From an optimization exercise on the open Yosys and OpenROAD flow, aimed at small area; shortcuts taken in it are not production practice. RTL that was checked went through simulation tests only; none was proved equivalent to the original. The series may have gaps, and a smaller design here may also do less where the tests do not look. The RTL of run 8 was laid out without a check of its function.

--- flow/design.v: outline only ---
// module fa_cell: 4 lines
// module ha_cell: 4 lines
// module PEArray2: 2795 lines
module PEArray2 #(
    parameter W = 8,
    parameter N = 4
)(
    input logic clk, rst, stationaryCtrl,
    input logic [N-1:0][W-1:0] a_in,
    input logic [N-1:0][W-1:0] b_in,
    input logic [N-1:0][W-1:0] c_in,
    output logic [N-1:0][W-1:0] c_out
);
  // ...
==> flow/run.sh <==
#!/bin/bash
# synth_recipe.tcl (not shown) runs the flow's synth.tcl, then flattens the netlist and writes it again
# the make line also repeats each setting of config.mk as NAME=value (left out here)
make -C /OpenROAD-flow-scripts/flow DESIGN_CONFIG=/design/flow/config.mk WORK_HOME=/design/flow/orfs CLKGATE_MAP_FILE= SYNTH_SCRIPT=/design/flow/synth_recipe.tcl finish
==> flow/config.mk <==
export PLATFORM = sky130hd
export DESIGN_NAME = PEArray2
export DESIGN_NICKNAME = PEArray2
export VERILOG_FILES = /design/flow/design.v
export SDC_FILE = /design/flow/constraint.sdc
export NUM_CORES = 4
export LEC_CHECK = 0
export CAP_MARGIN = 20
export CORE_MARGIN = 2
export CORE_UTILIZATION = 40
export SLEW_MARGIN = 20
export SYNTH_HIERARCHICAL = 1
export SYNTH_MINIMUM_KEEP_SIZE = 0
==> flow/constraint.sdc <==
create_clock -name core_clock -period 6.5 [get_ports {clk}]
set_input_delay 1.3000 -clock core_clock [delete_from_list [all_inputs] [get_ports {clk}]]
set_output_delay 1.3000 -clock core_clock [all_outputs]
set_load 0.01 [all_outputs]
**Run 1: M1 wires**

Cells faint in the background.
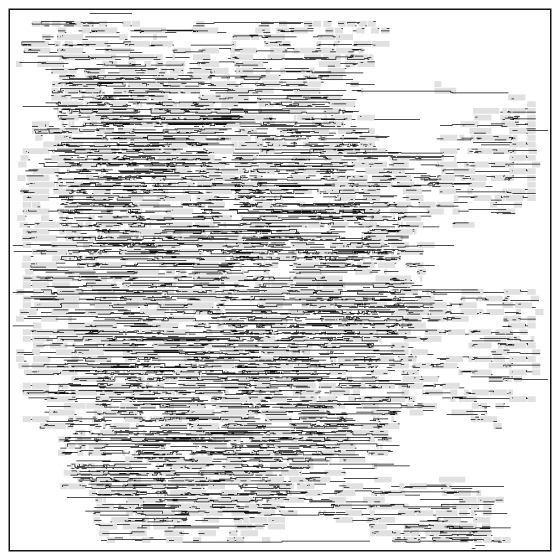
longest straight run: 67.2 um
wire length on this layer: 23.4 mm
nets with wire on the layer: 2,014

**Run 1: signal wires on met2**

Scale bar: 50 um.
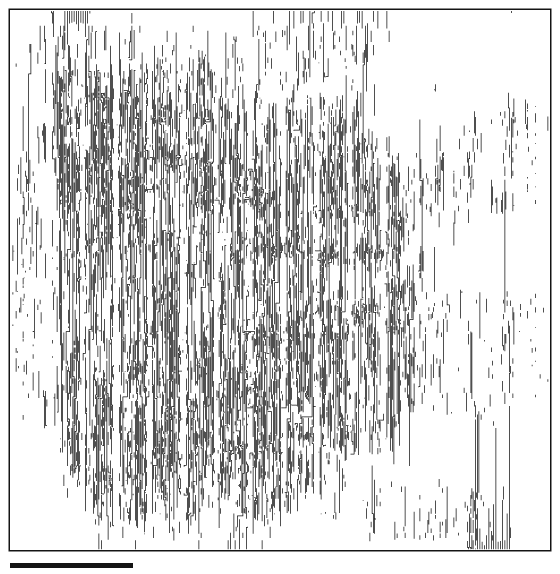
main direction: vertical
wire length on this layer: 27.0 mm
nets with wire on the layer: 1,937

**Run 1: metal 3**

Cells faint in the background.
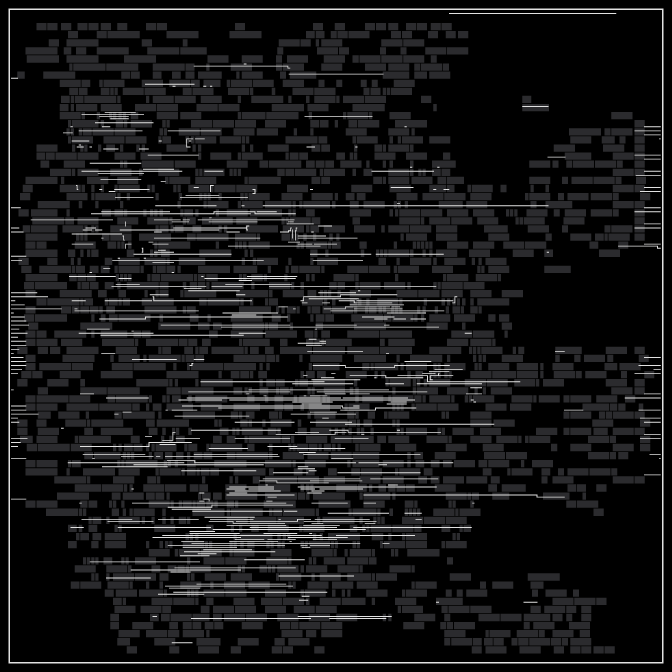
nets with wire on the layer: 270
wire length on this layer: 5,850 um
main direction: horizontal
share of all routed wire: 9.9%
longest straight run: 95.7 um

==> run notes, run 1 <==
* GRT overflow at 0
* Async SR Flop Fraction at 0%
* Final setup fails at 0
* Clock Sinks at 228
* Clock Tree Root: clkbuf_16
* R2R setup slack at approximately 0.88 ns
* # diodes at 0
* EDFF count, synth at 128
* Slew margin rel. at 37.31%
* Cell depth of the worst flop-to-flop path at 16
* Startpoint class of the critical path: input port
* Crit path max-delay family: adder cells
* Hold slack at approximately 0.43 ns
* Largest net degree at the start of global routing at 65
* Port Buffers at 130
* Layout cell share with drive strength beyond 1 at ~10%
* WHS Path Cells at 1
* Status: no timing/DRC/antenna violations
* Routability-driven placement congestion ratio at 0.9529
* Number of max-cap violations at 0
* Mapped Cells at 1,596
* Seq/Total Area, Yosys at a little under a third
* Critical path depth in cells at 17
* Routed length per instance at ~24 um
* Setup TNS at 0 ns
* Synthesis-to-layout area growth at 22.28%
* CTS tree: built
* # IOs at 131
* RSZ-0062 raised after global routing: yes
* Synthesized area per cell at 11.60 um2
* CP endpoint kind: flip-flop
* Total CTS buffers at 28
* Die area at 48,010 um2
* Period utilization at approximately 100%
* Starting Density at 40.70%
* Chip height at about 220 um
* Post-Syn Area at 18,510 um2
* Worst Path Buf+Inv at 2
* Clk pin slew, worst setup/hold paths at roughly 0.060 ns
* Hold Path Class: reg -> reg
* Top flip-flop cell by instance count after synthesis: edfxtp_1
* Final Hold Fails at 0
* Drt via density at 5.194
* CP Cell Sequence: clkdlybuf4s50_1 -> buf_4 -> nand2_1 -> fa_1 -> fa_1 -> fa_1 -> fa_1 -> fa_1 -> fa_1 -> fa_1 -> xor2_1 -> xnor2_1 -> xnor2_1 -> xnor2_1 -> xnor2_2 -> xnor3_1 -> nor2_1
* DRT Pass-1 Iters at 6
* Synth Warn # at 7
* CP required at 7.00 ns
* Vias in the first global route at 13,692
* Yosys reg bits at roughly 230
* Crit path arrival time at 6.82 ns
* Setup Crit Path Kind: in -> reg
* Total Wirelength at slightly below 60 mm
* Final ANT Viol Nets at 0
* Setup ws final at 0.1782 ns
* Max Fanout on Critical Path at 9
[run 1: cells by family (layout without fill, tap and decap cells)]
group	after synthesis	after routing	share of synthesized area [%]
adder cells (fa/ha/maj)	376	376	40.51
flip-flops	228	228	31.58
XOR/XNOR	224	224	11.06
other	1	24	0.02026
buffers and inverters	83	300	1.974
AND/OR/NAND/NOR	681	681	14.69
multiplexers	3	3	0.1623
[run 1: area by class of cell]
class,instances,area [um2]
Tap cell,600,750.7
Clock buffer,36,814.5
Clock inverter,15,146.4
Timing Repair Buffer,249,2658
Fill cell,4151,22850
Sequential cell,228,5846
Multi-Input combinational cell,1308,12420
[run 1: synthesized netlist by cell type (5+ instances only)]
master	number	area (um2)
xnor2_1	176	1541
buf_2	28	140.1
dfxtp_1	100	2002
buf_4	5	37.54
xor2_1	40	350.3
nor2_1	41	153.9
clkbuf_1	37	138.9
nand2_1	575	2158
buf_1	13	48.80
edfxtp_1	128	3844
fa_1	372	7447
nor2b_1	60	375.4
[run 1: layer usage]
metal	part of all wire, %	global-route usage, %	up-vias	routed length (um)
met1	39	33.40	6458	23410
met2	46	39.68	744	27020
li1	-	-	5298	-
met3	9.9	5.544	153	5847
met4	5.1	11.15	0	3037
met5	0	0	-	0
[run 1: timing repair]
| action | in CTS | in global routing |
|---|---|---|
| setup endpoints to repair | 0 | 4 |
| endpoints found under the hold margin | 0 | 0 |
| setup buffers | 0 | 8 |
| gates resized for setup | 0 | 19 |
[run 1: stage by stage]
stage          std cells  area [um2]  utilization, %
2_1_floorplan       1619       18610               -
6_report            2436       22630           49.76
5_1_grt             2436       22630           49.76
3_3_place_gp        2374       21450           47.16
4_1_cts             2425       22410           49.27
3_5_place_dp        2374       21450           47.16
==> inputs of run 2 (changes only) <==
--- a/flow/design.v
+++ b/flow/design.v
@@ -2,6 +2,16 @@
   assign s = a ^ b ^ c;
   assign co = (a & b) | (c & (a ^ b));
 endmodule
+module fa1_cell (input logic a, b, output logic s, co);
+  xnor_cell ux (a, b, s);
+  or_cell uo (a, b, co);
+endmodule
+module xnor_cell (input logic a, b, output logic y);
+  assign y = ~(a ^ b);
+endmodule
+module or_cell (input logic a, b, output logic y);
+  assign y = a | b;
+endmodule
 module ha_cell (input logic a, b, output logic s, co);
   assign s = a ^ b;
   assign co = a & b;
@@ -1723,9 +1733,9 @@
   assign p142 = ~(a[0][3][6] & b_in[3][0]);
   assign p143 = ~(a[0][3][6] & b_in[3][1]);
   assign p144 = ~(a[0][3][7] & b_in[3][0]);
-  fa_cell us145 (1'b1, p1, p37, s145, k146);
+  fa1_cell us145 (p1, p37, s145, k146);
   fa_cell us147 (p73, p109, s145, s147, k148);
-  fa_cell us149 (1'b1, p2, p9, s149, k150);
+  fa1_cell us149 (p2, p9, s149, k150);
   fa_cell us151 (p38, p45, p74, s151, k152);
   fa_cell us153 (p81, p110, p117, s153, k154);
   fa_cell us155 (k146, s149, s151, s155, k156);
@@ -1738,7 +1748,7 @@
   fa_cell us169 (s159, s161, s163, s169, k170);
   fa_cell us171 (s165, s167, k156, s171, k172);
   fa_cell us173 (s169, k158, s171, s173, k174);
-  fa_cell us175 (1'b1, p4, p11, s175, k176);
+  fa1_cell us175 (p4, p11, s175, k176);
   fa_cell us177 (p17, p22, p40, s177, k178);
   fa_cell us179 (p47, p53, p58, s179, k180);
   fa_cell us181 (p76, p83, p89, s181, k182);
@@ -1750,7 +1760,7 @@
   fa_cell us193 (s185, s187, k170, s193, k194);
   fa_cell us195 (s189, k172, s191, s195, k196);
   fa_cell us197 (s193, s195, k174, s197, k198);
-  fa_cell us199 (1'b1, p5, p12, s199, k200);
+  fa1_cell us199 (p5, p12, s199, k200);
   fa_cell us201 (p18, p23, p27, s201, k202);
   fa_cell us203 (p41, p48, p54, s203, k204);
   fa_cell us205 (p59, p63, p77, s205, k206);
@@ -1766,7 +1776,7 @@
   fa_cell us225 (s219, k192, k194, s225, k226);
   fa_cell us227 (s221, s223, k196, s227, k228);
   fa_cell us229 (s225, k198, s227, s229, k230);
-  fa_cell us231 (1'b1, p6, p13, s231, k232);
+  fa1_cell us231 (p6, p13, s231, k232);
   fa_cell us233 (p19, p24, p28, s233, k234);
   fa_cell us235 (p31, p42, p49, s235, k236);
   fa_cell us237 (p55, p60, p64, s237, k238);
@@ -1786,7 +1796,7 @@
   fa_cell us265 (k224, s259, s261, s265, k266);
   fa_cell us267 (k226, s263, s265, s267, k268);
   fa_cell us269 (k228, s267, k230, s269, k270);
-  fa_cell us271 (1'b1, p7, p14, s271, k272);
+  fa1_cell us271 (p7, p14, s271, k272);
   fa_cell us273 (p20, p25, p29, s273, k274);
   fa_cell us275 (p32, p34, p43, s275, k276);
   fa_cell us277 (p50, p56, p61, s277, k278);
@@ -2011,9 +2021,9 @@
   assign p516 = ~(a[1][3][6] & b_in[3][0]);
   assign p517 = ~(a[1][3][6] & b_in[3][1]);
   assign p518 = ~(a[1][3][7] & b_in[3][0]);
-  fa_cell us519 (1'b1, p375, p411, s519, k520);
+  fa1_cell us519 (p375, p411, s519, k520);
   fa_cell us521 (p447, p483, s519, s521, k522);
-  fa_cell us523 (1'b1, p376, p383, s523, k524);
+  fa1_cell us523 (p376, p383, s523, k524);
   fa_cell us525 (p412, p419, p448, s525, k526);
   fa_cell us527 (p455, p484, p491, s527, k528);
   fa_cell us529 (k520, s523, s525, s529, k530);
@@ -2026,7 +2036,7 @@
   fa_cell us543 (s533, s535, s537, s543, k544);
   fa_cell us545 (s539, s541, k530, s545, k546);
   fa_cell us547 (s543, k532, s545, s547, k548);
-  fa_cell us549 (1'b1, p378, p385, s549, k550);
+  fa1_cell us549 (p378, p385, s549, k550);
   fa_cell us551 (p391, p396, p414, s551, k552);
   fa_cell us553 (p421, p427, p432, s553, k554);
   fa_cell us555 (p450, p457, p463, s555, k556);
@@ -2038,7 +2048,7 @@
   fa_cell us567 (s559, s561, k544, s567, k568);
   fa_cell us569 (s563, k546, s565, s569, k570);
   fa_cell us571 (s567, s569, k548, s571, k572);
-  fa_cell us573 (1'b1, p379, p386, s573, k574);
+  fa1_cell us573 (p379, p386, s573, k574);
   fa_cell us575 (p392, p397, p401, s575, k576);
   fa_cell us577 (p415, p422, p428, s577, k578);
   fa_cell us579 (p433, p437, p451, s579, k580);
@@ -2054,7 +2064,7 @@
   fa_cell us599 (s593, k566, k568, s599, k600);
   fa_cell us601 (s595, s597, k570, s601, k602);
   fa_cell us603 (s599, k572, s601, s603, k604);
-  fa_cell us605 (1'b1, p380, p387, s605, k606);
+  fa1_cell us605 (p380, p387, s605, k606);
   fa_cell us607 (p393, p398, p402, s607, k608);
   fa_cell us609 (p405, p416, p423, s609, k610);
   fa_cell us611 (p429, p434, p438, s611, k612);
@@ -2074,7 +2084,7 @@
   fa_cell us639 (k598, s633, s635, s639, k640);
   fa_cell us641 (k600, s637, s639, s641, k642);
   fa_cell us643 (k602, s641, k604, s643, k644);
-  fa_cell us645 (1'b1, p381, p388, s645, k646);
+  fa1_cell us645 (p381, p388, s645, k646);
   fa_cell us647 (p394, p399, p403, s647, k648);
   fa_cell us649 (p406, p408, p417, s649, k650);
   fa_cell us651 (p424, p430, p435, s651, k652);
@@ -2299,9 +2309,9 @@
   assign p890 = ~(a[2][3][6] & b_in[3][0]);
   assign p891 = ~(a[2][3][6] & b_in[3][1]);
   assign p892 = ~(a[2][3][7] & b_in[3][0]);
-  fa_cell us893 (1'b1, p749, p785, s893, k894);
+  fa1_cell us893 (p749, p785, s893, k894);
   fa_cell us895 (p821, p857, s893, s895, k896);
-  fa_cell us897 (1'b1, p750, p757, s897, k898);
+  fa1_cell us897 (p750, p757, s897, k898);
   fa_cell us899 (p786, p793, p822, s899, k900);
   fa_cell us901 (p829, p858, p865, s901, k902);
   fa_cell us903 (k894, s897, s899, s903, k904);
@@ -2314,7 +2324,7 @@
   fa_cell us917 (s907, s909, s911, s917, k918);
   fa_cell us919 (s913, s915, k904, s919, k920);
   fa_cell us921 (s917, k906, s919, s921, k922);
-  fa_cell us923 (1'b1, p752, p759, s923, k924);
+  fa1_cell us923 (p752, p759, s923, k924);
   fa_cell us925 (p765, p770, p788, s925, k926);
   fa_cell us927 (p795, p801, p806, s927, k928);
   fa_cell us929 (p824, p831, p837, s929, k930);
@@ -2326,7 +2336,7 @@
   fa_cell us941 (s933, s935, k918, s941, k942);
   fa_cell us943 (s937, k920, s939, s943, k944);
   fa_cell us945 (s941, s943, k922, s945, k946);
-  fa_cell us947 (1'b1, p753, p760, s947, k948);
+  fa1_cell us947 (p753, p760, s947, k948);
   fa_cell us949 (p766, p771, p775, s949, k950);
   fa_cell us951 (p789, p796, p802, s951, k952);
   fa_cell us953 (p807, p811, p825, s953, k954);
@@ -2342,7 +2352,7 @@
   fa_cell us973 (s967, k940, k942, s973, k974);
   fa_cell us975 (s969, s971, k944, s975, k976);
   fa_cell us977 (s973, k946, s975, s977, k978);
-  fa_cell us979 (1'b1, p754, p761, s979, k980);
+  fa1_cell us979 (p754, p761, s979, k980);
   fa_cell us981 (p767, p772, p776, s981, k982);
   fa_cell us983 (p779, p790, p797, s983, k984);
   fa_cell us985 (p803, p808, p812, s985, k986);
@@ -2362,7 +2372,7 @@
   fa_cell us1013 (k972, s1007, s1009, s1013, k1014);
   fa_cell us1015 (k974, s1011, s1013, s1015, k1016);
   fa_cell us1017 (k976, s1015, k978, s1017, k1018);
-  fa_cell us1019 (1'b1, p755, p762, s1019, k1020);
+  fa1_cell us1019 (p755, p762, s1019, k1020);
   fa_cell us1021 (p768, p773, p777, s1021, k1022);
   fa_cell us1023 (p780, p782, p791, s1023, k1024);
   fa_cell us1025 (p798, p804, p809, s1025, k1026);
@@ -2587,9 +2597,9 @@
   assign p1264 = ~(a[3][3][6] & b_in[3][0]);
   assign p1265 = ~(a[3][3][6] & b_in[3][1]);
   assign p1266 = ~(a[3][3][7] & b_in[3][0]);
-  fa_cell us1267 (1'b1, p1123, p1159, s1267, k1268);
+  fa1_cell us1267 (p1123, p1159, s1267, k1268);
   fa_cell us1269 (p1195, p1231, s1267, s1269, k1270);
-  fa_cell us1271 (1'b1, p1124, p1131, s1271, k1272);
+  fa1_cell us1271 (p1124, p1131, s1271, k1272);
   fa_cell us1273 (p1160, p1167, p1196, s1273, k1274);
   fa_cell us1275 (p1203, p1232, p1239, s1275, k1276);
   fa_cell us1277 (k1268, s1271, s1273, s1277, k1278);
@@ -2602,7 +2612,7 @@
   fa_cell us1291 (s1281, s1283, s1285, s1291, k1292);
   fa_cell us1293 (s1287, s1289, k1278, s1293, k1294);
   fa_cell us1295 (s1291, k1280, s1293, s1295, k1296);
-  fa_cell us1297 (1'b1, p1126, p1133, s1297, k1298);
+  fa1_cell us1297 (p1126, p1133, s1297, k1298);
   fa_cell us1299 (p1139, p1144, p1162, s1299, k1300);
   fa_cell us1301 (p1169, p1175, p1180, s1301, k1302);
   fa_cell us1303 (p1198, p1205, p1211, s1303, k1304);
@@ -2614,7 +2624,7 @@
   fa_cell us1315 (s1307, s1309, k1292, s1315, k1316);
   fa_cell us1317 (s1311, k1294, s1313, s1317, k1318);
   fa_cell us1319 (s1315, s1317, k1296, s1319, k1320);
-  fa_cell us1321 (1'b1, p1127, p1134, s1321, k1322);
+  fa1_cell us1321 (p1127, p1134, s1321, k1322);
   fa_cell us1323 (p1140, p1145, p1149, s1323, k1324);
   fa_cell us1325 (p1163, p1170, p1176, s1325, k1326);
   fa_cell us1327 (p1181, p1185, p1199, s1327, k1328);
@@ -2630,7 +2640,7 @@
   fa_cell us1347 (s1341, k1314, k1316, s1347, k1348);
   fa_cell us1349 (s1343, s1345, k1318, s1349, k1350);
   fa_cell us1351 (s1347, k1320, s1349, s1351, k1352);
-  fa_cell us1353 (1'b1, p1128, p1135, s1353, k1354);
+  fa1_cell us1353 (p1128, p1135, s1353, k1354);
   fa_cell us1355 (p1141, p1146, p1150, s1355, k1356);
   fa_cell us1357 (p1153, p1164, p1171, s1357, k1358);
   fa_cell us1359 (p1177, p1182, p1186, s1359, k1360);
@@ -2650,7 +2660,7 @@
   fa_cell us1387 (k1346, s1381, s1383, s1387, k1388);
   fa_cell us1389 (k1348, s1385, s1387, s1389, k1390);
   fa_cell us1391 (k1350, s1389, k1352, s1391, k1392);
-  fa_cell us1393 (1'b1, p1129, p1136, s1393, k1394);
+  fa1_cell us1393 (p1129, p1136, s1393, k1394);
   fa_cell us1395 (p1142, p1147, p1151, s1395, k1396);
   fa_cell us1397 (p1154, p1156, p1165, s1397, k1398);
   fa_cell us1399 (p1172, p1178, p1183, s1399, k1400);
==> flow/flow/run.sh (new file) <==
#!/bin/bash
# Standard ORFS layout; ports are buffered with the smallest buffer and the
# clock tree uses small clock buffers without dummy loads.
set -euo pipefail
export BUFFER_PORTS_ARGS="-buffer_cell sky130_fd_sc_hd__buf_1"
export CTS_ARGS="-sink_clustering_enable -repair_clock_nets -dont_use_dummy_load -buf_list {sky130_fd_sc_hd__clkbuf_4 sky130_fd_sc_hd__clkbuf_8}"
bash standard.sh > standard.log 2>&1
==> flow/standard.sh (new file) <==
#!/bin/bash
# synth_recipe.tcl (not shown) runs the flow's synth.tcl, then flattens the netlist and writes it again
# the make line also repeats each setting of config.mk as NAME=value (left out here)
make -C /OpenROAD-flow-scripts/flow DESIGN_CONFIG=/design/flow/config.mk WORK_HOME=/design/flow/orfs CLKGATE_MAP_FILE= SYNTH_SCRIPT=/design/flow/synth_recipe.tcl "${@:-finish}"
removed: flow/run.sh
==> run notes, run 2 <==
* Status: no timing/DRC/antenna violations
* Starting Density at 40.51%
* Crit path arrival time at around 6.6 ns
* Setup TNS at 0 ns
* WHS Path Cells at 1
* Share of the synthesized area in the top cell type at 37.90%
* Total CTS buffers at 41
* Synthesized area per cell at 11.36 um2
* Post-CTS Repair Setup Buffers at 0
* Setup Crit Path Kind: in -> reg
* Post-synth top cells: 575 x nand2_1, 348 x fa_1, 200 x xnor2_1, 128 x edfxtp_1, 100 x dfxtp_1
* Crit path max-delay family: adder cells
* Routed length per instance at 23.90 um
* # diodes at 0
* Critical path depth in cells at 18
* Layout cell share with drive strength beyond 1 at 7.833%
* Final setup fails at 0
* Resized Gates After CTS at 0
* Count leader, synth: nand2_1
* Max Fanout on Critical Path at 8
* R2R setup slack at 0.78 ns
* Synth area leaders: fa_1 38%, edfxtp_1 21%, nand2_1 12%
* Top flip-flop cell by instance count after synthesis: edfxtp_1
* Hold Path Class: reg -> reg
* Clock Sinks at 228
* Final Hold Fails at 0
* Hold slack at 0.4230 ns
* Drt initial violations at 1,312
* CTS tree: built
* Area leader, netlist: fa_1
* Async SR Flop Fraction at 0%
* Port Buffers at 130
* Startpoint class of the critical path: input port
* Yosys reg bits at 228
* Largest net degree at the start of global routing at 60
* Final Util at 45.92%
* CP Cell Sequence: buf_1 -> buf_12 -> nand2_1 -> fa_1 -> fa_1 -> fa_1 -> fa_1 -> fa_1 -> fa_1 -> fa_1 -> fa_1 -> xor2_1 -> xnor2_1 -> xnor2_1 -> xnor2_1 -> xnor2_2 -> xnor3_1 -> nor2_1
* Number of max-cap violations at 0
* Post-Syn Area at roughly 18,000 um2
* Drt via density at ~5.3
* Final std cells w/o fill at 2,400
* Seq/Total Area, Yosys at 31.80%
* DRT Pass-1 Iters at 5
* Slew margin rel. at 42.36%
* Die area at roughly 48,000 um2
* Worst Path Buf+Inv at 2
* RSZ-0062 raised after global routing: no
* GRT overflow at 0
* Vias in the first global route at about 14,000
-- run 2: changes by cell type after synthesis, sizes merged --
cell	previous run	this run
or2	0	24
conb	1	0
fa	372	348
xnor2	180	204
-- run 2: cells by family after synthesis --
kind of cell	Yosys count	synth area share, %
adders and majority gates	352	38.17
DFF	228	31.80
buffers and inverters	83	1.987
xor gates and xnor gates	248	12.28
muxes	3	0.1633
and+or+nand+nor	705	15.61
-- run 2: metal layers --
metal / wire length, um / vias to the layer above / GRT usage [%]
li1: - / 5299 / -
met1: 22910 / 6460 / 33.31
met2: 25890 / 771 / 38.53
met3: 5503 / 189 / 5.191
met4: 3047 / 2 / 12.65
met5: 13 / - / 0
-- run 2: final cells by class --
type,count,area [um2]
fill,4221,24540
multi-input combinational,1308,12170
sequential,228,5846
timing repair buffer,223,1504
tap,600,750.7
clock buffer,41,564.3
-- run 2: through the flow --
step / cell area, um2 / setup WS, ns
3_5_place_dp: 20270 / -0.1738
2_1_floorplan: 18390 / 0.007474
5_1_grt: 20840 / 0.2034
4_1_cts: 20840 / 0.4224
3_3_place_gp: 20270 / -0.05636
6_report: 20840 / 0.4075
**Run 2: M1 wires**

Cells faint in the background.
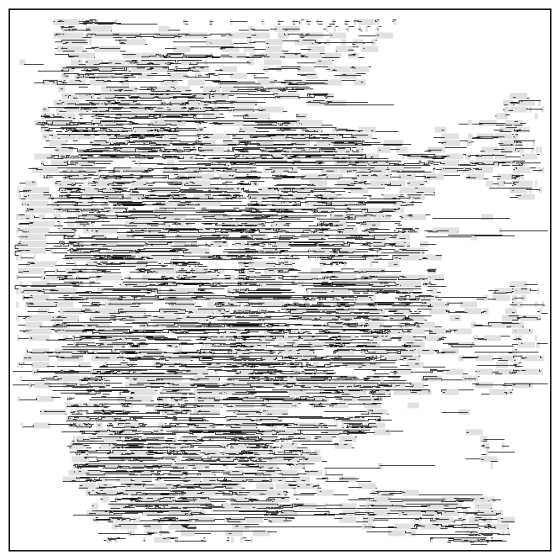
longest straight run: 63.5 um
share of all routed wire: 40%
main direction: horizontal

**Run 2: full-chip view from the flow's report step**

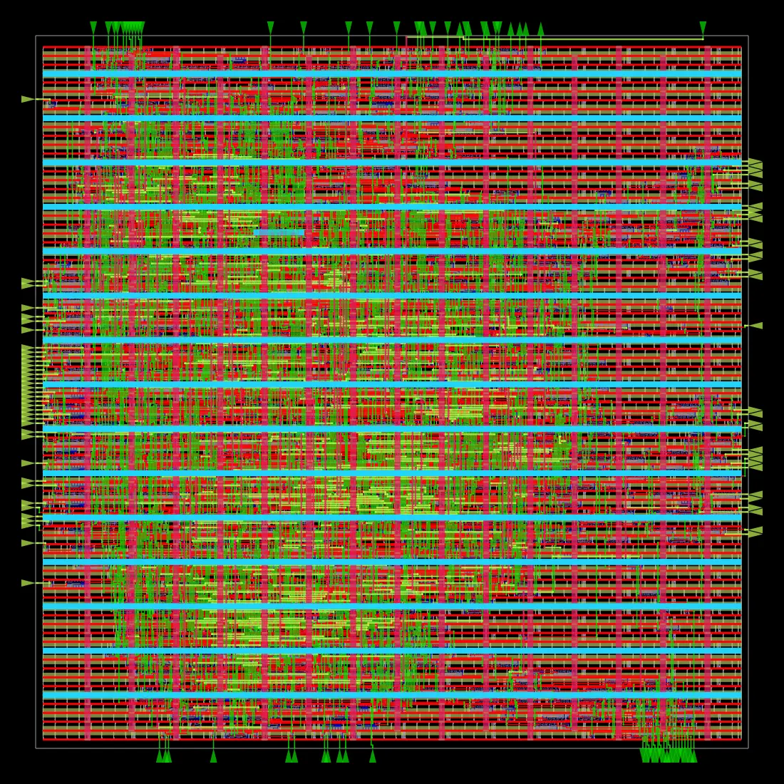
Chip Width: 218.4 um
final instance area: 20,840 um2
chip height: 218.4 um
# IOs: 131

**Run 2: metal 3**

Cells faint in the background.
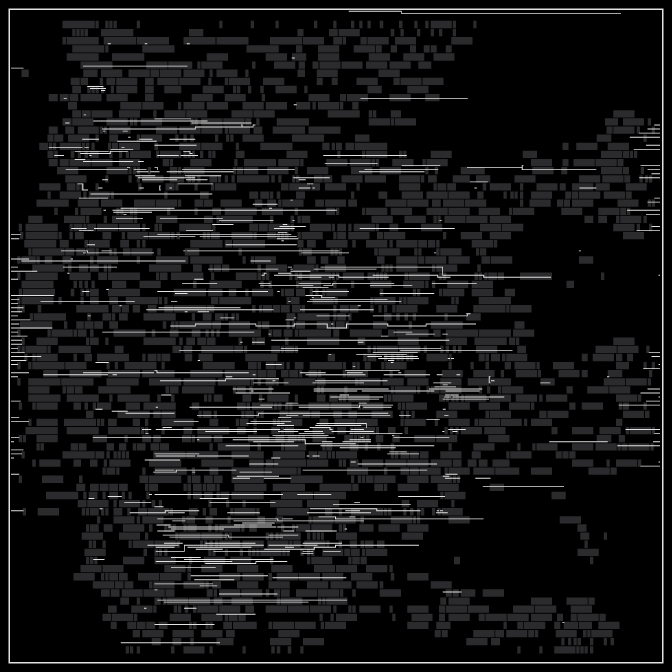
share of all routed wire: 9.6%
nets with wire on the layer: 260
longest straight run: 81.0 um
wire length on this layer: 5,500 um
main direction: horizontal
met3 usage: 5.191%
Total Wirelength: 57.37 mm
vias: 12,721

==> inputs of run 3 (changes only) <==
==> flow/flow/run.sh (replaced) <==
#!/bin/bash
# Standard ORFS layout; ports are buffered with the smallest buffer.
set -euo pipefail
export BUFFER_PORTS_ARGS="-buffer_cell sky130_fd_sc_hd__buf_1"
bash standard.sh > standard.log 2>&1
==> run notes, run 3 <==
* Count leader, synth: nand2_1
* Xor and xnor area share after synthesis at ~12%
* Seq/Total Area, Yosys at 31.80%
* Simple-gate share of the synthesized area at 15.61%
* Yosys reg bits at 228
* Crit path arrival time at about 6.6 ns
* Post-Syn Area at 18,380 um2
* Slew margin rel. at 42.25%
* DRT Pass-1 Iters at 5
* R2R setup slack at 0.78 ns
* Mux contribution to synthesized area at 0.1633%
* Clock Sinks at ~230
* Post-synth top cells: 575 x nand2_1, 348 x fa_1, 200 x xnor2_1, 128 x edfxtp_1, 100 x dfxtp_1
* CTS tree: built
* Synth area leaders: fa_1 38%, edfxtp_1 21%, nand2_1 12%
* WHS Path Cells at 1
* Top flip-flop cell by instance count after synthesis: edfxtp_1
* Final Hold Fails at 0
* Placed cell area at around 20,000 um2
* Status: no timing/DRC/antenna violations
* Synthesized area per cell at 11.36 um2
* Worst Path Buf+Inv at 2
* Drt via density at 5.234
* EDFF count, synth at 128
* Synth Warn # at 7
* Setup TNS at 0 ns
* Hold Path Class: reg -> reg
* Final setup fails at 0
* CP Cell Sequence: buf_1 -> buf_12 -> nand2_1 -> fa_1 -> fa_1 -> fa_1 -> fa_1 -> fa_1 -> fa_1 -> fa_1 -> fa_1 -> xor2_1 -> xnor2_1 -> xnor2_1 -> xnor2_1 -> xnor2_2 -> xnor3_1 -> nor2_1
* Routed length per instance at approximately 24 um
* Chip height at 218.4 um
* Area leader, netlist: fa_1
* Cell depth of the worst flop-to-flop path at 16
* Resized Gates After CTS at 0
* Clk pin slew, worst setup/hold paths at 0.05 ns
* Async SR Flop Fraction at 0%
* # IOs at 131
* Largest family of logic cells by synthesized area: adder cells
* Final ANT Viol Nets at 0
* Adder-cell share of the synthesized area at 38.17%
* Filler instances at 4,179
* Die area at 47,690 um2
* Chip Width at 218.4 um
* Compound-Gate Fraction of Synth Area at 0%
* Crit path max-delay family: adder cells
* Placed cell count at 2,359
* Synthesis-to-layout area growth at 15.76%
## run 3: cell types whose count changed in the layout (fill, tap and decap cells not counted)
| cell | before | now |
|---|---|---|
| clkbuf_1 | 0 | 9 |
| clkinv_2 | 0 | 2 |
| clkinv_4 | 0 | 4 |
| clkbuf_8 | 41 | 3 |
| clkbuf_16 | 0 | 33 |
| inv_6 | 0 | 3 |
| inv_4 | 0 | 1 |
| bufinv_16 | 0 | 1 |
## run 3: layout make-up
cell class | count | area [um2] | share of cell area (%)
clock buffer | 45 | 900.9 | 4.233
clock inverter | 11 | 107.6 | 0.5056
multi-input combinational | 1308 | 12170 | 57.20
sequential | 228 | 5846 | 27.47
tap | 600 | 750.7 | 3.528
timing repair buffer | 223 | 1504 | 7.067
## run 3: kinds of logic (layout without fill, tap and decap cells)
logic type,after synthesis,count (layout)
adder cells (fa/ha/maj),352,352
AND/OR/NAND/NOR,705,705
multiplexers,3,3
flip-flops,228,228
XOR/XNOR,248,248
buffers and inverters,83,279
## run 3: stage by stage
stage          hold WS, ns  setup slack [ns]  util (%)
2_1_floorplan       0.4138          0.007474         -
3_3_place_gp        0.4284          -0.05636     44.67
3_5_place_dp        0.4253           -0.1738     44.67
4_1_cts             0.4387            0.4094     46.90
5_1_grt             0.4501            0.2049     46.90
6_report            0.4349            0.4129     46.90
## run 3: routing by layer
| layer | GRT usage (%) | part of all wire [%] | vias to the layer above |
|---|---|---|---|
| li1 | - | - | 5303 |
| met4 | 10.59 | 5.0 | 2 |
| met3 | 5.052 | 9.2 | 166 |
| met1 | 33.46 | 40 | 6434 |
| met5 | 0 | 0.023 | - |
| met2 | 38.69 | 45 | 735 |
**Run 3: full-chip view from the flow's report step**

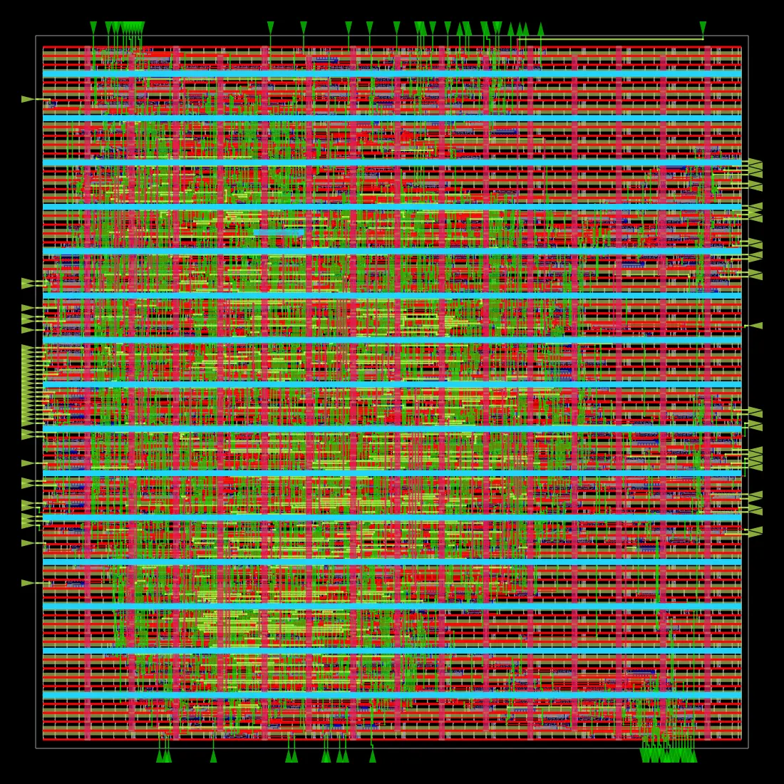
# rows: 78
final std cells w/o fill: 2,415
Total Wirelength: 57.34 mm
final instance area: 21,280 um2

**Run 3: routing congestion map**

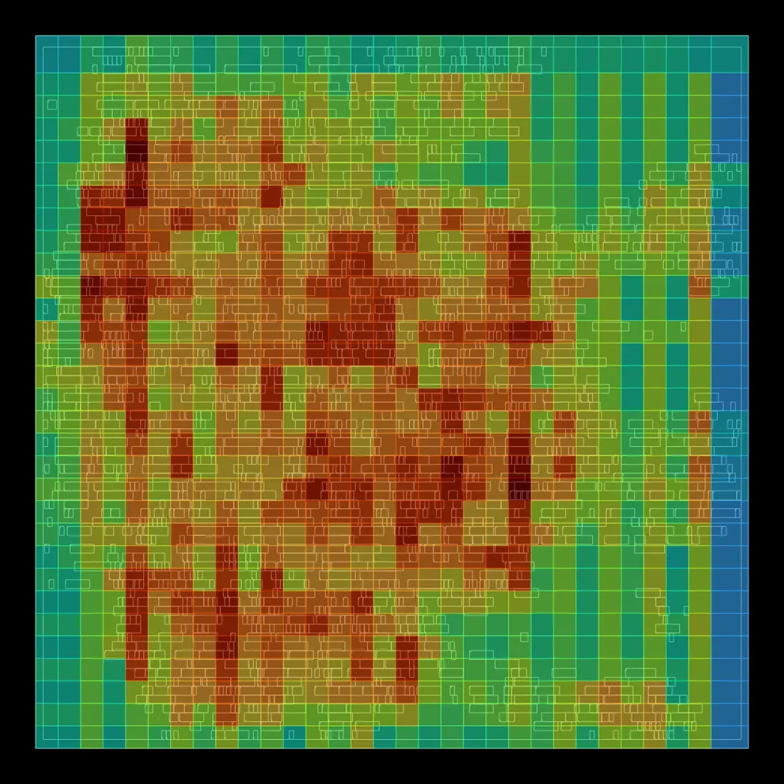
GR peak layer: met2
Total Routing Usage GR: 24.72%
met3 usage: 5.052%
Final Util: 46.90%

**Run 3: the metal 4 layer**

Cells faint in the background.
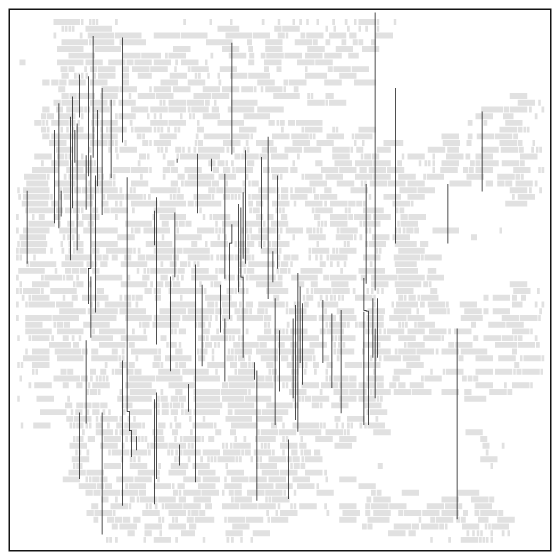
share of all routed wire: 5.0%
nets with wire on the layer: 48
main direction: vertical
vias: 12,640

==> inputs of run 4 (changes only) <==
==> flow/flow/run.sh (replaced) <==
#!/bin/bash
# Standard ORFS layout; ports are buffered with the smallest buffer and the
# clock tree uses small clock buffers without dummy loads.
set -euo pipefail
export BUFFER_PORTS_ARGS="-buffer_cell sky130_fd_sc_hd__buf_1"
export CTS_ARGS="-sink_clustering_enable -repair_clock_nets -dont_use_dummy_load -sink_clustering_size 14 -sink_clustering_max_diameter 60 -buf_list {sky130_fd_sc_hd__clkbuf_4 sky130_fd_sc_hd__clkbuf_8}"
bash standard.sh > standard.log 2>&1
--- a/flow/config.mk
+++ b/flow/config.mk
@@ -7,7 +7,7 @@
 export LEC_CHECK = 0
 export CAP_MARGIN = 20
 export CORE_MARGIN = 2
-export CORE_UTILIZATION = 40
+export CORE_UTILIZATION = 75
 export SLEW_MARGIN = 20
 export SYNTH_HIERARCHICAL = 1
 export SYNTH_MINIMUM_KEEP_SIZE = 0
==> run notes, run 4 <==
* Placed cell count at between 2,000 and 2,500
* Compound-Gate Fraction of Synth Area at 0%
* Seq/Total Area, Yosys at 31.80%
* R2R setup slack at 0.56 ns
* Total Routing Usage GR at roughly 43%
* Resized Gates After CTS at 0
* Mux contribution to synthesized area at 0.1633%
* Final ANT Viol Nets at 0
* Clock Tree Root: clkbuf_8
* Hold slack at between 0.4 and 0.5 ns
* Synthesized area per cell at around 11 um2
* Dpl ws at -0.2093 ns
* Yosys reg bits at 228
* Routed length per instance at 25.70 um
* EDFF count, synth at 128
* Chip height at ~160 um
* Clock Sinks at ~230
* Final setup fails at 0
* Post-synth top cells: 575 x nand2_1, 348 x fa_1, 200 x xnor2_1, 128 x edfxtp_1, 100 x dfxtp_1
* GRT overflow at 0
* Adder-cell share of the synthesized area at 38.17%
* Largest net degree at the start of global routing at 73
* Worst Path Buf+Inv at 2
* Area leader, netlist: fa_1
* Drt via density at 6.373
* Clk pin slew, worst setup/hold paths at 0.09 ns
* Synth Warn # at 7
* Die area at 25,780 um2
* # IOs at between 100 and 150
* Xor and xnor area share after synthesis at between 10% and 20%
* Top flip-flop cell by instance count after synthesis: edfxtp_1
* Synth area leaders: fa_1 38%, edfxtp_1 21%, nand2_1 12%
* Synthesis-to-layout area growth at 8.514%
* Critical path depth in cells at 18
* Number of max-cap violations at 0
* RSZ-0062 raised after global routing: no
* Final std cells w/o fill at 2,075
* Mapped Cells at approximately 1,600
* Share of the synthesized area in the top cell type at 37.90%
* Max Fanout on Critical Path at 13
* Status: no timing/DRC/antenna violations
* Async SR Flop Fraction at 0%
* Port Buffers at 130
* CP Cell Sequence: buf_1 -> buf_12 -> nand2_1 -> fa_1 -> fa_1 -> fa_1 -> fa_1 -> fa_1 -> fa_1 -> fa_1 -> fa_1 -> xor2_1 -> xnor2_1 -> xnor2_1 -> xnor2_1 -> xnor2_2 -> xnor3_1 -> nor2_1
* WHS Path Cells at 1
## run 4: cell types whose count changed in the layout (fill, tap and decap cells not counted), sizes merged
cell,before,now
buf,221,192
bufinv,1,0
clkbuf,47,23
clkinv,6,0
inv,4,0
## run 4: kinds of logic after synthesis
logic type / Yosys count
xor+xnor: 248
fa+ha+maj: 352
flops: 228
mux: 3
buf+inv: 83
simple gates: 705
## run 4: through the flow
step / TNS (ns) / utilization, % / cell area (um2)
detailed placement: -0.6282 / 81.32 / 19660
floorplan: 0 / - / 18390
CTS: 0 / 82.51 / 19950
global route: 0 / 82.51 / 19950
finish: 0 / 82.51 / 19950
global placement: -0.01478 / 81.32 / 19660
## run 4: final cells by class
type / instances / area [um2]
Clock buffer: 21 / 289.0
Fill cell: 1421 / 4228
Multi-Input combinational cell: 1308 / 12170
Sequential cell: 228 / 5846
Tap cell: 324 / 405.4
Timing Repair Buffer: 194 / 1236
## run 4: routing by layer
| layer | vias to the layer above | GRT usage (%) | part of all wire, % |
|---|---|---|---|
| met4 | 0 | 23.83 | 7.1 |
| met3 | 334 | 12.91 | 16 |
| met5 | - | 0 | 0 |
| li1 | 5188 | - | - |
| met2 | 1295 | 66.07 | 45 |
| met1 | 6407 | 56.01 | 32 |
**Run 4: full-chip view from the flow's report step**

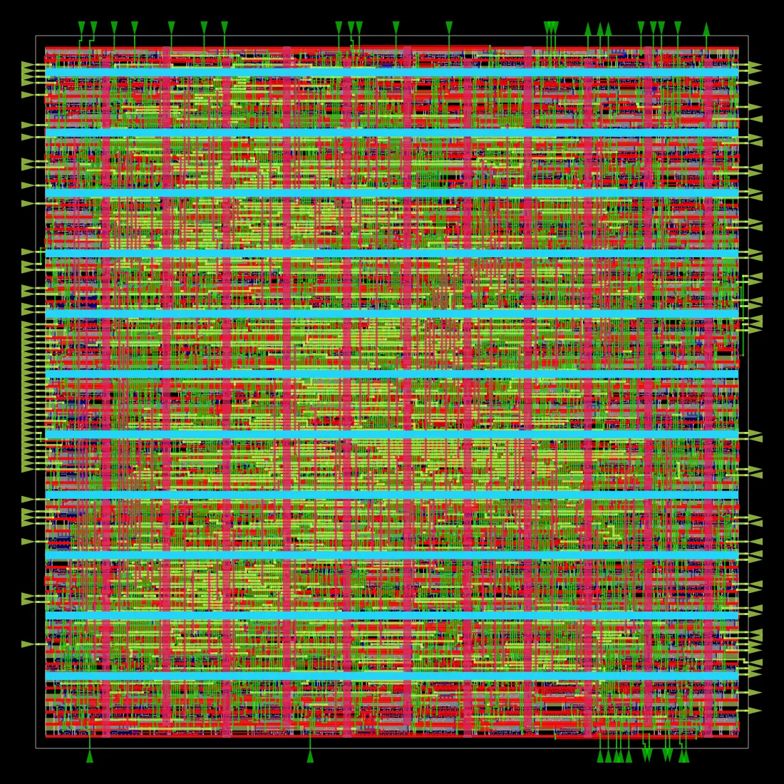
Final Util: 82.51%
# rows: 57
final instance area: 19,950 um2

**Run 4: the metal 4 layer**

Cells faint in the background.
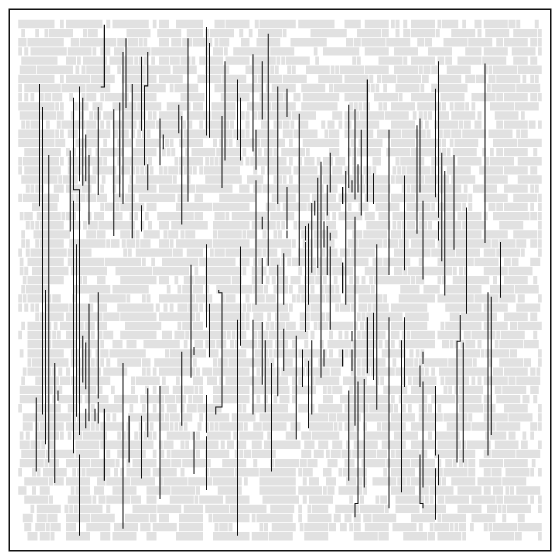
main direction: vertical
nets with wire on the layer: 101
wire length on this layer: 3,790 um
vias: 13,224
Total Wirelength: 53.32 mm

**Run 4: signal wires on met2**

Scale bar: 50 um.
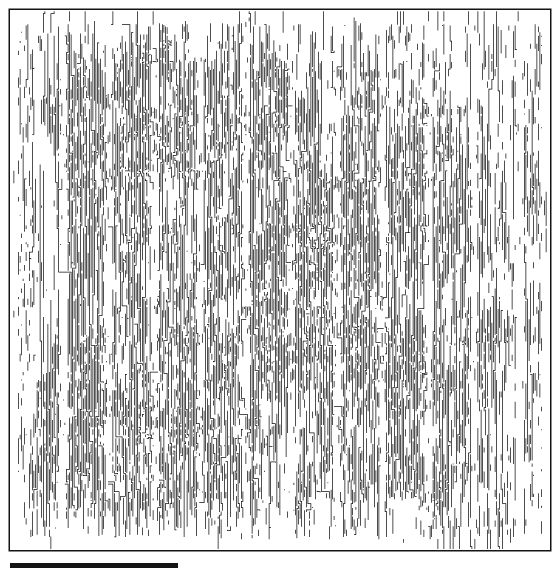
nets with wire on the layer: 1,938
wire length on this layer: 23.9 mm

==> inputs of run 5 (changes only) <==
==> flow/flow/run.sh (replaced) <==
#!/bin/bash
# Standard ORFS layout; ports are buffered with the smallest buffer and the
# clock tree uses small clock buffers without dummy loads.
set -euo pipefail
export BUFFER_PORTS_ARGS="-buffer_cell sky130_fd_sc_hd__buf_1"
export CTS_ARGS="-sink_clustering_enable -repair_clock_nets -dont_use_dummy_load -sink_clustering_size 16 -sink_clustering_max_diameter 80 -buf_list {sky130_fd_sc_hd__clkbuf_4 sky130_fd_sc_hd__clkbuf_8}"
bash standard.sh > standard.log 2>&1
--- a/flow/config.mk
+++ b/flow/config.mk
@@ -7,7 +7,8 @@
 export LEC_CHECK = 0
 export CAP_MARGIN = 20
 export CORE_MARGIN = 2
-export CORE_UTILIZATION = 75
+export CORE_UTILIZATION = 65
+export GPL_TIMING_DRIVEN = 0
 export SLEW_MARGIN = 20
 export SYNTH_HIERARCHICAL = 1
 export SYNTH_MINIMUM_KEEP_SIZE = 0
==> run notes, run 5 <==
* Status: no timing/DRC/antenna violations
* Async SR Flop Fraction at 0%
* Clock Sinks at 228
* Synth Warn # at 7
* Chip Width at 172.2 um
* Area leader, netlist: fa_1
* Routability-driven placement congestion ratio at 0.9749
* # rows at 61
* Synthesized area per cell at 11.36 um2
* Critical path depth in cells at 19
* Layout cell share with drive strength beyond 1 at 6.481%
* CP Cell Sequence: buf_2 -> clkbuf_8 -> buf_4 -> nand2_1 -> fa_1 -> fa_1 -> fa_1 -> fa_1 -> fa_1 -> fa_1 -> fa_1 -> fa_1 -> xor2_1 -> xnor2_1 -> xnor2_1 -> xnor2_2 -> xnor2_2 -> xnor3_2 -> nor2_1
* # IOs at between 100 and 150
* Clock Tree Root: clkbuf_8
* GRT overflow at 0
* Final instance area at 19,900 um2
* Synth area leaders: fa_1 38%, edfxtp_1 21%, nand2_1 12%
* Number of max-cap violations at 0
* Startpoint class of the critical path: input port
* Port Buffers at between 100 and 150
* Share of the synthesized area in the top cell type at 37.90%
* Drt initial violations at between 1,500 and 2,000
* Final setup fails at 0
* CP required at 6.98 ns
* Period utilization at slightly below 100%
* Crit path arrival time at approximately 6.9 ns
* # diodes at 0
* Crit path max-delay family: adder cells
* Setup Crit Path Kind: in -> reg
* Slew margin rel. at approximately three fifths
* Max Fanout on Critical Path at 10
* Routed length per instance at 24.83 um
* Vias in the first global route at approximately 14,000
* Final ANT Viol Nets at 0
* Cell depth of the worst flop-to-flop path at 17
## run 5: timing repair
action | CTS | global route
buffers inserted | 5 | 0
resized for setup | 64 | 29
setup endpoints to repair | 4 | 4
cloned | 0 | 0
pin swaps | 4 | 8
## run 5: final cells by class
| cell class | instances | area (um2) |
|---|---|---|
| Tap cell | 378 | 473.0 |
| Multi-Input combinational cell | 1308 | 12210 |
| Clock buffer | 19 | 261.5 |
| Timing Repair Buffer | 127 | 590.6 |
| Sequential cell | 228 | 5846 |
| Fill cell | 2063 | 7879 |
| Buffer | 77 | 524.3 |
## run 5: cells by family after synthesis
logic type | count (synthesis) | synth area share (%)
xor gates and xnor gates | 248 | 12.28
adders and majority gates | 352 | 38.17
buffers and inverters | 83 | 1.987
DFF | 228 | 31.80
muxes | 3 | 0.1633
and+or+nand+nor | 705 | 15.61
## run 5: metal layers
metal | GRT usage (%) | part of all wire, %
met1 | 50.35 | 37
met2 | 58.29 | 45
met3 | 11.38 | 13
met4 | 16.66 | 5.1
met5 | 0 | 0.023
## run 5: metrics by stage
stage               TNS [ns]  std cells  util [%]
floorplan                  0       1619         -
global placement      -54.01       2115     69.50
detailed placement    -5.237       2119     69.82
CTS                        0       2137     71.41
global route               0       2137     71.64
finish                     0       2137     71.64
**Run 5: the metal 4 layer**

Cells faint in the background.
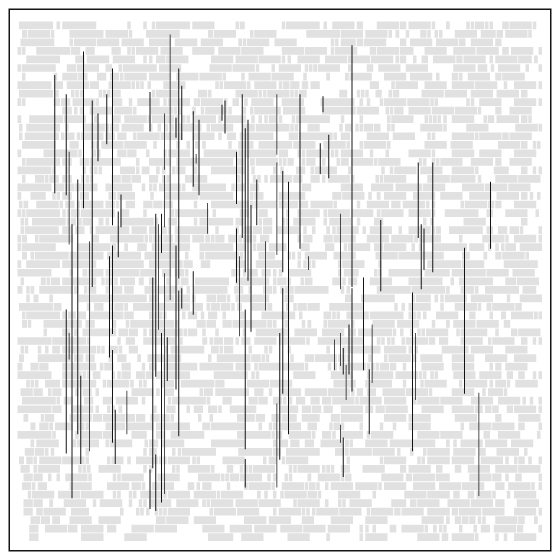
longest straight run: 87.0 um
share of all routed wire: 5.1%
vias: 12,916
Total Wirelength: 53.06 mm

**Run 5: routing congestion map**

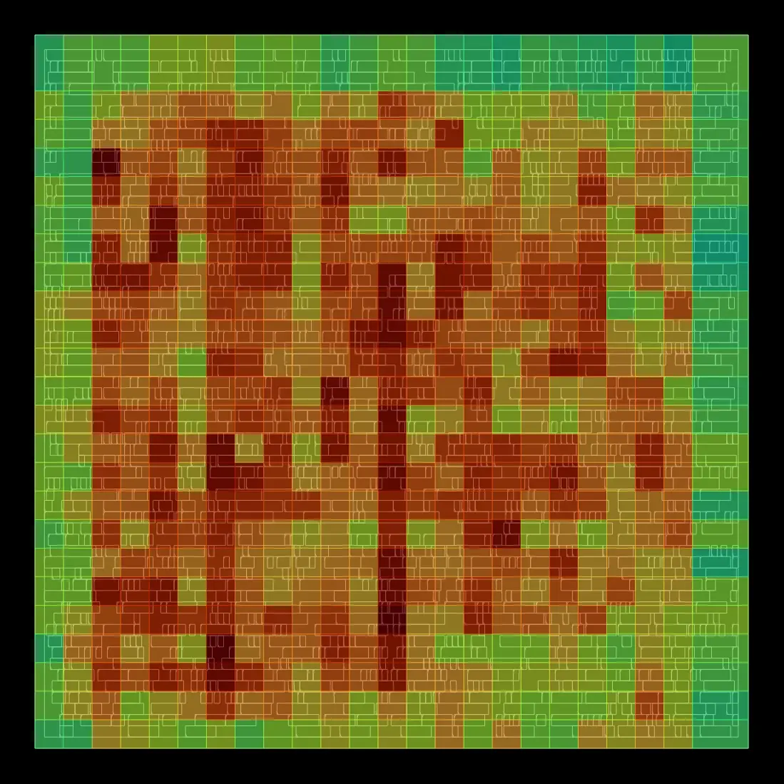
met3 usage: 11.38%
grt met2 use: 58.29%
Total Routing Usage GR: 37.82%

**Run 5: signal wires on met2**

Scale bar: 50 um.
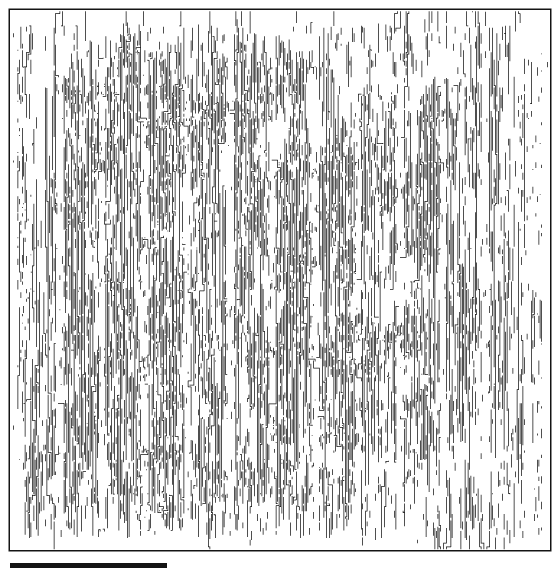
longest straight run: 93.8 um
share of all routed wire: 45%
wire length on this layer: 23.8 mm
nets with wire on the layer: 1,914
main direction: vertical

==> inputs of run 6 (changes only) <==
--- a/flow/flow/run.sh
+++ b/flow/flow/run.sh
@@ -4,4 +4,5 @@
 set -euo pipefail
 export BUFFER_PORTS_ARGS="-buffer_cell sky130_fd_sc_hd__buf_1"
 export CTS_ARGS="-sink_clustering_enable -repair_clock_nets -dont_use_dummy_load -sink_clustering_size 16 -sink_clustering_max_diameter 80 -buf_list {sky130_fd_sc_hd__clkbuf_4 sky130_fd_sc_hd__clkbuf_8}"
+export RECOVER_POWER=100
 bash standard.sh > standard.log 2>&1
--- a/flow/config.mk
+++ b/flow/config.mk
@@ -8,7 +8,6 @@
 export CAP_MARGIN = 20
 export CORE_MARGIN = 2
 export CORE_UTILIZATION = 65
-export GPL_TIMING_DRIVEN = 0
 export SLEW_MARGIN = 20
 export SYNTH_HIERARCHICAL = 1
 export SYNTH_MINIMUM_KEEP_SIZE = 0
==> run notes, run 6 <==
* Largest net degree at the start of global routing at 133
* Area of the multi-input gates at 12,170 um2
* Register area at 5846 um2
* Setup TNS at 0 ns
* Startpoint class of the critical path: input port
* Clk pin slew, worst setup/hold paths at 0.10 ns
* Setup ws final at 0.4395 ns
* Clock Tree Root: clkbuf_8
* Total Routing Usage GR at 37.48%
* WHS Path Cells at 1
* Status: failed layout checks
* Dpl ws at -0.1407 ns
* # diodes at 0
* # rows at 61
* Count leader, synth: nand2_1
* Routability-driven placement congestion ratio at 0.9289
* Crit path arrival time at between 6 and 7 ns
* Number of max-cap violations at 2
* Top flip-flop cell by instance count after synthesis: edfxtp_1
* Final Hold Fails at 0
* Slew Limit Fails at slightly above 200
* Filler instances at 2,032
* # IOs at 131
* Drt initial violations at 1,297
* Layout check failures: capacitance limit, slew limit
-- run 6: cell counts after synthesis --
No cell type changed its count.
-- run 6: cell type report --
| cell class | count | share of cell area, % |
|---|---|---|
| Timing Repair Buffer | 186 | 5.896 |
| Clock buffer | 19 | 1.312 |
| Tap cell | 378 | 2.373 |
| Multi-Input combinational cell | 1308 | 61.08 |
| Sequential cell | 228 | 29.33 |
-- run 6: routing by layer --
| layer | track usage (%) | vias to the layer above | wire [um] |
|---|---|---|---|
| met2 | 57.69 | 928 | 23720 |
| met4 | 17.46 | 2 | 3054 |
| met5 | 0 | - | 11 |
| li1 | - | 5176 | - |
| met1 | 50.10 | 6271 | 19000 |
| met3 | 10.48 | 199 | 6845 |
-- run 6: logic make-up after synthesis --
| logic type | share of synthesized area (%) |
|---|---|
| XOR/XNOR | 12.28 |
| adder cells (fa/ha/maj) | 38.17 |
| buffers and inverters | 1.987 |
| flip-flops | 31.80 |
| multiplexers | 0.1633 |
| AND/OR/NAND/NOR | 15.61 |
-- run 6: worst max-delay path, stage by stage --
cell	delay, ns
buf_1	0.12
buf_12	0.20
nand2_1	0.11
fa_1	0.45
fa_1	0.48
fa_1	0.45
fa_1	0.50
fa_1	0.42
fa_1	0.41
fa_1	0.38
fa_1	0.38
xor2_1	0.17
xnor2_1	0.19
xnor2_1	0.12
xnor2_1	0.27
xnor2_2	0.16
xnor3_1	0.32
nor2_1	0.08
**Run 6: M1 wires**

Cells faint in the background.
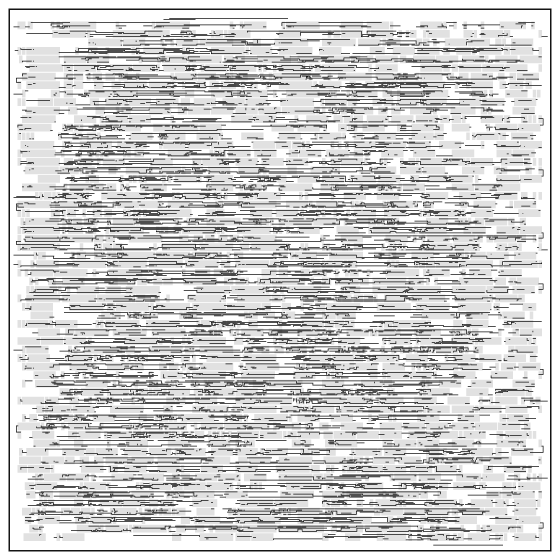
share of all routed wire: 36%
nets with wire on the layer: 1,903
longest straight run: 63.9 um
main direction: horizontal
Total Wirelength: 52.63 mm
vias: 12,576

**Run 6: signal wires on met2**

Scale bar: 50 um.
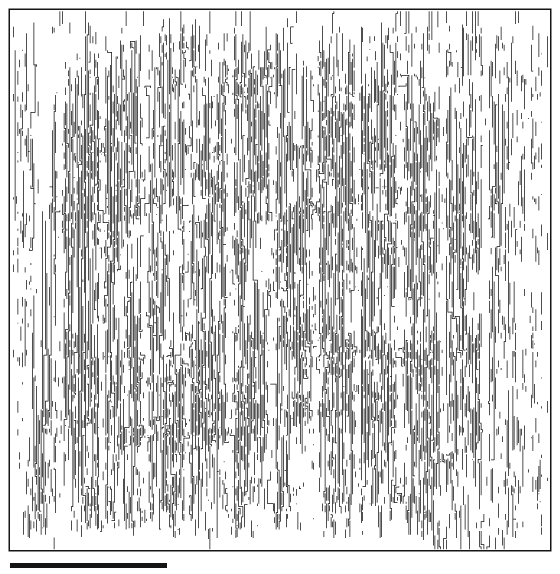
nets with wire on the layer: 1,887
share of all routed wire: 45%
wire length on this layer: 23.7 mm
longest straight run: 69.9 um
grt met2 use: 57.69%

**Run 6: the metal 4 layer**

Cells faint in the background.
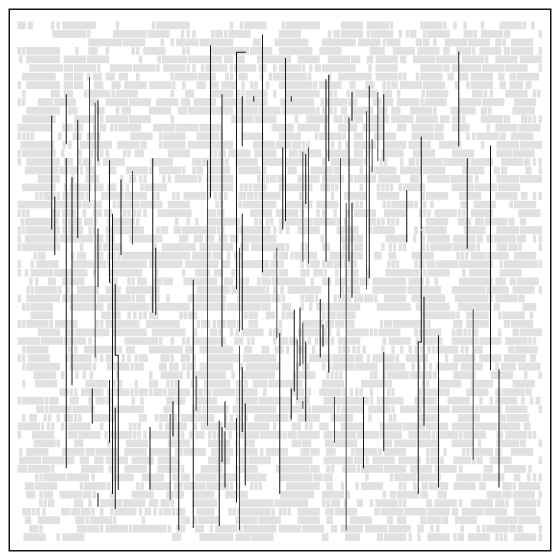
wire length on this layer: 3,050 um
share of all routed wire: 5.8%
longest straight run: 104 um

==> inputs of run 7 (changes only) <==
--- a/flow/flow/run.sh
+++ b/flow/flow/run.sh
@@ -4,5 +4,4 @@
 set -euo pipefail
 export BUFFER_PORTS_ARGS="-buffer_cell sky130_fd_sc_hd__buf_1"
 export CTS_ARGS="-sink_clustering_enable -repair_clock_nets -dont_use_dummy_load -sink_clustering_size 16 -sink_clustering_max_diameter 80 -buf_list {sky130_fd_sc_hd__clkbuf_4 sky130_fd_sc_hd__clkbuf_8}"
-export RECOVER_POWER=100
 bash standard.sh > standard.log 2>&1
==> run notes, run 7 <==
* Status: no timing/DRC/antenna violations
* Port Buffers at 130
* Final setup fails at 0
* WHS Path Cells at 1
* Crit path arrival time at 6.52 ns
* Synth Warn # at 7
* Starting Density at 66.17%
* Drt initial violations at 1,290
* Slew margin rel. at 48.77%
* Hold Path Class: reg -> reg
* DRT Pass-1 Iters at 5
* Dpl ws at -0.1407 ns
* Drt via density at approximately 6
* # diodes at 0
* Clock Tree Root: clkbuf_8
* Placed cell count at approximately 2,100
* Largest net degree at the start of global routing at 133
* Seq/Total Area, Yosys at between 30% and 40%
* Share of the synthesized area in the top cell type at 37.90%
* Synthesized area per cell at between 10 and 15 um2
* Total Routing Usage GR at 37.48%
* Chip Width at 172.2 um
* Setup ws final at 0.4419 ns
* Startpoint class of the critical path: input port
* Synthesis-to-layout area growth at 8.541%
* Post-CTS Repair Setup Buffers at 0
* Chip height at about 170 um
* Mapped Cells at 1,619
* Layout cell share with drive strength beyond 1 at 4.710%
* Final ANT Viol Nets at 0
* CP max stage delay at 0.50 ns
* Final Hold Fails at 0
* Number of max-cap violations at 0
* Count leader, synth: nand2_1
* Clock Sinks at 228
* Max Fanout on Critical Path at 13
* Total CTS buffers at 19
* Setup Crit Path Kind: in -> reg
* Synth area leaders: fa_1 38%, edfxtp_1 21%, nand2_1 12%
* Slew Limit Fails at 0
* Post-Syn Area at 18,380 um2
* Async SR Flop Fraction at 0%
* Final Util at between 70 and 80%
* Resized Gates After CTS at 0
* Cell depth of the worst flop-to-flop path at 16
* Vias in the first global route at about 14,000
* Yosys reg bits at 228
* Clk pin slew, worst setup/hold paths at roughly 0.10 ns
* Hold slack at 0.4105 ns
* # IOs at about 130
-- run 7: routing by layer --
metal	GRT usage (%)	up-vias	share of wire, %
li1	-	5170	-
met1	50.10	6303	36
met2	57.69	943	45
met3	10.48	194	13
met4	17.46	2	5.6
met5	0	-	0.021
-- run 7: final cells by class --
| type | instances | area (um2) |
|---|---|---|
| Fill cell | 2028 | 7828 |
| Timing Repair Buffer | 186 | 1201 |
| Multi-Input combinational cell | 1308 | 12170 |
| Tap cell | 378 | 473.0 |
| Sequential cell | 228 | 5846 |
| Clock buffer | 19 | 261.5 |
-- run 7: critical path: cells and delay by family --
family                   cells  cell delay (ns)
XOR/XNOR                     6             1.22
buffers and inverters        2             0.32
AND/OR/NAND/NOR              2             0.18
adder cells (fa/ha/maj)      8             3.47
-- run 7: cells by family after synthesis --
family,after synthesis,synth area share (%)
xor gates and xnor gates,248,12.28
adders and majority gates,352,38.17
buffers and inverters,83,1.987
DFF,228,31.80
muxes,3,0.1633
and+or+nand+nor,705,15.61
-- run 7: through the flow --
| step | instance area, um2 | setup TNS, ns |
|---|---|---|
| after detailed placement | 19690 | -0.3210 |
| after floorplan | 18390 | 0 |
| after global placement | 19690 | -0.007833 |
| after global routing | 19950 | 0 |
| final | 19950 | 0 |
| after CTS | 19950 | 0 |
**Run 7: signal wires on met2**

Scale bar: 50 um.
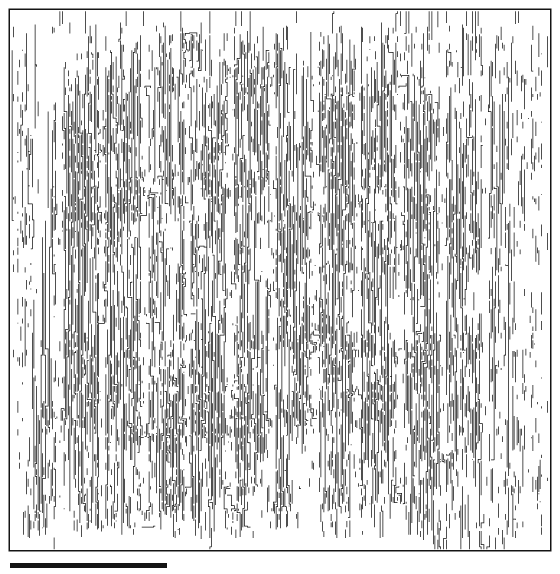
share of all routed wire: 45%
longest straight run: 80.6 um
main direction: vertical
vias: 12,612
Total Wirelength: 52.56 mm

**Run 7: full-chip view from the flow's report step**

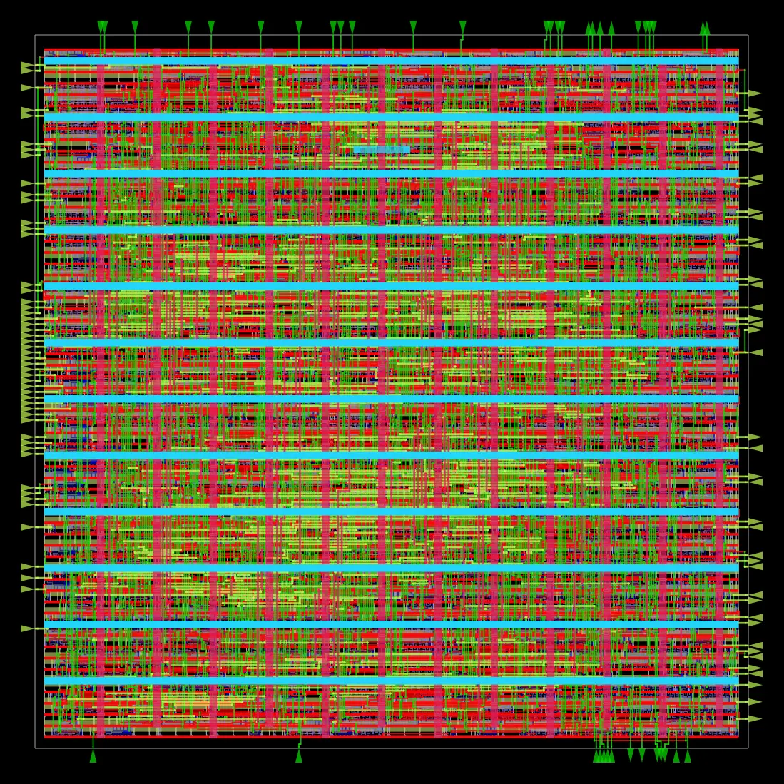
final instance area: 19,950 um2
final std cells w/o fill: 2,119
die area: 29,640 um2

**Run 7: M1 wires**

Cells faint in the background.
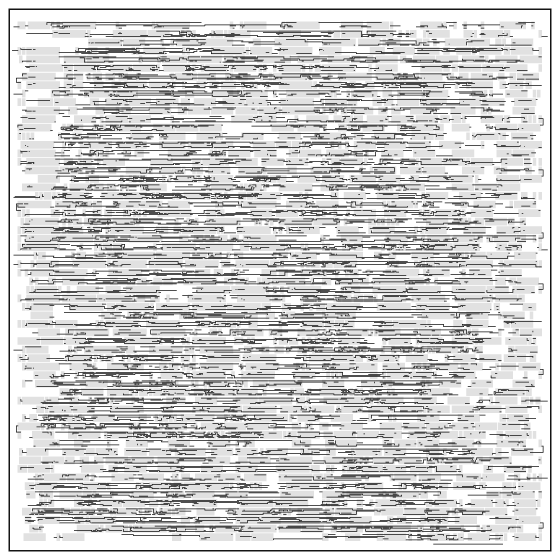
nets with wire on the layer: 1,899
wire length on this layer: 19,100 um
longest straight run: 63.5 um

--- run 8: outline of the changes from run 7 ---
flow/design.v: 2813 -> 2829 lines; modules unchanged: 5
  bsel_cell: new, 5 lines
  bsel0_cell: new, 5 lines
  aoi22_cell: new, 3 lines
  nand_cell: new, 3 lines
  PEArray2: edited, 2795 -> 2795 lines
==> module bsel_cell as of run 8 <==
module bsel_cell (input logic one, two, neg, x, xm1, output logic p);
  logic q;
  aoi22_cell ua (one, x, two, xm1, q);
  xnor_cell ux (q, neg, p);
endmodule
==> module bsel0_cell as of run 8 <==
module bsel0_cell (input logic one, neg, x, output logic p);
  logic q;
  nand_cell ua (one, x, q);
  xnor_cell ux (q, neg, p);
endmodule
==> module nand_cell as of run 8 <==
module nand_cell (input logic a, b, output logic y);
  assign y = ~(a & b);
endmodule
==> module aoi22_cell as of run 8 <==
module aoi22_cell (input logic a, b, c, d, output logic y);
  assign y = ~((a & b) | (c & d));
endmodule
==> run notes, run 8 <==
* Max Fanout on Critical Path at 17
* Drt via density at around 6
* Routability-driven placement congestion ratio at 0.9855
* Top flip-flop cell by instance count after synthesis: edfxtp_1
* Synthesis-to-layout area growth at 8.826%
* Status: no timing/DRC/antenna violations
* Largest net degree at the start of global routing at 73
* Hold Path Class: reg -> reg
* Total Routing Usage GR at 37.75%
* Clk pin slew, worst setup/hold paths at 0.09 ns
* Placed cell count at between 2,000 and 2,500
* Port Buffers at 130
* Post-synth top cells: 576 x nand2_1, 348 x fa_1, 200 x xnor2_1, 128 x edfxtp_1, 100 x dfxtp_1
* Yosys reg bits at roughly 230
* Final setup fails at 0
* GRT overflow at 0
* Seq/Total Area, Yosys at 31.79%
* CTS tree: built
* Crit path max-delay family: adder cells
* Layout cell share with drive strength beyond 1 at 5.251%
* DRT Pass-1 Iters at 8
* Clock Sinks at 228
* Starting Density at 66.18%
* Post-CTS Repair Setup Buffers at 0
* Crit path arrival time at roughly 6.6 ns
* Resized Gates After CTS at 0
* Hold slack at 0.4428 ns
* CP max stage delay at between 0.5 and 0.6 ns
* Async SR Flop Fraction at 0%
* EDFF count, synth at 128
* Total CTS buffers at 19
* Routed length per instance at 25.14 um
* Count leader, synth: nand2_1
* Chip Width at 172.2 um
* CP required at 6.99 ns
* CP Cell Sequence: buf_1 -> buf_12 -> nand2_1 -> fa_1 -> fa_1 -> fa_1 -> fa_1 -> fa_1 -> fa_1 -> fa_1 -> fa_1 -> xor2_1 -> xnor2_1 -> xnor2_1 -> xnor2_1 -> xnor2_2 -> xnor3_1 -> nor2_1
* Synth area leaders: fa_1 38%, edfxtp_1 21%, nand2_1 12%
* Number of max-cap violations at 0
## run 8: final cells by class
type | instances | area (um2)
well taps | 378 | 473.0
clock buffers | 19 | 261.5
flip-flops and latches | 228 | 5846
multi-input cells | 1308 | 12170
fillers | 2099 | 7772
repair buffers | 197 | 1259
## run 8: cell families after synthesis
| kind of cell | after synthesis | share of synthesized area [%] |
|---|---|---|
| simple gates | 705 | 15.59 |
| flops | 228 | 31.79 |
| fa+ha+maj | 352 | 38.16 |
| xor+xnor | 248 | 12.28 |
| buf+inv | 83 | 2.014 |
| mux | 3 | 0.1633 |
## run 8: layer usage
metal | wire length [um] | global-route usage (%) | vias to the layer above
met5 | 0 | 0 | -
met4 | 2777 | 16.70 | 0
met3 | 7593 | 9.316 | 228
met2 | 23990 | 57.41 | 1094
met1 | 19180 | 52.38 | 6388
li1 | - | - | 5194
## run 8: worst register-to-register path: cells and delay by family (launching register included)
kind / cells / cell delay, ns
fa+ha+maj: 8 / 3.51
xor+xnor: 6 / 1.23
flops: 1 / 0.62
simple gates: 2 / 0.26
## run 8: stage by stage
stage	setup WS, ns	instance area [um2]	util (%)	TNS (ns)
global placement	-0.005338	19750	71.08	-0.005338
CTS	0.4342	20010	72.02	0
finish	0.3973	20010	72.02	0
detailed placement	-0.1291	19750	71.08	-0.3107
global route	0.2435	20010	72.02	0
floorplan	0.03444	18390	-	0
**Run 8: full-chip view from the flow's report step**

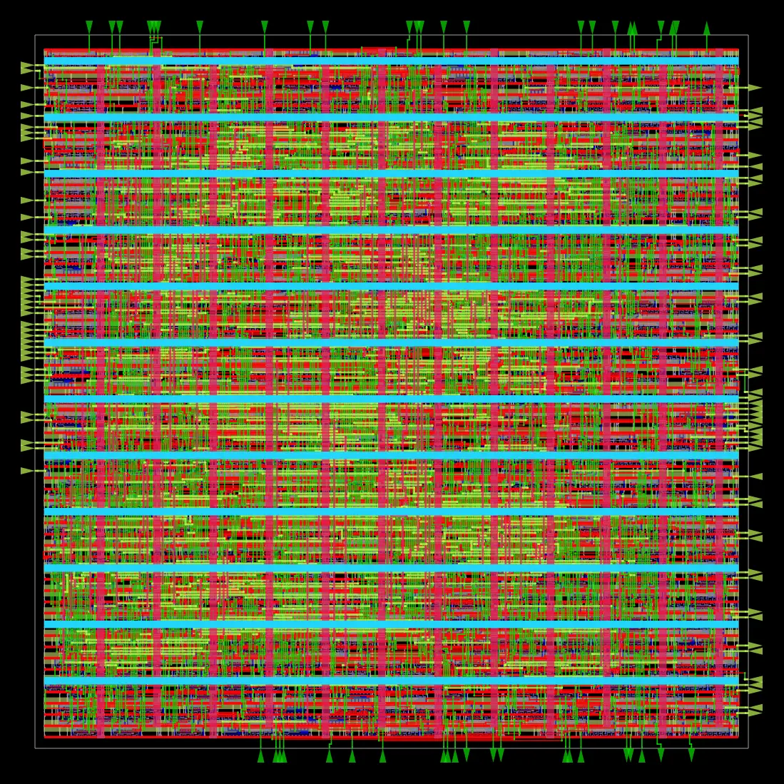
die area: 29,650 um2
chip height: 172.2 um

**Run 8: metal 3**

Cells faint in the background.
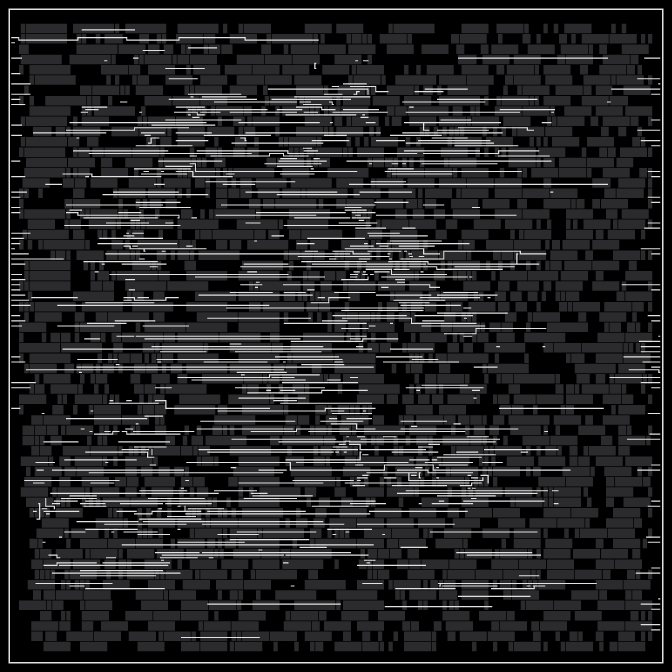
share of all routed wire: 14%
main direction: horizontal
wire length on this layer: 7,590 um
longest straight run: 81.4 um

**Run 8: the metal 4 layer**

Cells faint in the background.
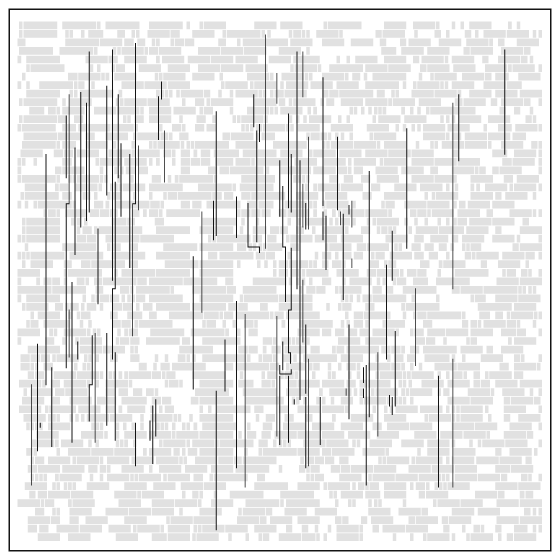
main direction: vertical
longest straight run: 78.2 um
vias: 12,904
Total Wirelength: 53.54 mm

==> run 9: too many edits to list; what changed since run 8 <==
flow/design.v: 2829 -> 2832 lines; modules unchanged: 9
  xor_cell: new, 3 lines
  PEArray2: edited, 2795 -> 2795 lines
==> module xor_cell as of run 9 <==
module xor_cell (input logic a, b, output logic y);
  assign y = a ^ b;
endmodule
--- a/flow/config.mk
+++ b/flow/config.mk
@@ -9,4 +9,5 @@
 export CORE_MARGIN = 2
 export CORE_UTILIZATION = 65
+export GPL_TIMING_DRIVEN = 0
 export SLEW_MARGIN = 20
 export SYNTH_HIERARCHICAL = 1
==> run notes, run 9 <==
* CP endpoint kind: flip-flop
* Port Buffers at 113
* Layout cell share with drive strength beyond 1 at 4.353%
* Clk pin slew, worst setup/hold paths at approximately 0.090 ns
* DRT Pass-1 Iters at 8
* Async SR Flop Fraction at 0%
* Vias at 12,395
* Setup ws final at 0.7858 ns
* R2R setup slack at 1.35 ns
* Hold Path Class: reg -> reg
* RSZ-0062 raised after global routing: no
* Synthesis-to-layout area growth at 6.951%
* Final ANT Viol Nets at 0
* Yosys reg bits at 228
* Placed cell count at 2,127
* Post-synth top cells: 576 x nand2_1, 348 x fa_1, 232 x xor2_1, 128 x edfxtp_1, 100 x dfxtp_1
* Post-Syn Area at approximately 18,000 um2
* # diodes at 0
* Slew margin rel. at 38.54%
* Final Hold Fails at 0
* Chip Width at 172.3 um
* Seq/Total Area, Yosys at 31.75%
* Number of max-cap violations at 0
* Chip height at 172.3 um
* Dpl ws at around 0.35 ns
* Crit path arrival time at 6.13 ns
* Routability-driven placement congestion ratio at 0.9559
* EDFF count, synth at 128
* Period utilization at 87.91%
* Area leader, netlist: fa_1
* Mapped Cells at about 1,600
* Cell depth of the worst flop-to-flop path at 12
* Synth area leaders: fa_1 38%, edfxtp_1 21%, nand2_1 12%
* Final std cells w/o fill at between 2,000 and 2,500
* Post-CTS Repair Setup Buffers at 0
* Drt via density at 5.773
* Top flip-flop cell by instance count after synthesis: edfxtp_1
* Max Fanout on Critical Path at 10
* Synthesized area per cell at 11.30 um2
* Count leader, synth: nand2_1
* WHS Path Cells at 1
* Startpoint class of the critical path: input port
* CP required at 6.92 ns
* Starting Density at 66.10%
* GRT overflow at 0
* CTS tree: built
* Status: no timing/DRC/antenna violations
-- run 9: cell families (layout without fill, tap and decap cells) --
logic type | after synthesis | after routing | share of synthesized area [%]
xor+xnor | 256 | 256 | 12.18
buf+inv | 84 | 221 | 2.168
flops | 228 | 228 | 31.75
other cells | 1 | 4 | 0.02037
mux | 3 | 3 | 0.1631
simple gates | 705 | 705 | 15.62
fa+ha+maj | 352 | 352 | 38.11
-- run 9: routing by layer --
layer,up-vias,GRT usage [%],wire [um]
met4,0,13.74,2173
li1,5226,-,-
met1,6196,49.50,19380
met5,-,0,0
met2,864,53.40,22140
met3,109,9.133,6097
-- run 9: area by class of cell --
| class | instances | area, um2 |
|---|---|---|
| Sequential cell | 228 | 5846 |
| Multi-Input combinational cell | 1320 | 12180 |
| Clock buffer | 20 | 275.3 |
| Fill cell | 2099 | 8164 |
| Buffer | 84 | 399.1 |
| Timing Repair Buffer | 117 | 520.5 |
| Tap cell | 378 | 473.0 |
-- run 9: worst max-delay path, stage by stage --
cell and delay, ns:
buf_1 0.51, buf_2 0.47, nand2_1 0.15, fa_1 0.56
fa_1 0.48, fa_1 0.51, fa_1 0.58, fa_1 0.46
fa_1 0.42, fa_1 0.38, xor2_1 0.23, nor2_1 0.07
-- run 9: through the flow --
| step | hold slack (ns) | setup TNS [ns] | area (um2) |
|---|---|---|---|
| finish | 0.4168 | 0 | 19690 |
| global route | 0.4337 | 0 | 19690 |
| CTS | 0.4229 | 0 | 19690 |
| detailed placement | 0.4204 | 0 | 19420 |
| global placement | 0.4184 | -57.12 | 19320 |
| floorplan | 0.4138 | 0 | 18430 |
**Run 9: full-chip view from the flow's report step**

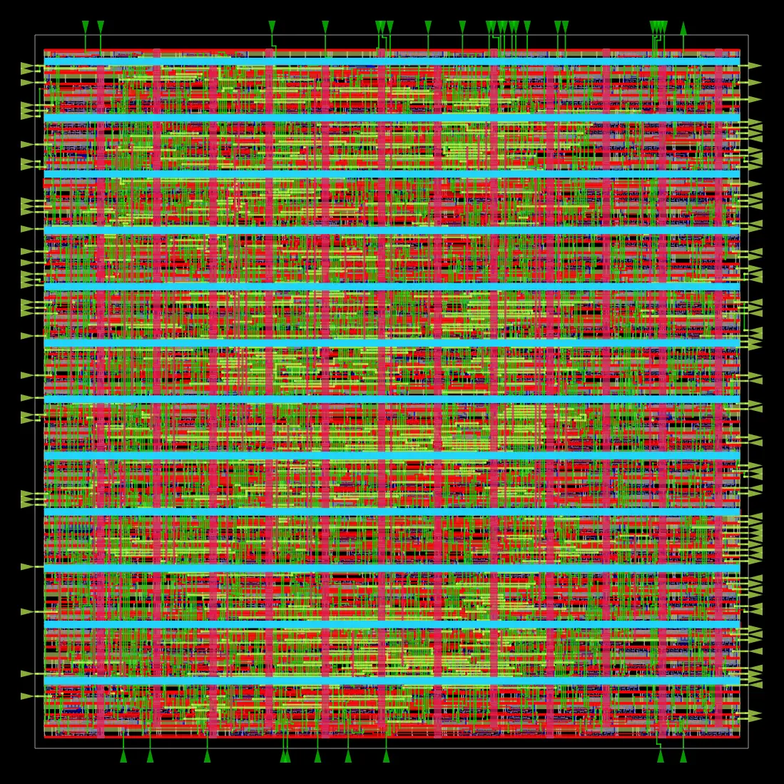
final instance area: 19,690 um2
# rows: 61
Final Util: 70.69%
Total Wirelength: 49.79 mm

**Run 9: the metal 4 layer**

Cells faint in the background.
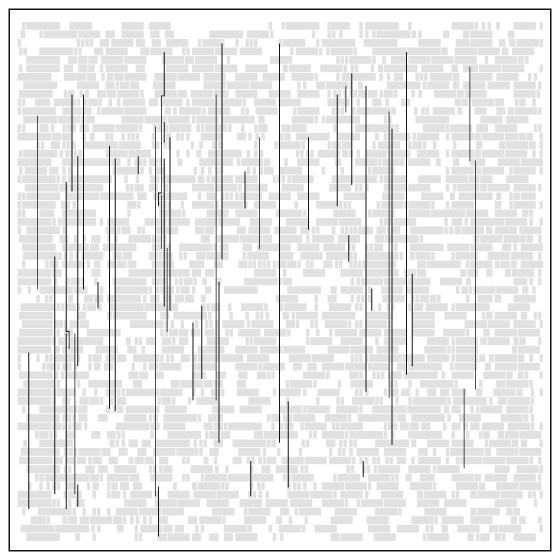
nets with wire on the layer: 37
main direction: vertical
share of all routed wire: 4.4%
wire length on this layer: 2,170 um

**Run 9: routing congestion map**

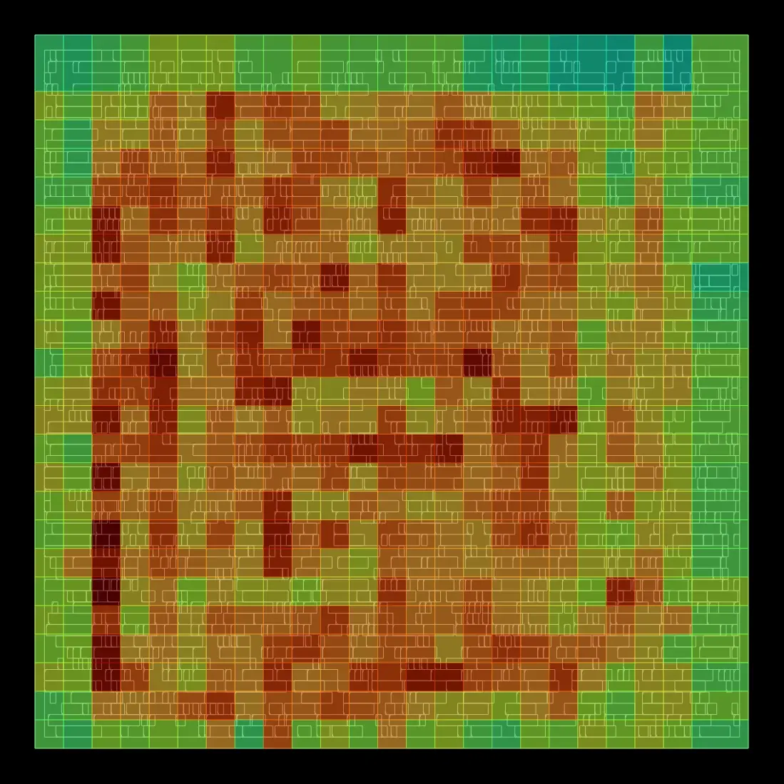
met3 usage: 9.133%
grt met2 use: 53.40%
grt met1 use: 49.50%
Total Routing Usage GR: 35.24%
routed length per instance: 23.19 um

==> inputs of run 10 (changes only) <==
--- a/flow/config.mk
+++ b/flow/config.mk
@@ -8,7 +8,6 @@
 export CAP_MARGIN = 20
 export CORE_MARGIN = 2
 export CORE_UTILIZATION = 65
-export GPL_TIMING_DRIVEN = 0
 export SLEW_MARGIN = 20
 export SYNTH_HIERARCHICAL = 1
 export SYNTH_MINIMUM_KEEP_SIZE = 0
==> run notes, run 10 <==
* Status: no timing/DRC/antenna violations
* Top flip-flop cell by instance count after synthesis: edfxtp_1
* Area leader, netlist: fa_1
* # IOs at 131
* Post-synth top cells: 576 x nand2_1, 348 x fa_1, 232 x xor2_1, 128 x edfxtp_1, 100 x dfxtp_1
* Clock Sinks at 228
* Async SR Flop Fraction at 0%
* Drt initial violations at 1,064
* CP required at 6.93 ns
* Mapped Cells at around 1,600
* Final ANT Viol Nets at 0
* Routed length per instance at 22.89 um
* Synthesized area per cell at 11.30 um2
* Slew margin rel. at 30.75%
* Max Fanout on Critical Path at 12
* Slew Limit Fails at 0
* Post-CTS Repair Setup Buffers at 0
* Post-Syn Area at 18,410 um2
* RSZ-0062 raised after global routing: no
* Share of the synthesized area in the top cell type at 37.83%
* WHS Path Cells at 0
* Synth area leaders: fa_1 38%, edfxtp_1 21%, nand2_1 12%
* Synthesis-to-layout area growth at 6.149%
* Seq/Total Area, Yosys at 31.75%
* Setup TNS at 0 ns
* Clock Tree Root: clkbuf_8
* CTS tree: built
* Routability-driven placement congestion ratio at roughly 0.95
* Hold slack at 0.4214 ns
* Largest net degree at the start of global routing at 80
* Total CTS buffers at 19
* R2R setup slack at approximately 1.7 ns
* CP endpoint kind: flip-flop
* Clk pin slew, worst setup/hold paths at between 0.1 and 0.15 ns
* DRT Pass-1 Iters at 5
* Starting Density at 66.10%
* Cell depth of the worst flop-to-flop path at 11
* # rows at between 60 and 70
* Port Buffers at 130
* Drt via density at 5.735
* Layout cell share with drive strength beyond 1 at 2.897%
* Yosys reg bits at 228
* Synth Warn # at 7
* Vias in the first global route at 12,805
## run 10: cell counts after synthesis
Identical to the previous run, type by type.
## run 10: layer usage
layer  track usage [%]  up-vias  routed length, um
li1                  -     5136                  -
met3             9.979      105               5890
met4             10.08        0               1355
met2             52.54      787              21440
met1             48.94     6038              19480
met5                 0        -                  0
## run 10: through the flow
step           util, %  instances  area, um2  worst slack [ns]
4_1_cts          70.16       2104      19550             1.333
2_1_floorplan        -       1632      18430             1.093
3_3_place_gp     69.23       2085      19280            0.8486
3_5_place_dp     69.23       2085      19280            0.7802
6_report         70.16       2104      19550             1.298
5_1_grt          70.16       2104      19550             1.199
## run 10: critical path: stages
cell and delay, ns:
buf_1 0.59, nand2_1 0.17, fa_1 0.52, fa_1 0.55, fa_1 0.45, fa_1 0.52
fa_1 0.43, fa_1 0.44, fa_1 0.40, xor2_1 0.18, nor2_1 0.06
## run 10: final cells by class
| type | instances | area, um2 |
|---|---|---|
| Fill cell | 2101 | 8312 |
| Tap cell | 378 | 473.0 |
| Sequential cell | 228 | 5846 |
| Timing Repair Buffer | 159 | 785.8 |
| Clock buffer | 19 | 261.5 |
| Multi-Input combinational cell | 1320 | 12180 |
## run 10: cells by family (layout without fill, tap and decap cells)
| logic type | Yosys count | after routing | share of synthesized area, % |
|---|---|---|---|
| XOR/XNOR | 256 | 256 | 12.18 |
| AND/OR/NAND/NOR | 705 | 705 | 15.62 |
| buffers and inverters | 84 | 178 | 2.168 |
| adder cells (fa/ha/maj) | 352 | 352 | 38.11 |
| other | 1 | 4 | 0.02037 |
| flip-flops | 228 | 228 | 31.75 |
| multiplexers | 3 | 3 | 0.1631 |
**Run 10: M1 wires**

Cells faint in the background.
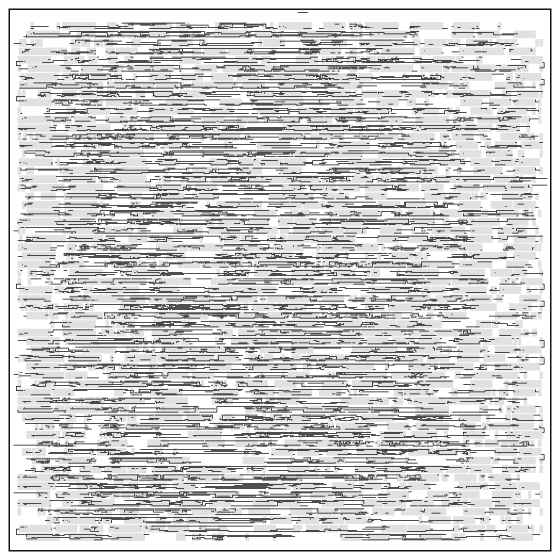
main direction: horizontal
wire length on this layer: 19,500 um
longest straight run: 70.4 um
nets with wire on the layer: 1,905
share of all routed wire: 40%
Total Wirelength: 48.17 mm
grt met1 use: 48.94%
vias: 12,066

**Run 10: signal wires on met2**

Scale bar: 50 um.
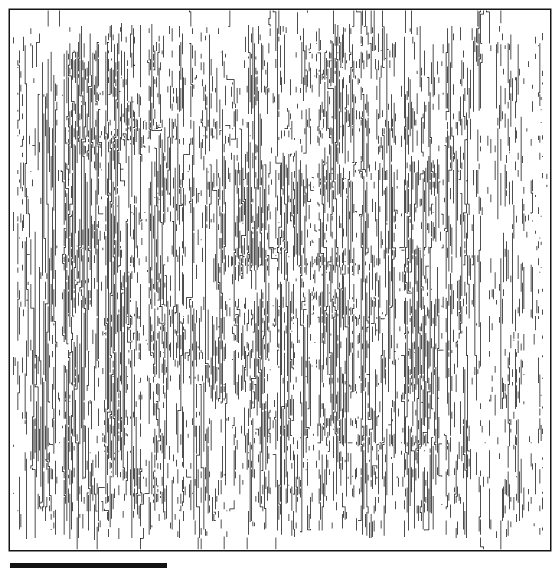
share of all routed wire: 45%
longest straight run: 68.3 um
wire length on this layer: 21.4 mm
main direction: vertical

**Run 10: metal 3**

Cells faint in the background.
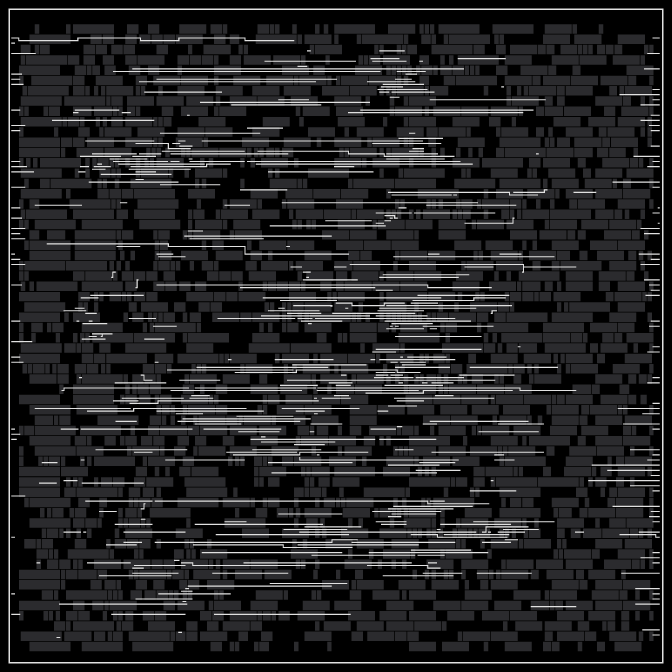
longest straight run: 87.4 um
nets with wire on the layer: 304
share of all routed wire: 12%
wire length on this layer: 5,890 um

==> inputs of run 11 (changes only) <==
--- a/flow/config.mk
+++ b/flow/config.mk
@@ -7,7 +7,7 @@
 export LEC_CHECK = 0
 export CAP_MARGIN = 20
 export CORE_MARGIN = 2
-export CORE_UTILIZATION = 65
+export CORE_UTILIZATION = 72
 export SLEW_MARGIN = 20
 export SYNTH_HIERARCHICAL = 1
 export SYNTH_MINIMUM_KEEP_SIZE = 0
==> run notes, run 11 <==
* Status: no timing/DRC/antenna violations
* Largest net degree at the start of global routing at 55
* Final ANT Viol Nets at 0
* Resized Gates After CTS at 0
* Clk pin slew, worst setup/hold paths at 0.09 ns
* Post-Syn Area at between 15,000 and 20,000 um2
* R2R setup slack at about 1.8 ns
* # rows at 58
* CP Cell Sequence: buf_1 -> nand2_1 -> fa_1 -> fa_1 -> fa_1 -> fa_1 -> fa_1 -> fa_1 -> fa_1 -> fa_1 -> xor2_1 -> nor2_1
* Final Hold Fails at 0
* Clock Sinks at about 230
* Total CTS buffers at 20
* CP endpoint kind: flip-flop
* GRT overflow at 0
* Drt via density at about 6.1
* Routability-driven placement congestion ratio at ~0.92
* Seq/Total Area, Yosys at 31.75%
* Synthesis-to-layout area growth at 6.020%
* Startpoint class of the critical path: input port
* Period utilization at 83.48%
* CP required at 6.92 ns
* Crit path arrival time at 5.85 ns
* Setup Crit Path Kind: in -> reg
* Setup ws final at 1.073 ns
* Post-synth top cells: 576 x nand2_1, 348 x fa_1, 232 x xor2_1, 128 x edfxtp_1, 100 x dfxtp_1
* CP max stage delay at 0.60 ns
* CTS tree: built
* Cell depth of the worst flop-to-flop path at 11
* Slew Limit Fails at 0
* Filler instances at approximately 1,700
* Starting Density at 73.12%
* Mapped Cells at 1,629
* Number of max-cap violations at 0
==> run 11: cell counts after synthesis <==
Identical to the previous run, type by type.
==> run 11: cell families (layout without fill, tap and decap cells) <==
kind of cell / Yosys count / count (layout) / share of synthesized area, %
adder cells (fa/ha/maj): 352 / 352 / 38.11
multiplexers: 3 / 3 / 0.1631
other: 1 / 4 / 0.02037
flip-flops: 228 / 228 / 31.75
buffers and inverters: 84 / 182 / 2.168
XOR/XNOR: 256 / 256 / 12.18
AND/OR/NAND/NOR: 705 / 705 / 15.62
==> run 11: area by class of cell <==
cell class              instances  area share (%)
repair buffers                162           4.140
well taps                     330           2.115
multi-input cells            1320           62.39
clock buffers                  20           1.410
flip-flops and latches        228           29.94
==> run 11: stage by stage <==
step                      area (um2)  hold slack, ns
after floorplan                18430          0.4138
after global placement         19250          0.4185
after detailed placement       19250          0.4220
after CTS                      19520          0.4171
after global routing           19520          0.4289
final                          19520          0.4138
==> run 11: routing by layer <==
metal | wire length [um] | vias to the layer above | global-route usage (%)
met5 | 0 | - | 0
met4 | 2034 | 0 | 13.96
met3 | 6190 | 164 | 11.64
met2 | 21760 | 922 | 58.29
met1 | 18120 | 6269 | 50.73
li1 | - | 5149 | -
==> run 11: worst max-delay path, delay by kind of cell <==
family / cells / cell delay [ns]
fa+ha+maj: 8 / 3.50
buf+inv: 1 / 0.60
simple gates: 2 / 0.23
xor+xnor: 1 / 0.19
**Run 11: signal wires on met2**

Scale bar: 50 um.
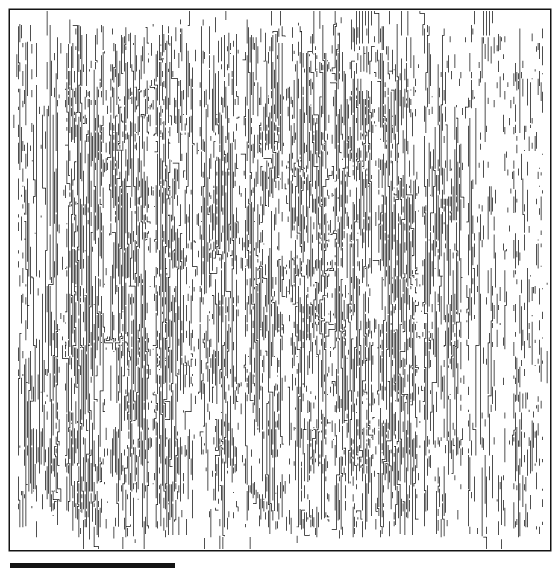
longest straight run: 62.6 um
share of all routed wire: 45%
nets with wire on the layer: 1,886
main direction: vertical
wire length on this layer: 21.8 mm
Total Wirelength: 48.11 mm
grt met2 use: 58.29%
vias: 12,504

**Run 11: full-chip view from the flow's report step**

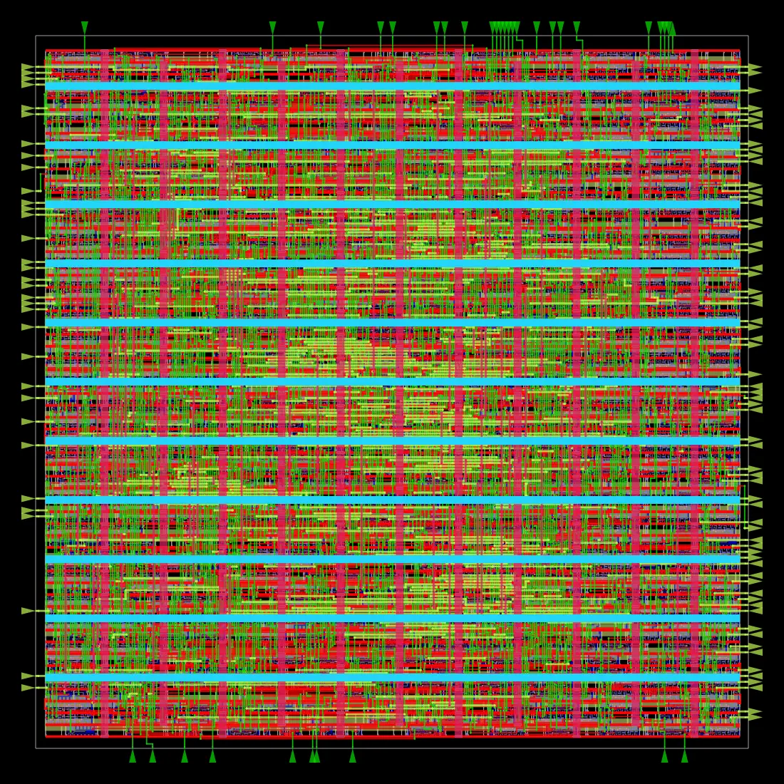
chip height: 163.9 um
Chip Width: 163.9 um
die area: 26,870 um2
final std cells w/o fill: 2,060

**Run 11: routing congestion map**

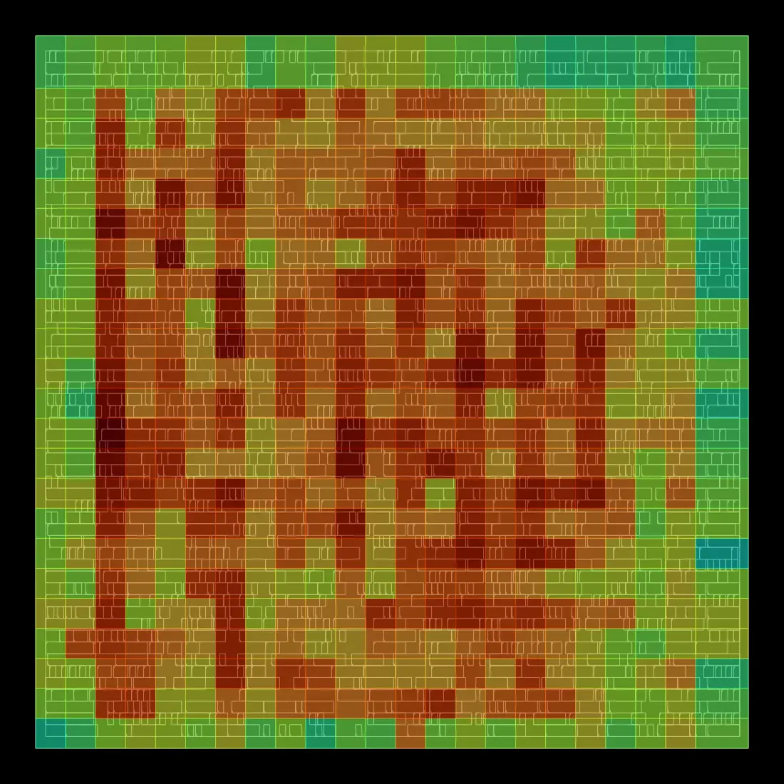
Final Util: 77.53%
Total Routing Usage GR: 37.57%
grt met1 use: 50.73%
met3 usage: 11.64%

==> inputs of run 12 (changes only) <==
==> flow/flow/run.sh (replaced) <==
#!/bin/bash
# Standard ORFS layout; ports are buffered with the smallest buffer and the
# clock tree uses small clock buffers without dummy loads.
set -euo pipefail
export BUFFER_PORTS_ARGS="-buffer_cell sky130_fd_sc_hd__buf_1"
export CTS_ARGS="-sink_clustering_enable -repair_clock_nets -dont_use_dummy_load -sink_clustering_size 12 -sink_clustering_max_diameter 60 -buf_list {sky130_fd_sc_hd__clkbuf_4}"
bash standard.sh > standard.log 2>&1
--- a/flow/config.mk
+++ b/flow/config.mk
@@ -7,7 +7,7 @@
 export LEC_CHECK = 0
 export CAP_MARGIN = 20
 export CORE_MARGIN = 2
-export CORE_UTILIZATION = 72
+export CORE_UTILIZATION = 65
 export SLEW_MARGIN = 20
 export SYNTH_HIERARCHICAL = 1
 export SYNTH_MINIMUM_KEEP_SIZE = 0
==> run notes, run 12 <==
* Status: no timing/DRC/antenna violations
* Setup ws final at 1.496 ns
* Final ANT Viol Nets at 0
* Yosys reg bits at 228
* Share of the synthesized area in the top cell type at 37.83%
* Cell depth of the worst flop-to-flop path at 11
* Synth area leaders: fa_1 38%, edfxtp_1 21%, nand2_1 12%
* Count leader, synth: nand2_1
* Drt initial violations at about 1,100
* Seq/Total Area, Yosys at 31.75%
* Area leader, netlist: fa_1
* Placed cell count at ~2,100
* Startpoint class of the critical path: input port
* RSZ-0062 raised after global routing: no
* Clk pin slew, worst setup/hold paths at between 0.1 and 0.15 ns
* Final setup fails at 0
* Hold slack at ~0.43 ns
* Routability-driven placement congestion ratio at roughly 0.95
* Synth Warn # at 7
* Top flip-flop cell by instance count after synthesis: edfxtp_1
* GRT overflow at 0
* Post-Syn Area at approximately 18,000 um2
* Clock Sinks at 228
* Total CTS buffers at 28
* Async SR Flop Fraction at 0%
* WHS Path Cells at 1
* Largest net degree at the start of global routing at 80
* R2R setup slack at 1.74 ns
* Slew margin rel. at 29.75%
* Clock Tree Root: clkbuf_4
* Period utilization at between 70% and 80%
* Post-CTS Repair Setup Buffers at 0
* Synthesized area per cell at about 11 um2
==> run 12: cell counts after synthesis <==
No cell type changed its count.
==> run 12: critical path, cell delays in order <==
cell	delay [ns]
buf_1	0.59
nand2_1	0.17
fa_1	0.52
fa_1	0.55
fa_1	0.46
fa_1	0.53
fa_1	0.44
fa_1	0.43
fa_1	0.40
xor2_1	0.17
nor2_1	0.06
==> run 12: per-layer routing <==
| layer | global-route usage [%] | wire (um) | up-vias |
|---|---|---|---|
| li1 | - | - | 5166 |
| met1 | 49.36 | 19450 | 6076 |
| met2 | 52.84 | 21560 | 803 |
| met3 | 9.476 | 5880 | 128 |
| met4 | 10.12 | 1466 | 0 |
| met5 | 0.3478 | 0 | - |
==> run 12: cell families after synthesis <==
family,share of synthesized area [%]
AND/OR/NAND/NOR,15.62
XOR/XNOR,12.18
buffers and inverters,2.168
adder cells (fa/ha/maj),38.11
flip-flops,31.75
other,0.02037
multiplexers,0.1631
==> run 12: through the flow <==
step / instance area [um2]
finish: 19500
detailed placement: 19280
floorplan: 18430
global placement: 19280
global route: 19500
CTS: 19490
==> run 12: layout make-up <==
cell class                      instances  area [um2]  area share [%]
Sequential cell                       228        5846           29.98
Timing Repair Buffer                  159       785.8           4.030
Clock buffer                           28       210.2           1.078
Multi-Input combinational cell       1320       12180           62.47
Tap cell                              378       473.0           2.426
Antenna cell                            1       2.502         0.01283
**Run 12: full-chip view from the flow's report step**

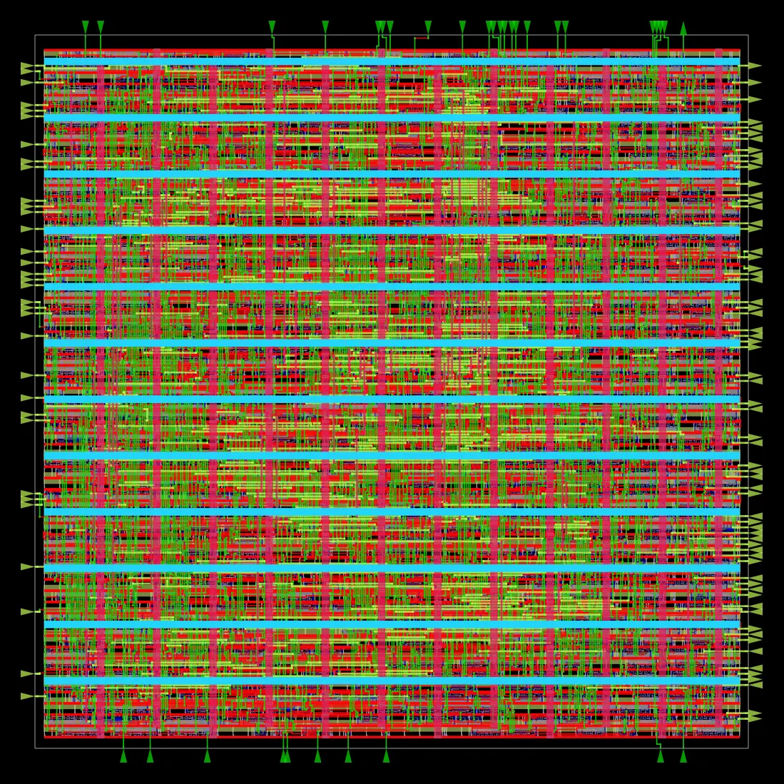
final instance area: 19,500 um2
Total Wirelength: 48.36 mm
final std cells w/o fill: 2,114
Final Util: 69.99%
Chip Width: 172.3 um

**Run 12: the metal 4 layer**

Cells faint in the background.
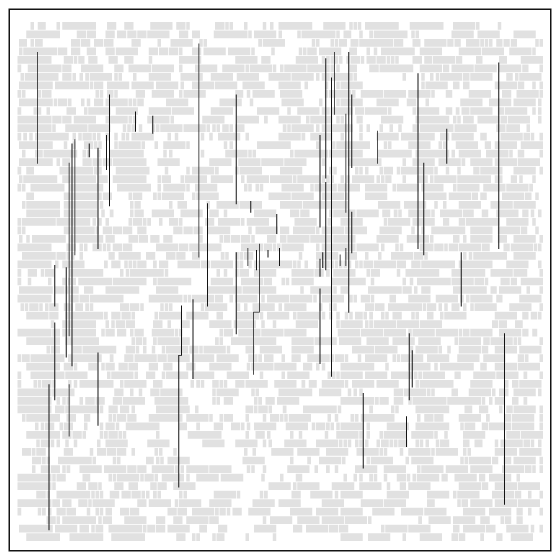
share of all routed wire: 3.0%
main direction: vertical
vias: 12,173

**Run 12: M1 wires**

Cells faint in the background.
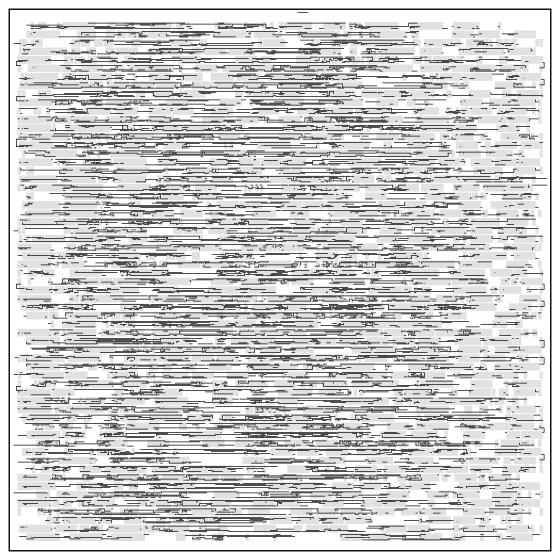
wire length on this layer: 19,500 um
nets with wire on the layer: 1,905
grt met1 use: 49.36%

==> inputs of run 13 (changes only) <==
==> flow/flow/run.sh (replaced) <==
#!/bin/bash
# Standard ORFS layout; ports are buffered with the smallest buffer and the
# clock tree uses small clock buffers without dummy loads.
set -euo pipefail
export BUFFER_PORTS_ARGS="-buffer_cell sky130_fd_sc_hd__buf_1"
export CTS_ARGS="-sink_clustering_enable -repair_clock_nets -dont_use_dummy_load -sink_clustering_size 14 -sink_clustering_max_diameter 70 -buf_list {sky130_fd_sc_hd__clkbuf_4 sky130_fd_sc_hd__clkbuf_8}"
bash standard.sh > standard.log 2>&1
==> run notes, run 13 <==
* Mapped Cells at 1,629
* Clock Tree Root: clkbuf_8
* GRT overflow at 0
* Clock Sinks at around 230
* Hold Path Class: reg -> reg
* Number of max-cap violations at 0
* Synth area leaders: fa_1 38%, edfxtp_1 21%, nand2_1 12%
* Top flip-flop cell by instance count after synthesis: edfxtp_1
* CP endpoint kind: flip-flop
* Post-CTS Repair Setup Buffers at 0
* Count leader, synth: nand2_1
* Setup ws final at between 1 and 1.5 ns
* Setup TNS at 0 ns
* Total Routing Usage GR at 34.71%
* Chip Width at 172.3 um
* # IOs at 131
* Synthesis-to-layout area growth at 6.598%
* CTS tree: built
* Async SR Flop Fraction at 0%
* Drt via density at 5.745
* Dpl ws at 0.7802 ns
* Status: no timing/DRC/antenna violations
* Layout cell share with drive strength beyond 1 at 3.233%
* R2R setup slack at 1.75 ns
* CP required at 6.98 ns
* Routed length per instance at 22.96 um
* Max Fanout on Critical Path at 12
* Cell depth of the worst flop-to-flop path at 11
* # rows at 61
* Final setup fails at 0
* Clk pin slew, worst setup/hold paths at 0.08 ns
* Total CTS buffers at 25
* Slew margin rel. at 30.25%
* Vias in the first global route at ~13,000
* Resized Gates After CTS at 0
* Startpoint class of the critical path: input port
* Period utilization at 79.73%
* Slew Limit Fails at 0
* Routability-driven placement congestion ratio at 0.9470
* DRT Pass-1 Iters at 8
* Area leader, netlist: fa_1
* Share of the synthesized area in the top cell type at 37.83%
* Synthesized area per cell at around 11 um2
* RSZ-0062 raised after global routing: no
* Yosys reg bits at 228
* Crit path arrival time at 5.67 ns
* Starting Density at 66.10%
* Post-Syn Area at between 15,000 and 20,000 um2
* Setup Crit Path Kind: in -> reg
## run 13: cell counts after synthesis
No cell type changed its count.
## run 13: kinds of logic (layout without fill, tap and decap cells)
group / Yosys count / after routing / synth area share (%)
muxes: 3 / 3 / 0.1631
DFF: 228 / 228 / 31.75
adders and majority gates: 352 / 352 / 38.11
and+or+nand+nor: 705 / 705 / 15.62
other: 1 / 4 / 0.02037
buffers and inverters: 84 / 184 / 2.168
xor gates and xnor gates: 256 / 256 / 12.18
## run 13: routing by layer
metal	vias up	global-route usage, %	wire [um]
met5	-	0	0
met4	0	10.05	1460
met3	105	9.728	5829
met2	795	53.19	21580
met1	6079	49.22	19580
li1	5144	-	-
## run 13: metrics by stage
step / cell area [um2] / util, % / hold slack, ns / cells
after floorplan: 18430 / - / 0.4138 / 1632
after global placement: 19280 / 69.23 / 0.4189 / 2085
after detailed placement: 19280 / 69.23 / 0.4212 / 2085
after CTS: 19630 / 70.46 / 0.4358 / 2110
after global routing: 19630 / 70.46 / 0.4380 / 2110
final: 19630 / 70.46 / 0.4398 / 2110
## run 13: final cells by class
type | count | area, um2 | area share [%]
clock buffers | 25 | 344.1 | 1.753
well taps | 378 | 473.0 | 2.409
repair buffers | 159 | 785.8 | 4.003
flip-flops and latches | 228 | 5846 | 29.78
multi-input cells | 1320 | 12180 | 62.05
## run 13: worst max-delay path: stages
cell and delay [ns]:
buf_1 0.58, nand2_1 0.19, fa_1 0.52, fa_1 0.57, fa_1 0.46, fa_1 0.53, fa_1 0.44, fa_1 0.42
fa_1 0.38, xor2_1 0.17, nor2_1 0.10
**Run 13: metal 3**

Cells faint in the background.
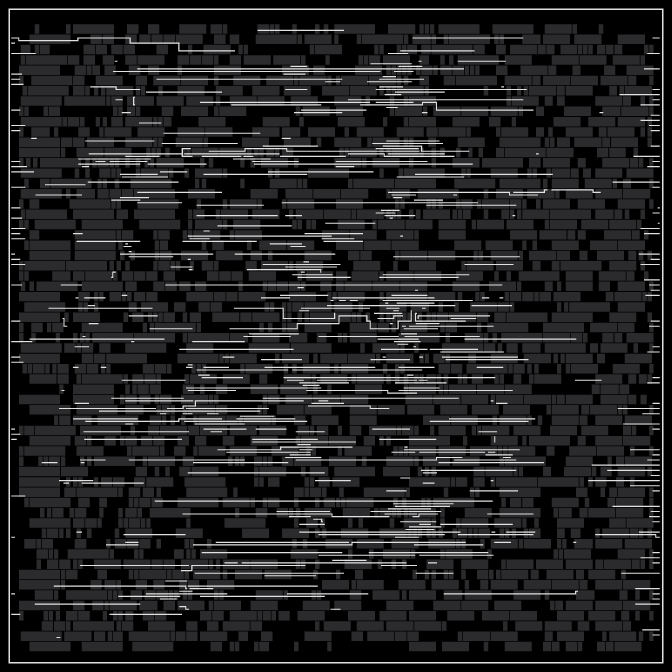
longest straight run: 89.0 um
nets with wire on the layer: 303
main direction: horizontal
wire length on this layer: 5,830 um

**Run 13: the metal 4 layer**

Cells faint in the background.
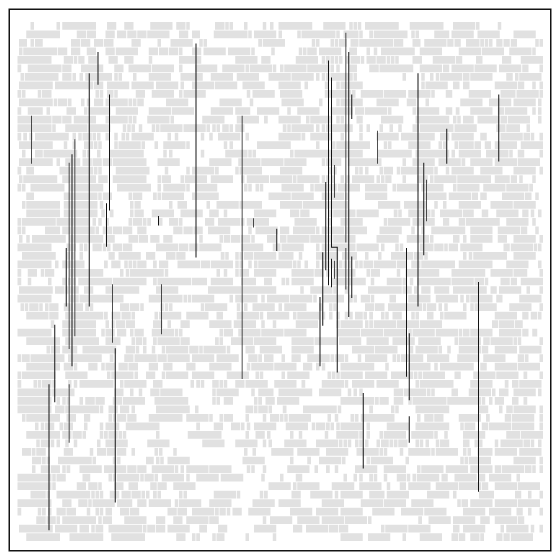
longest straight run: 84.3 um
share of all routed wire: 3.0%
nets with wire on the layer: 32
vias: 12,123
Total Wirelength: 48.46 mm

**Run 13: full-chip view from the flow's report step**

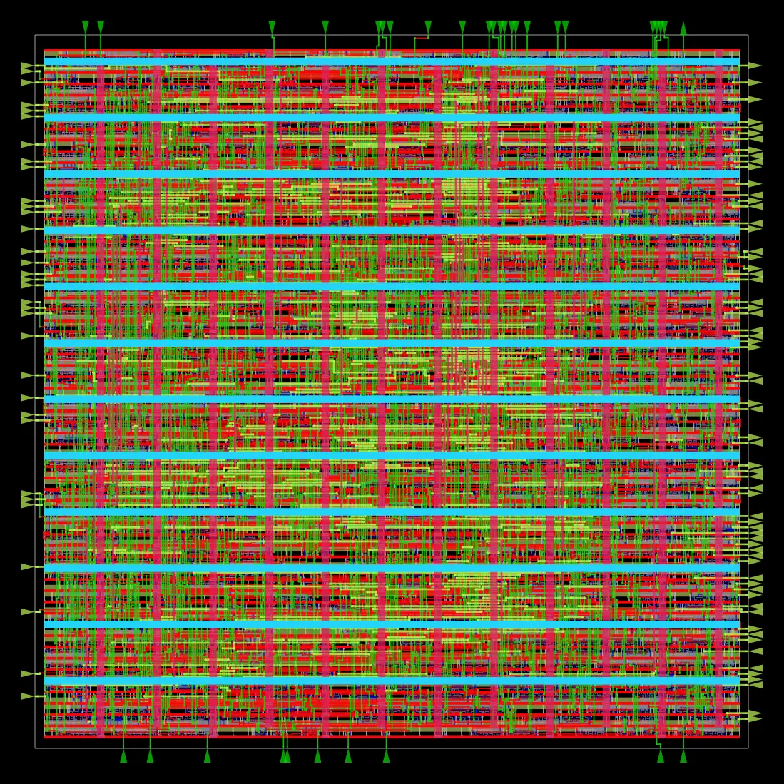
final instance area: 19,630 um2
final std cells w/o fill: 2,110


==> gallery <==
Routing congestion map.
image #1
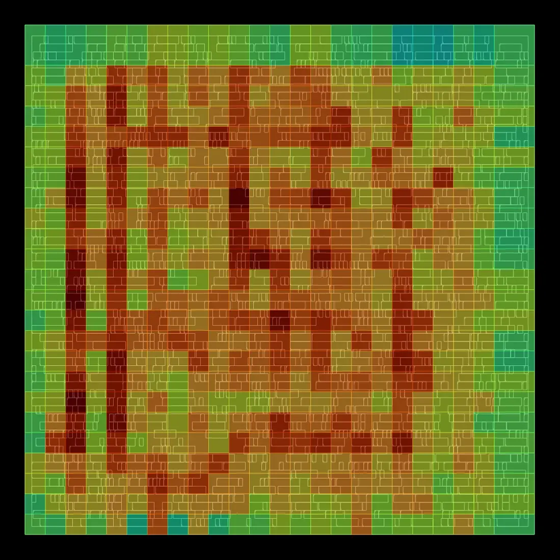
image #2
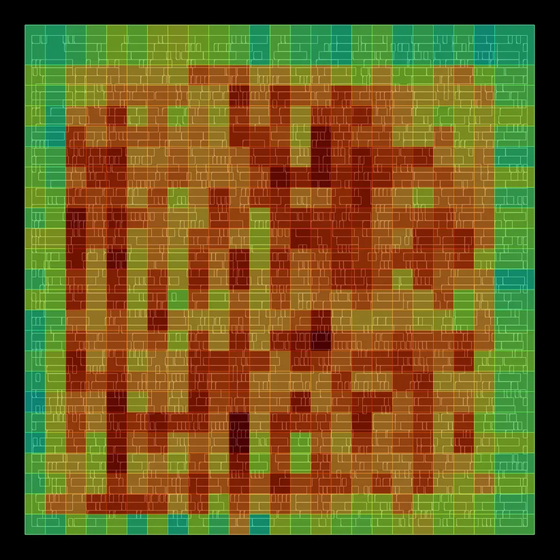
image #3
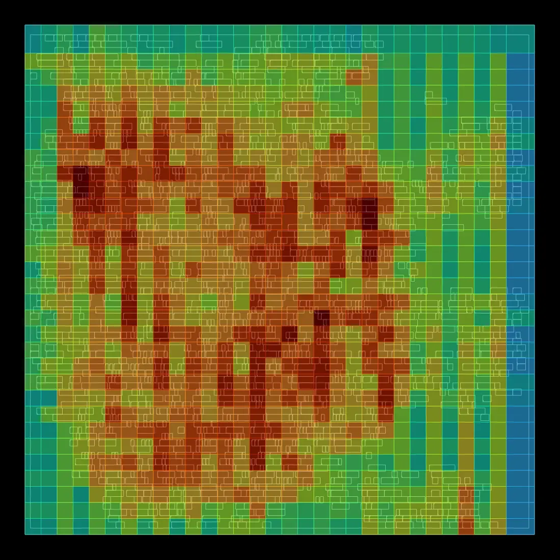
image #4
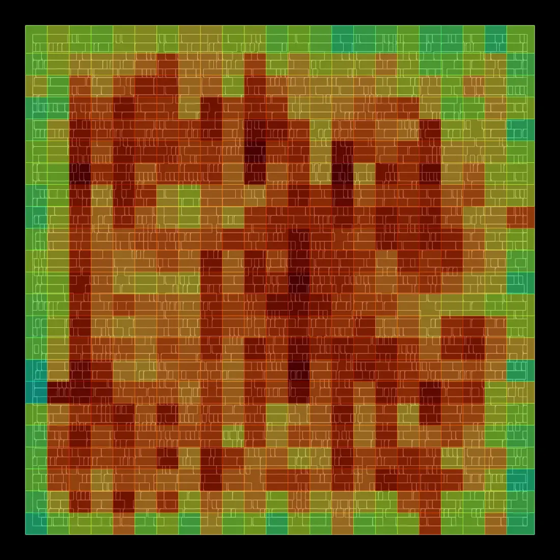
For run 10, see image #1.
For run 1, see image #3.
For run 6, see image #2.
For run 4, see image #4.
The one with the lowest track usage is image #3.
The one with the lowest utilization is image #3.

## re-timing with driven ports
The results above use ideal ports. As a check the final layouts listed here were re-extracted and re-timed, cells and wires unchanged.
Step 1, drivers: a clkbuf_16 drives clk and a buf_2 each remaining input, both assumed.
Step 2 times the ports against the registers' clock, not the clock port: input delays grow and output delays shrink by t, the midpoint of the rising clock arrivals with the driver on.
Slacks: ideal ports / drivers / drivers and shift; pairs: ideal ports / drivers.
| run | t (ns) | setup WS [ns] | latest minus earliest clock arrival (ns) |
|---|---|---|---|
| run 1 | 0.619 | 0.178 / 0.203 / -0.416 | 0.020 / 0.020 |
| run 2 | 0.620 | 0.407 / 0.436 / -0.184 | 0.036 / 0.036 |
| run 3 | 0.630 | 0.413 / 0.447 / -0.183 | 0.013 / 0.014 |
| run 4 | 0.605 | 0.327 / 0.352 / -0.253 | 0.041 / 0.040 |
| run 5 | 0.587 | 0.106 / 0.134 / -0.453 | 0.056 / 0.056 |
| run 6 | 0.591 | 0.439 / 0.464 / -0.126 | 0.072 / 0.073 |
| run 7 | 0.593 | 0.442 / 0.467 / -0.126 | 0.068 / 0.068 |
| run 8 | 0.587 | 0.397 / 0.422 / -0.164 | 0.068 / 0.067 |
| run 9 | 0.571 | 0.786 / 0.810 / 0.239 | 0.060 / 0.060 |
| run 10 | 0.577 | 1.298 / 1.322 / 0.745 | 0.063 / 0.063 |
| run 11 | 0.576 | 1.073 / 1.095 / 0.519 | 0.092 / 0.092 |
| run 12 | 0.740 | 1.496 / 1.516 / 0.777 | 0.123 / 0.123 |
| run 13 | 0.598 | 1.317 / 1.340 / 0.742 | 0.060 / 0.060 |
The setup slack of run 12, which loses most, moves by +0.020 ns with the drivers and by -0.719 ns with both steps.
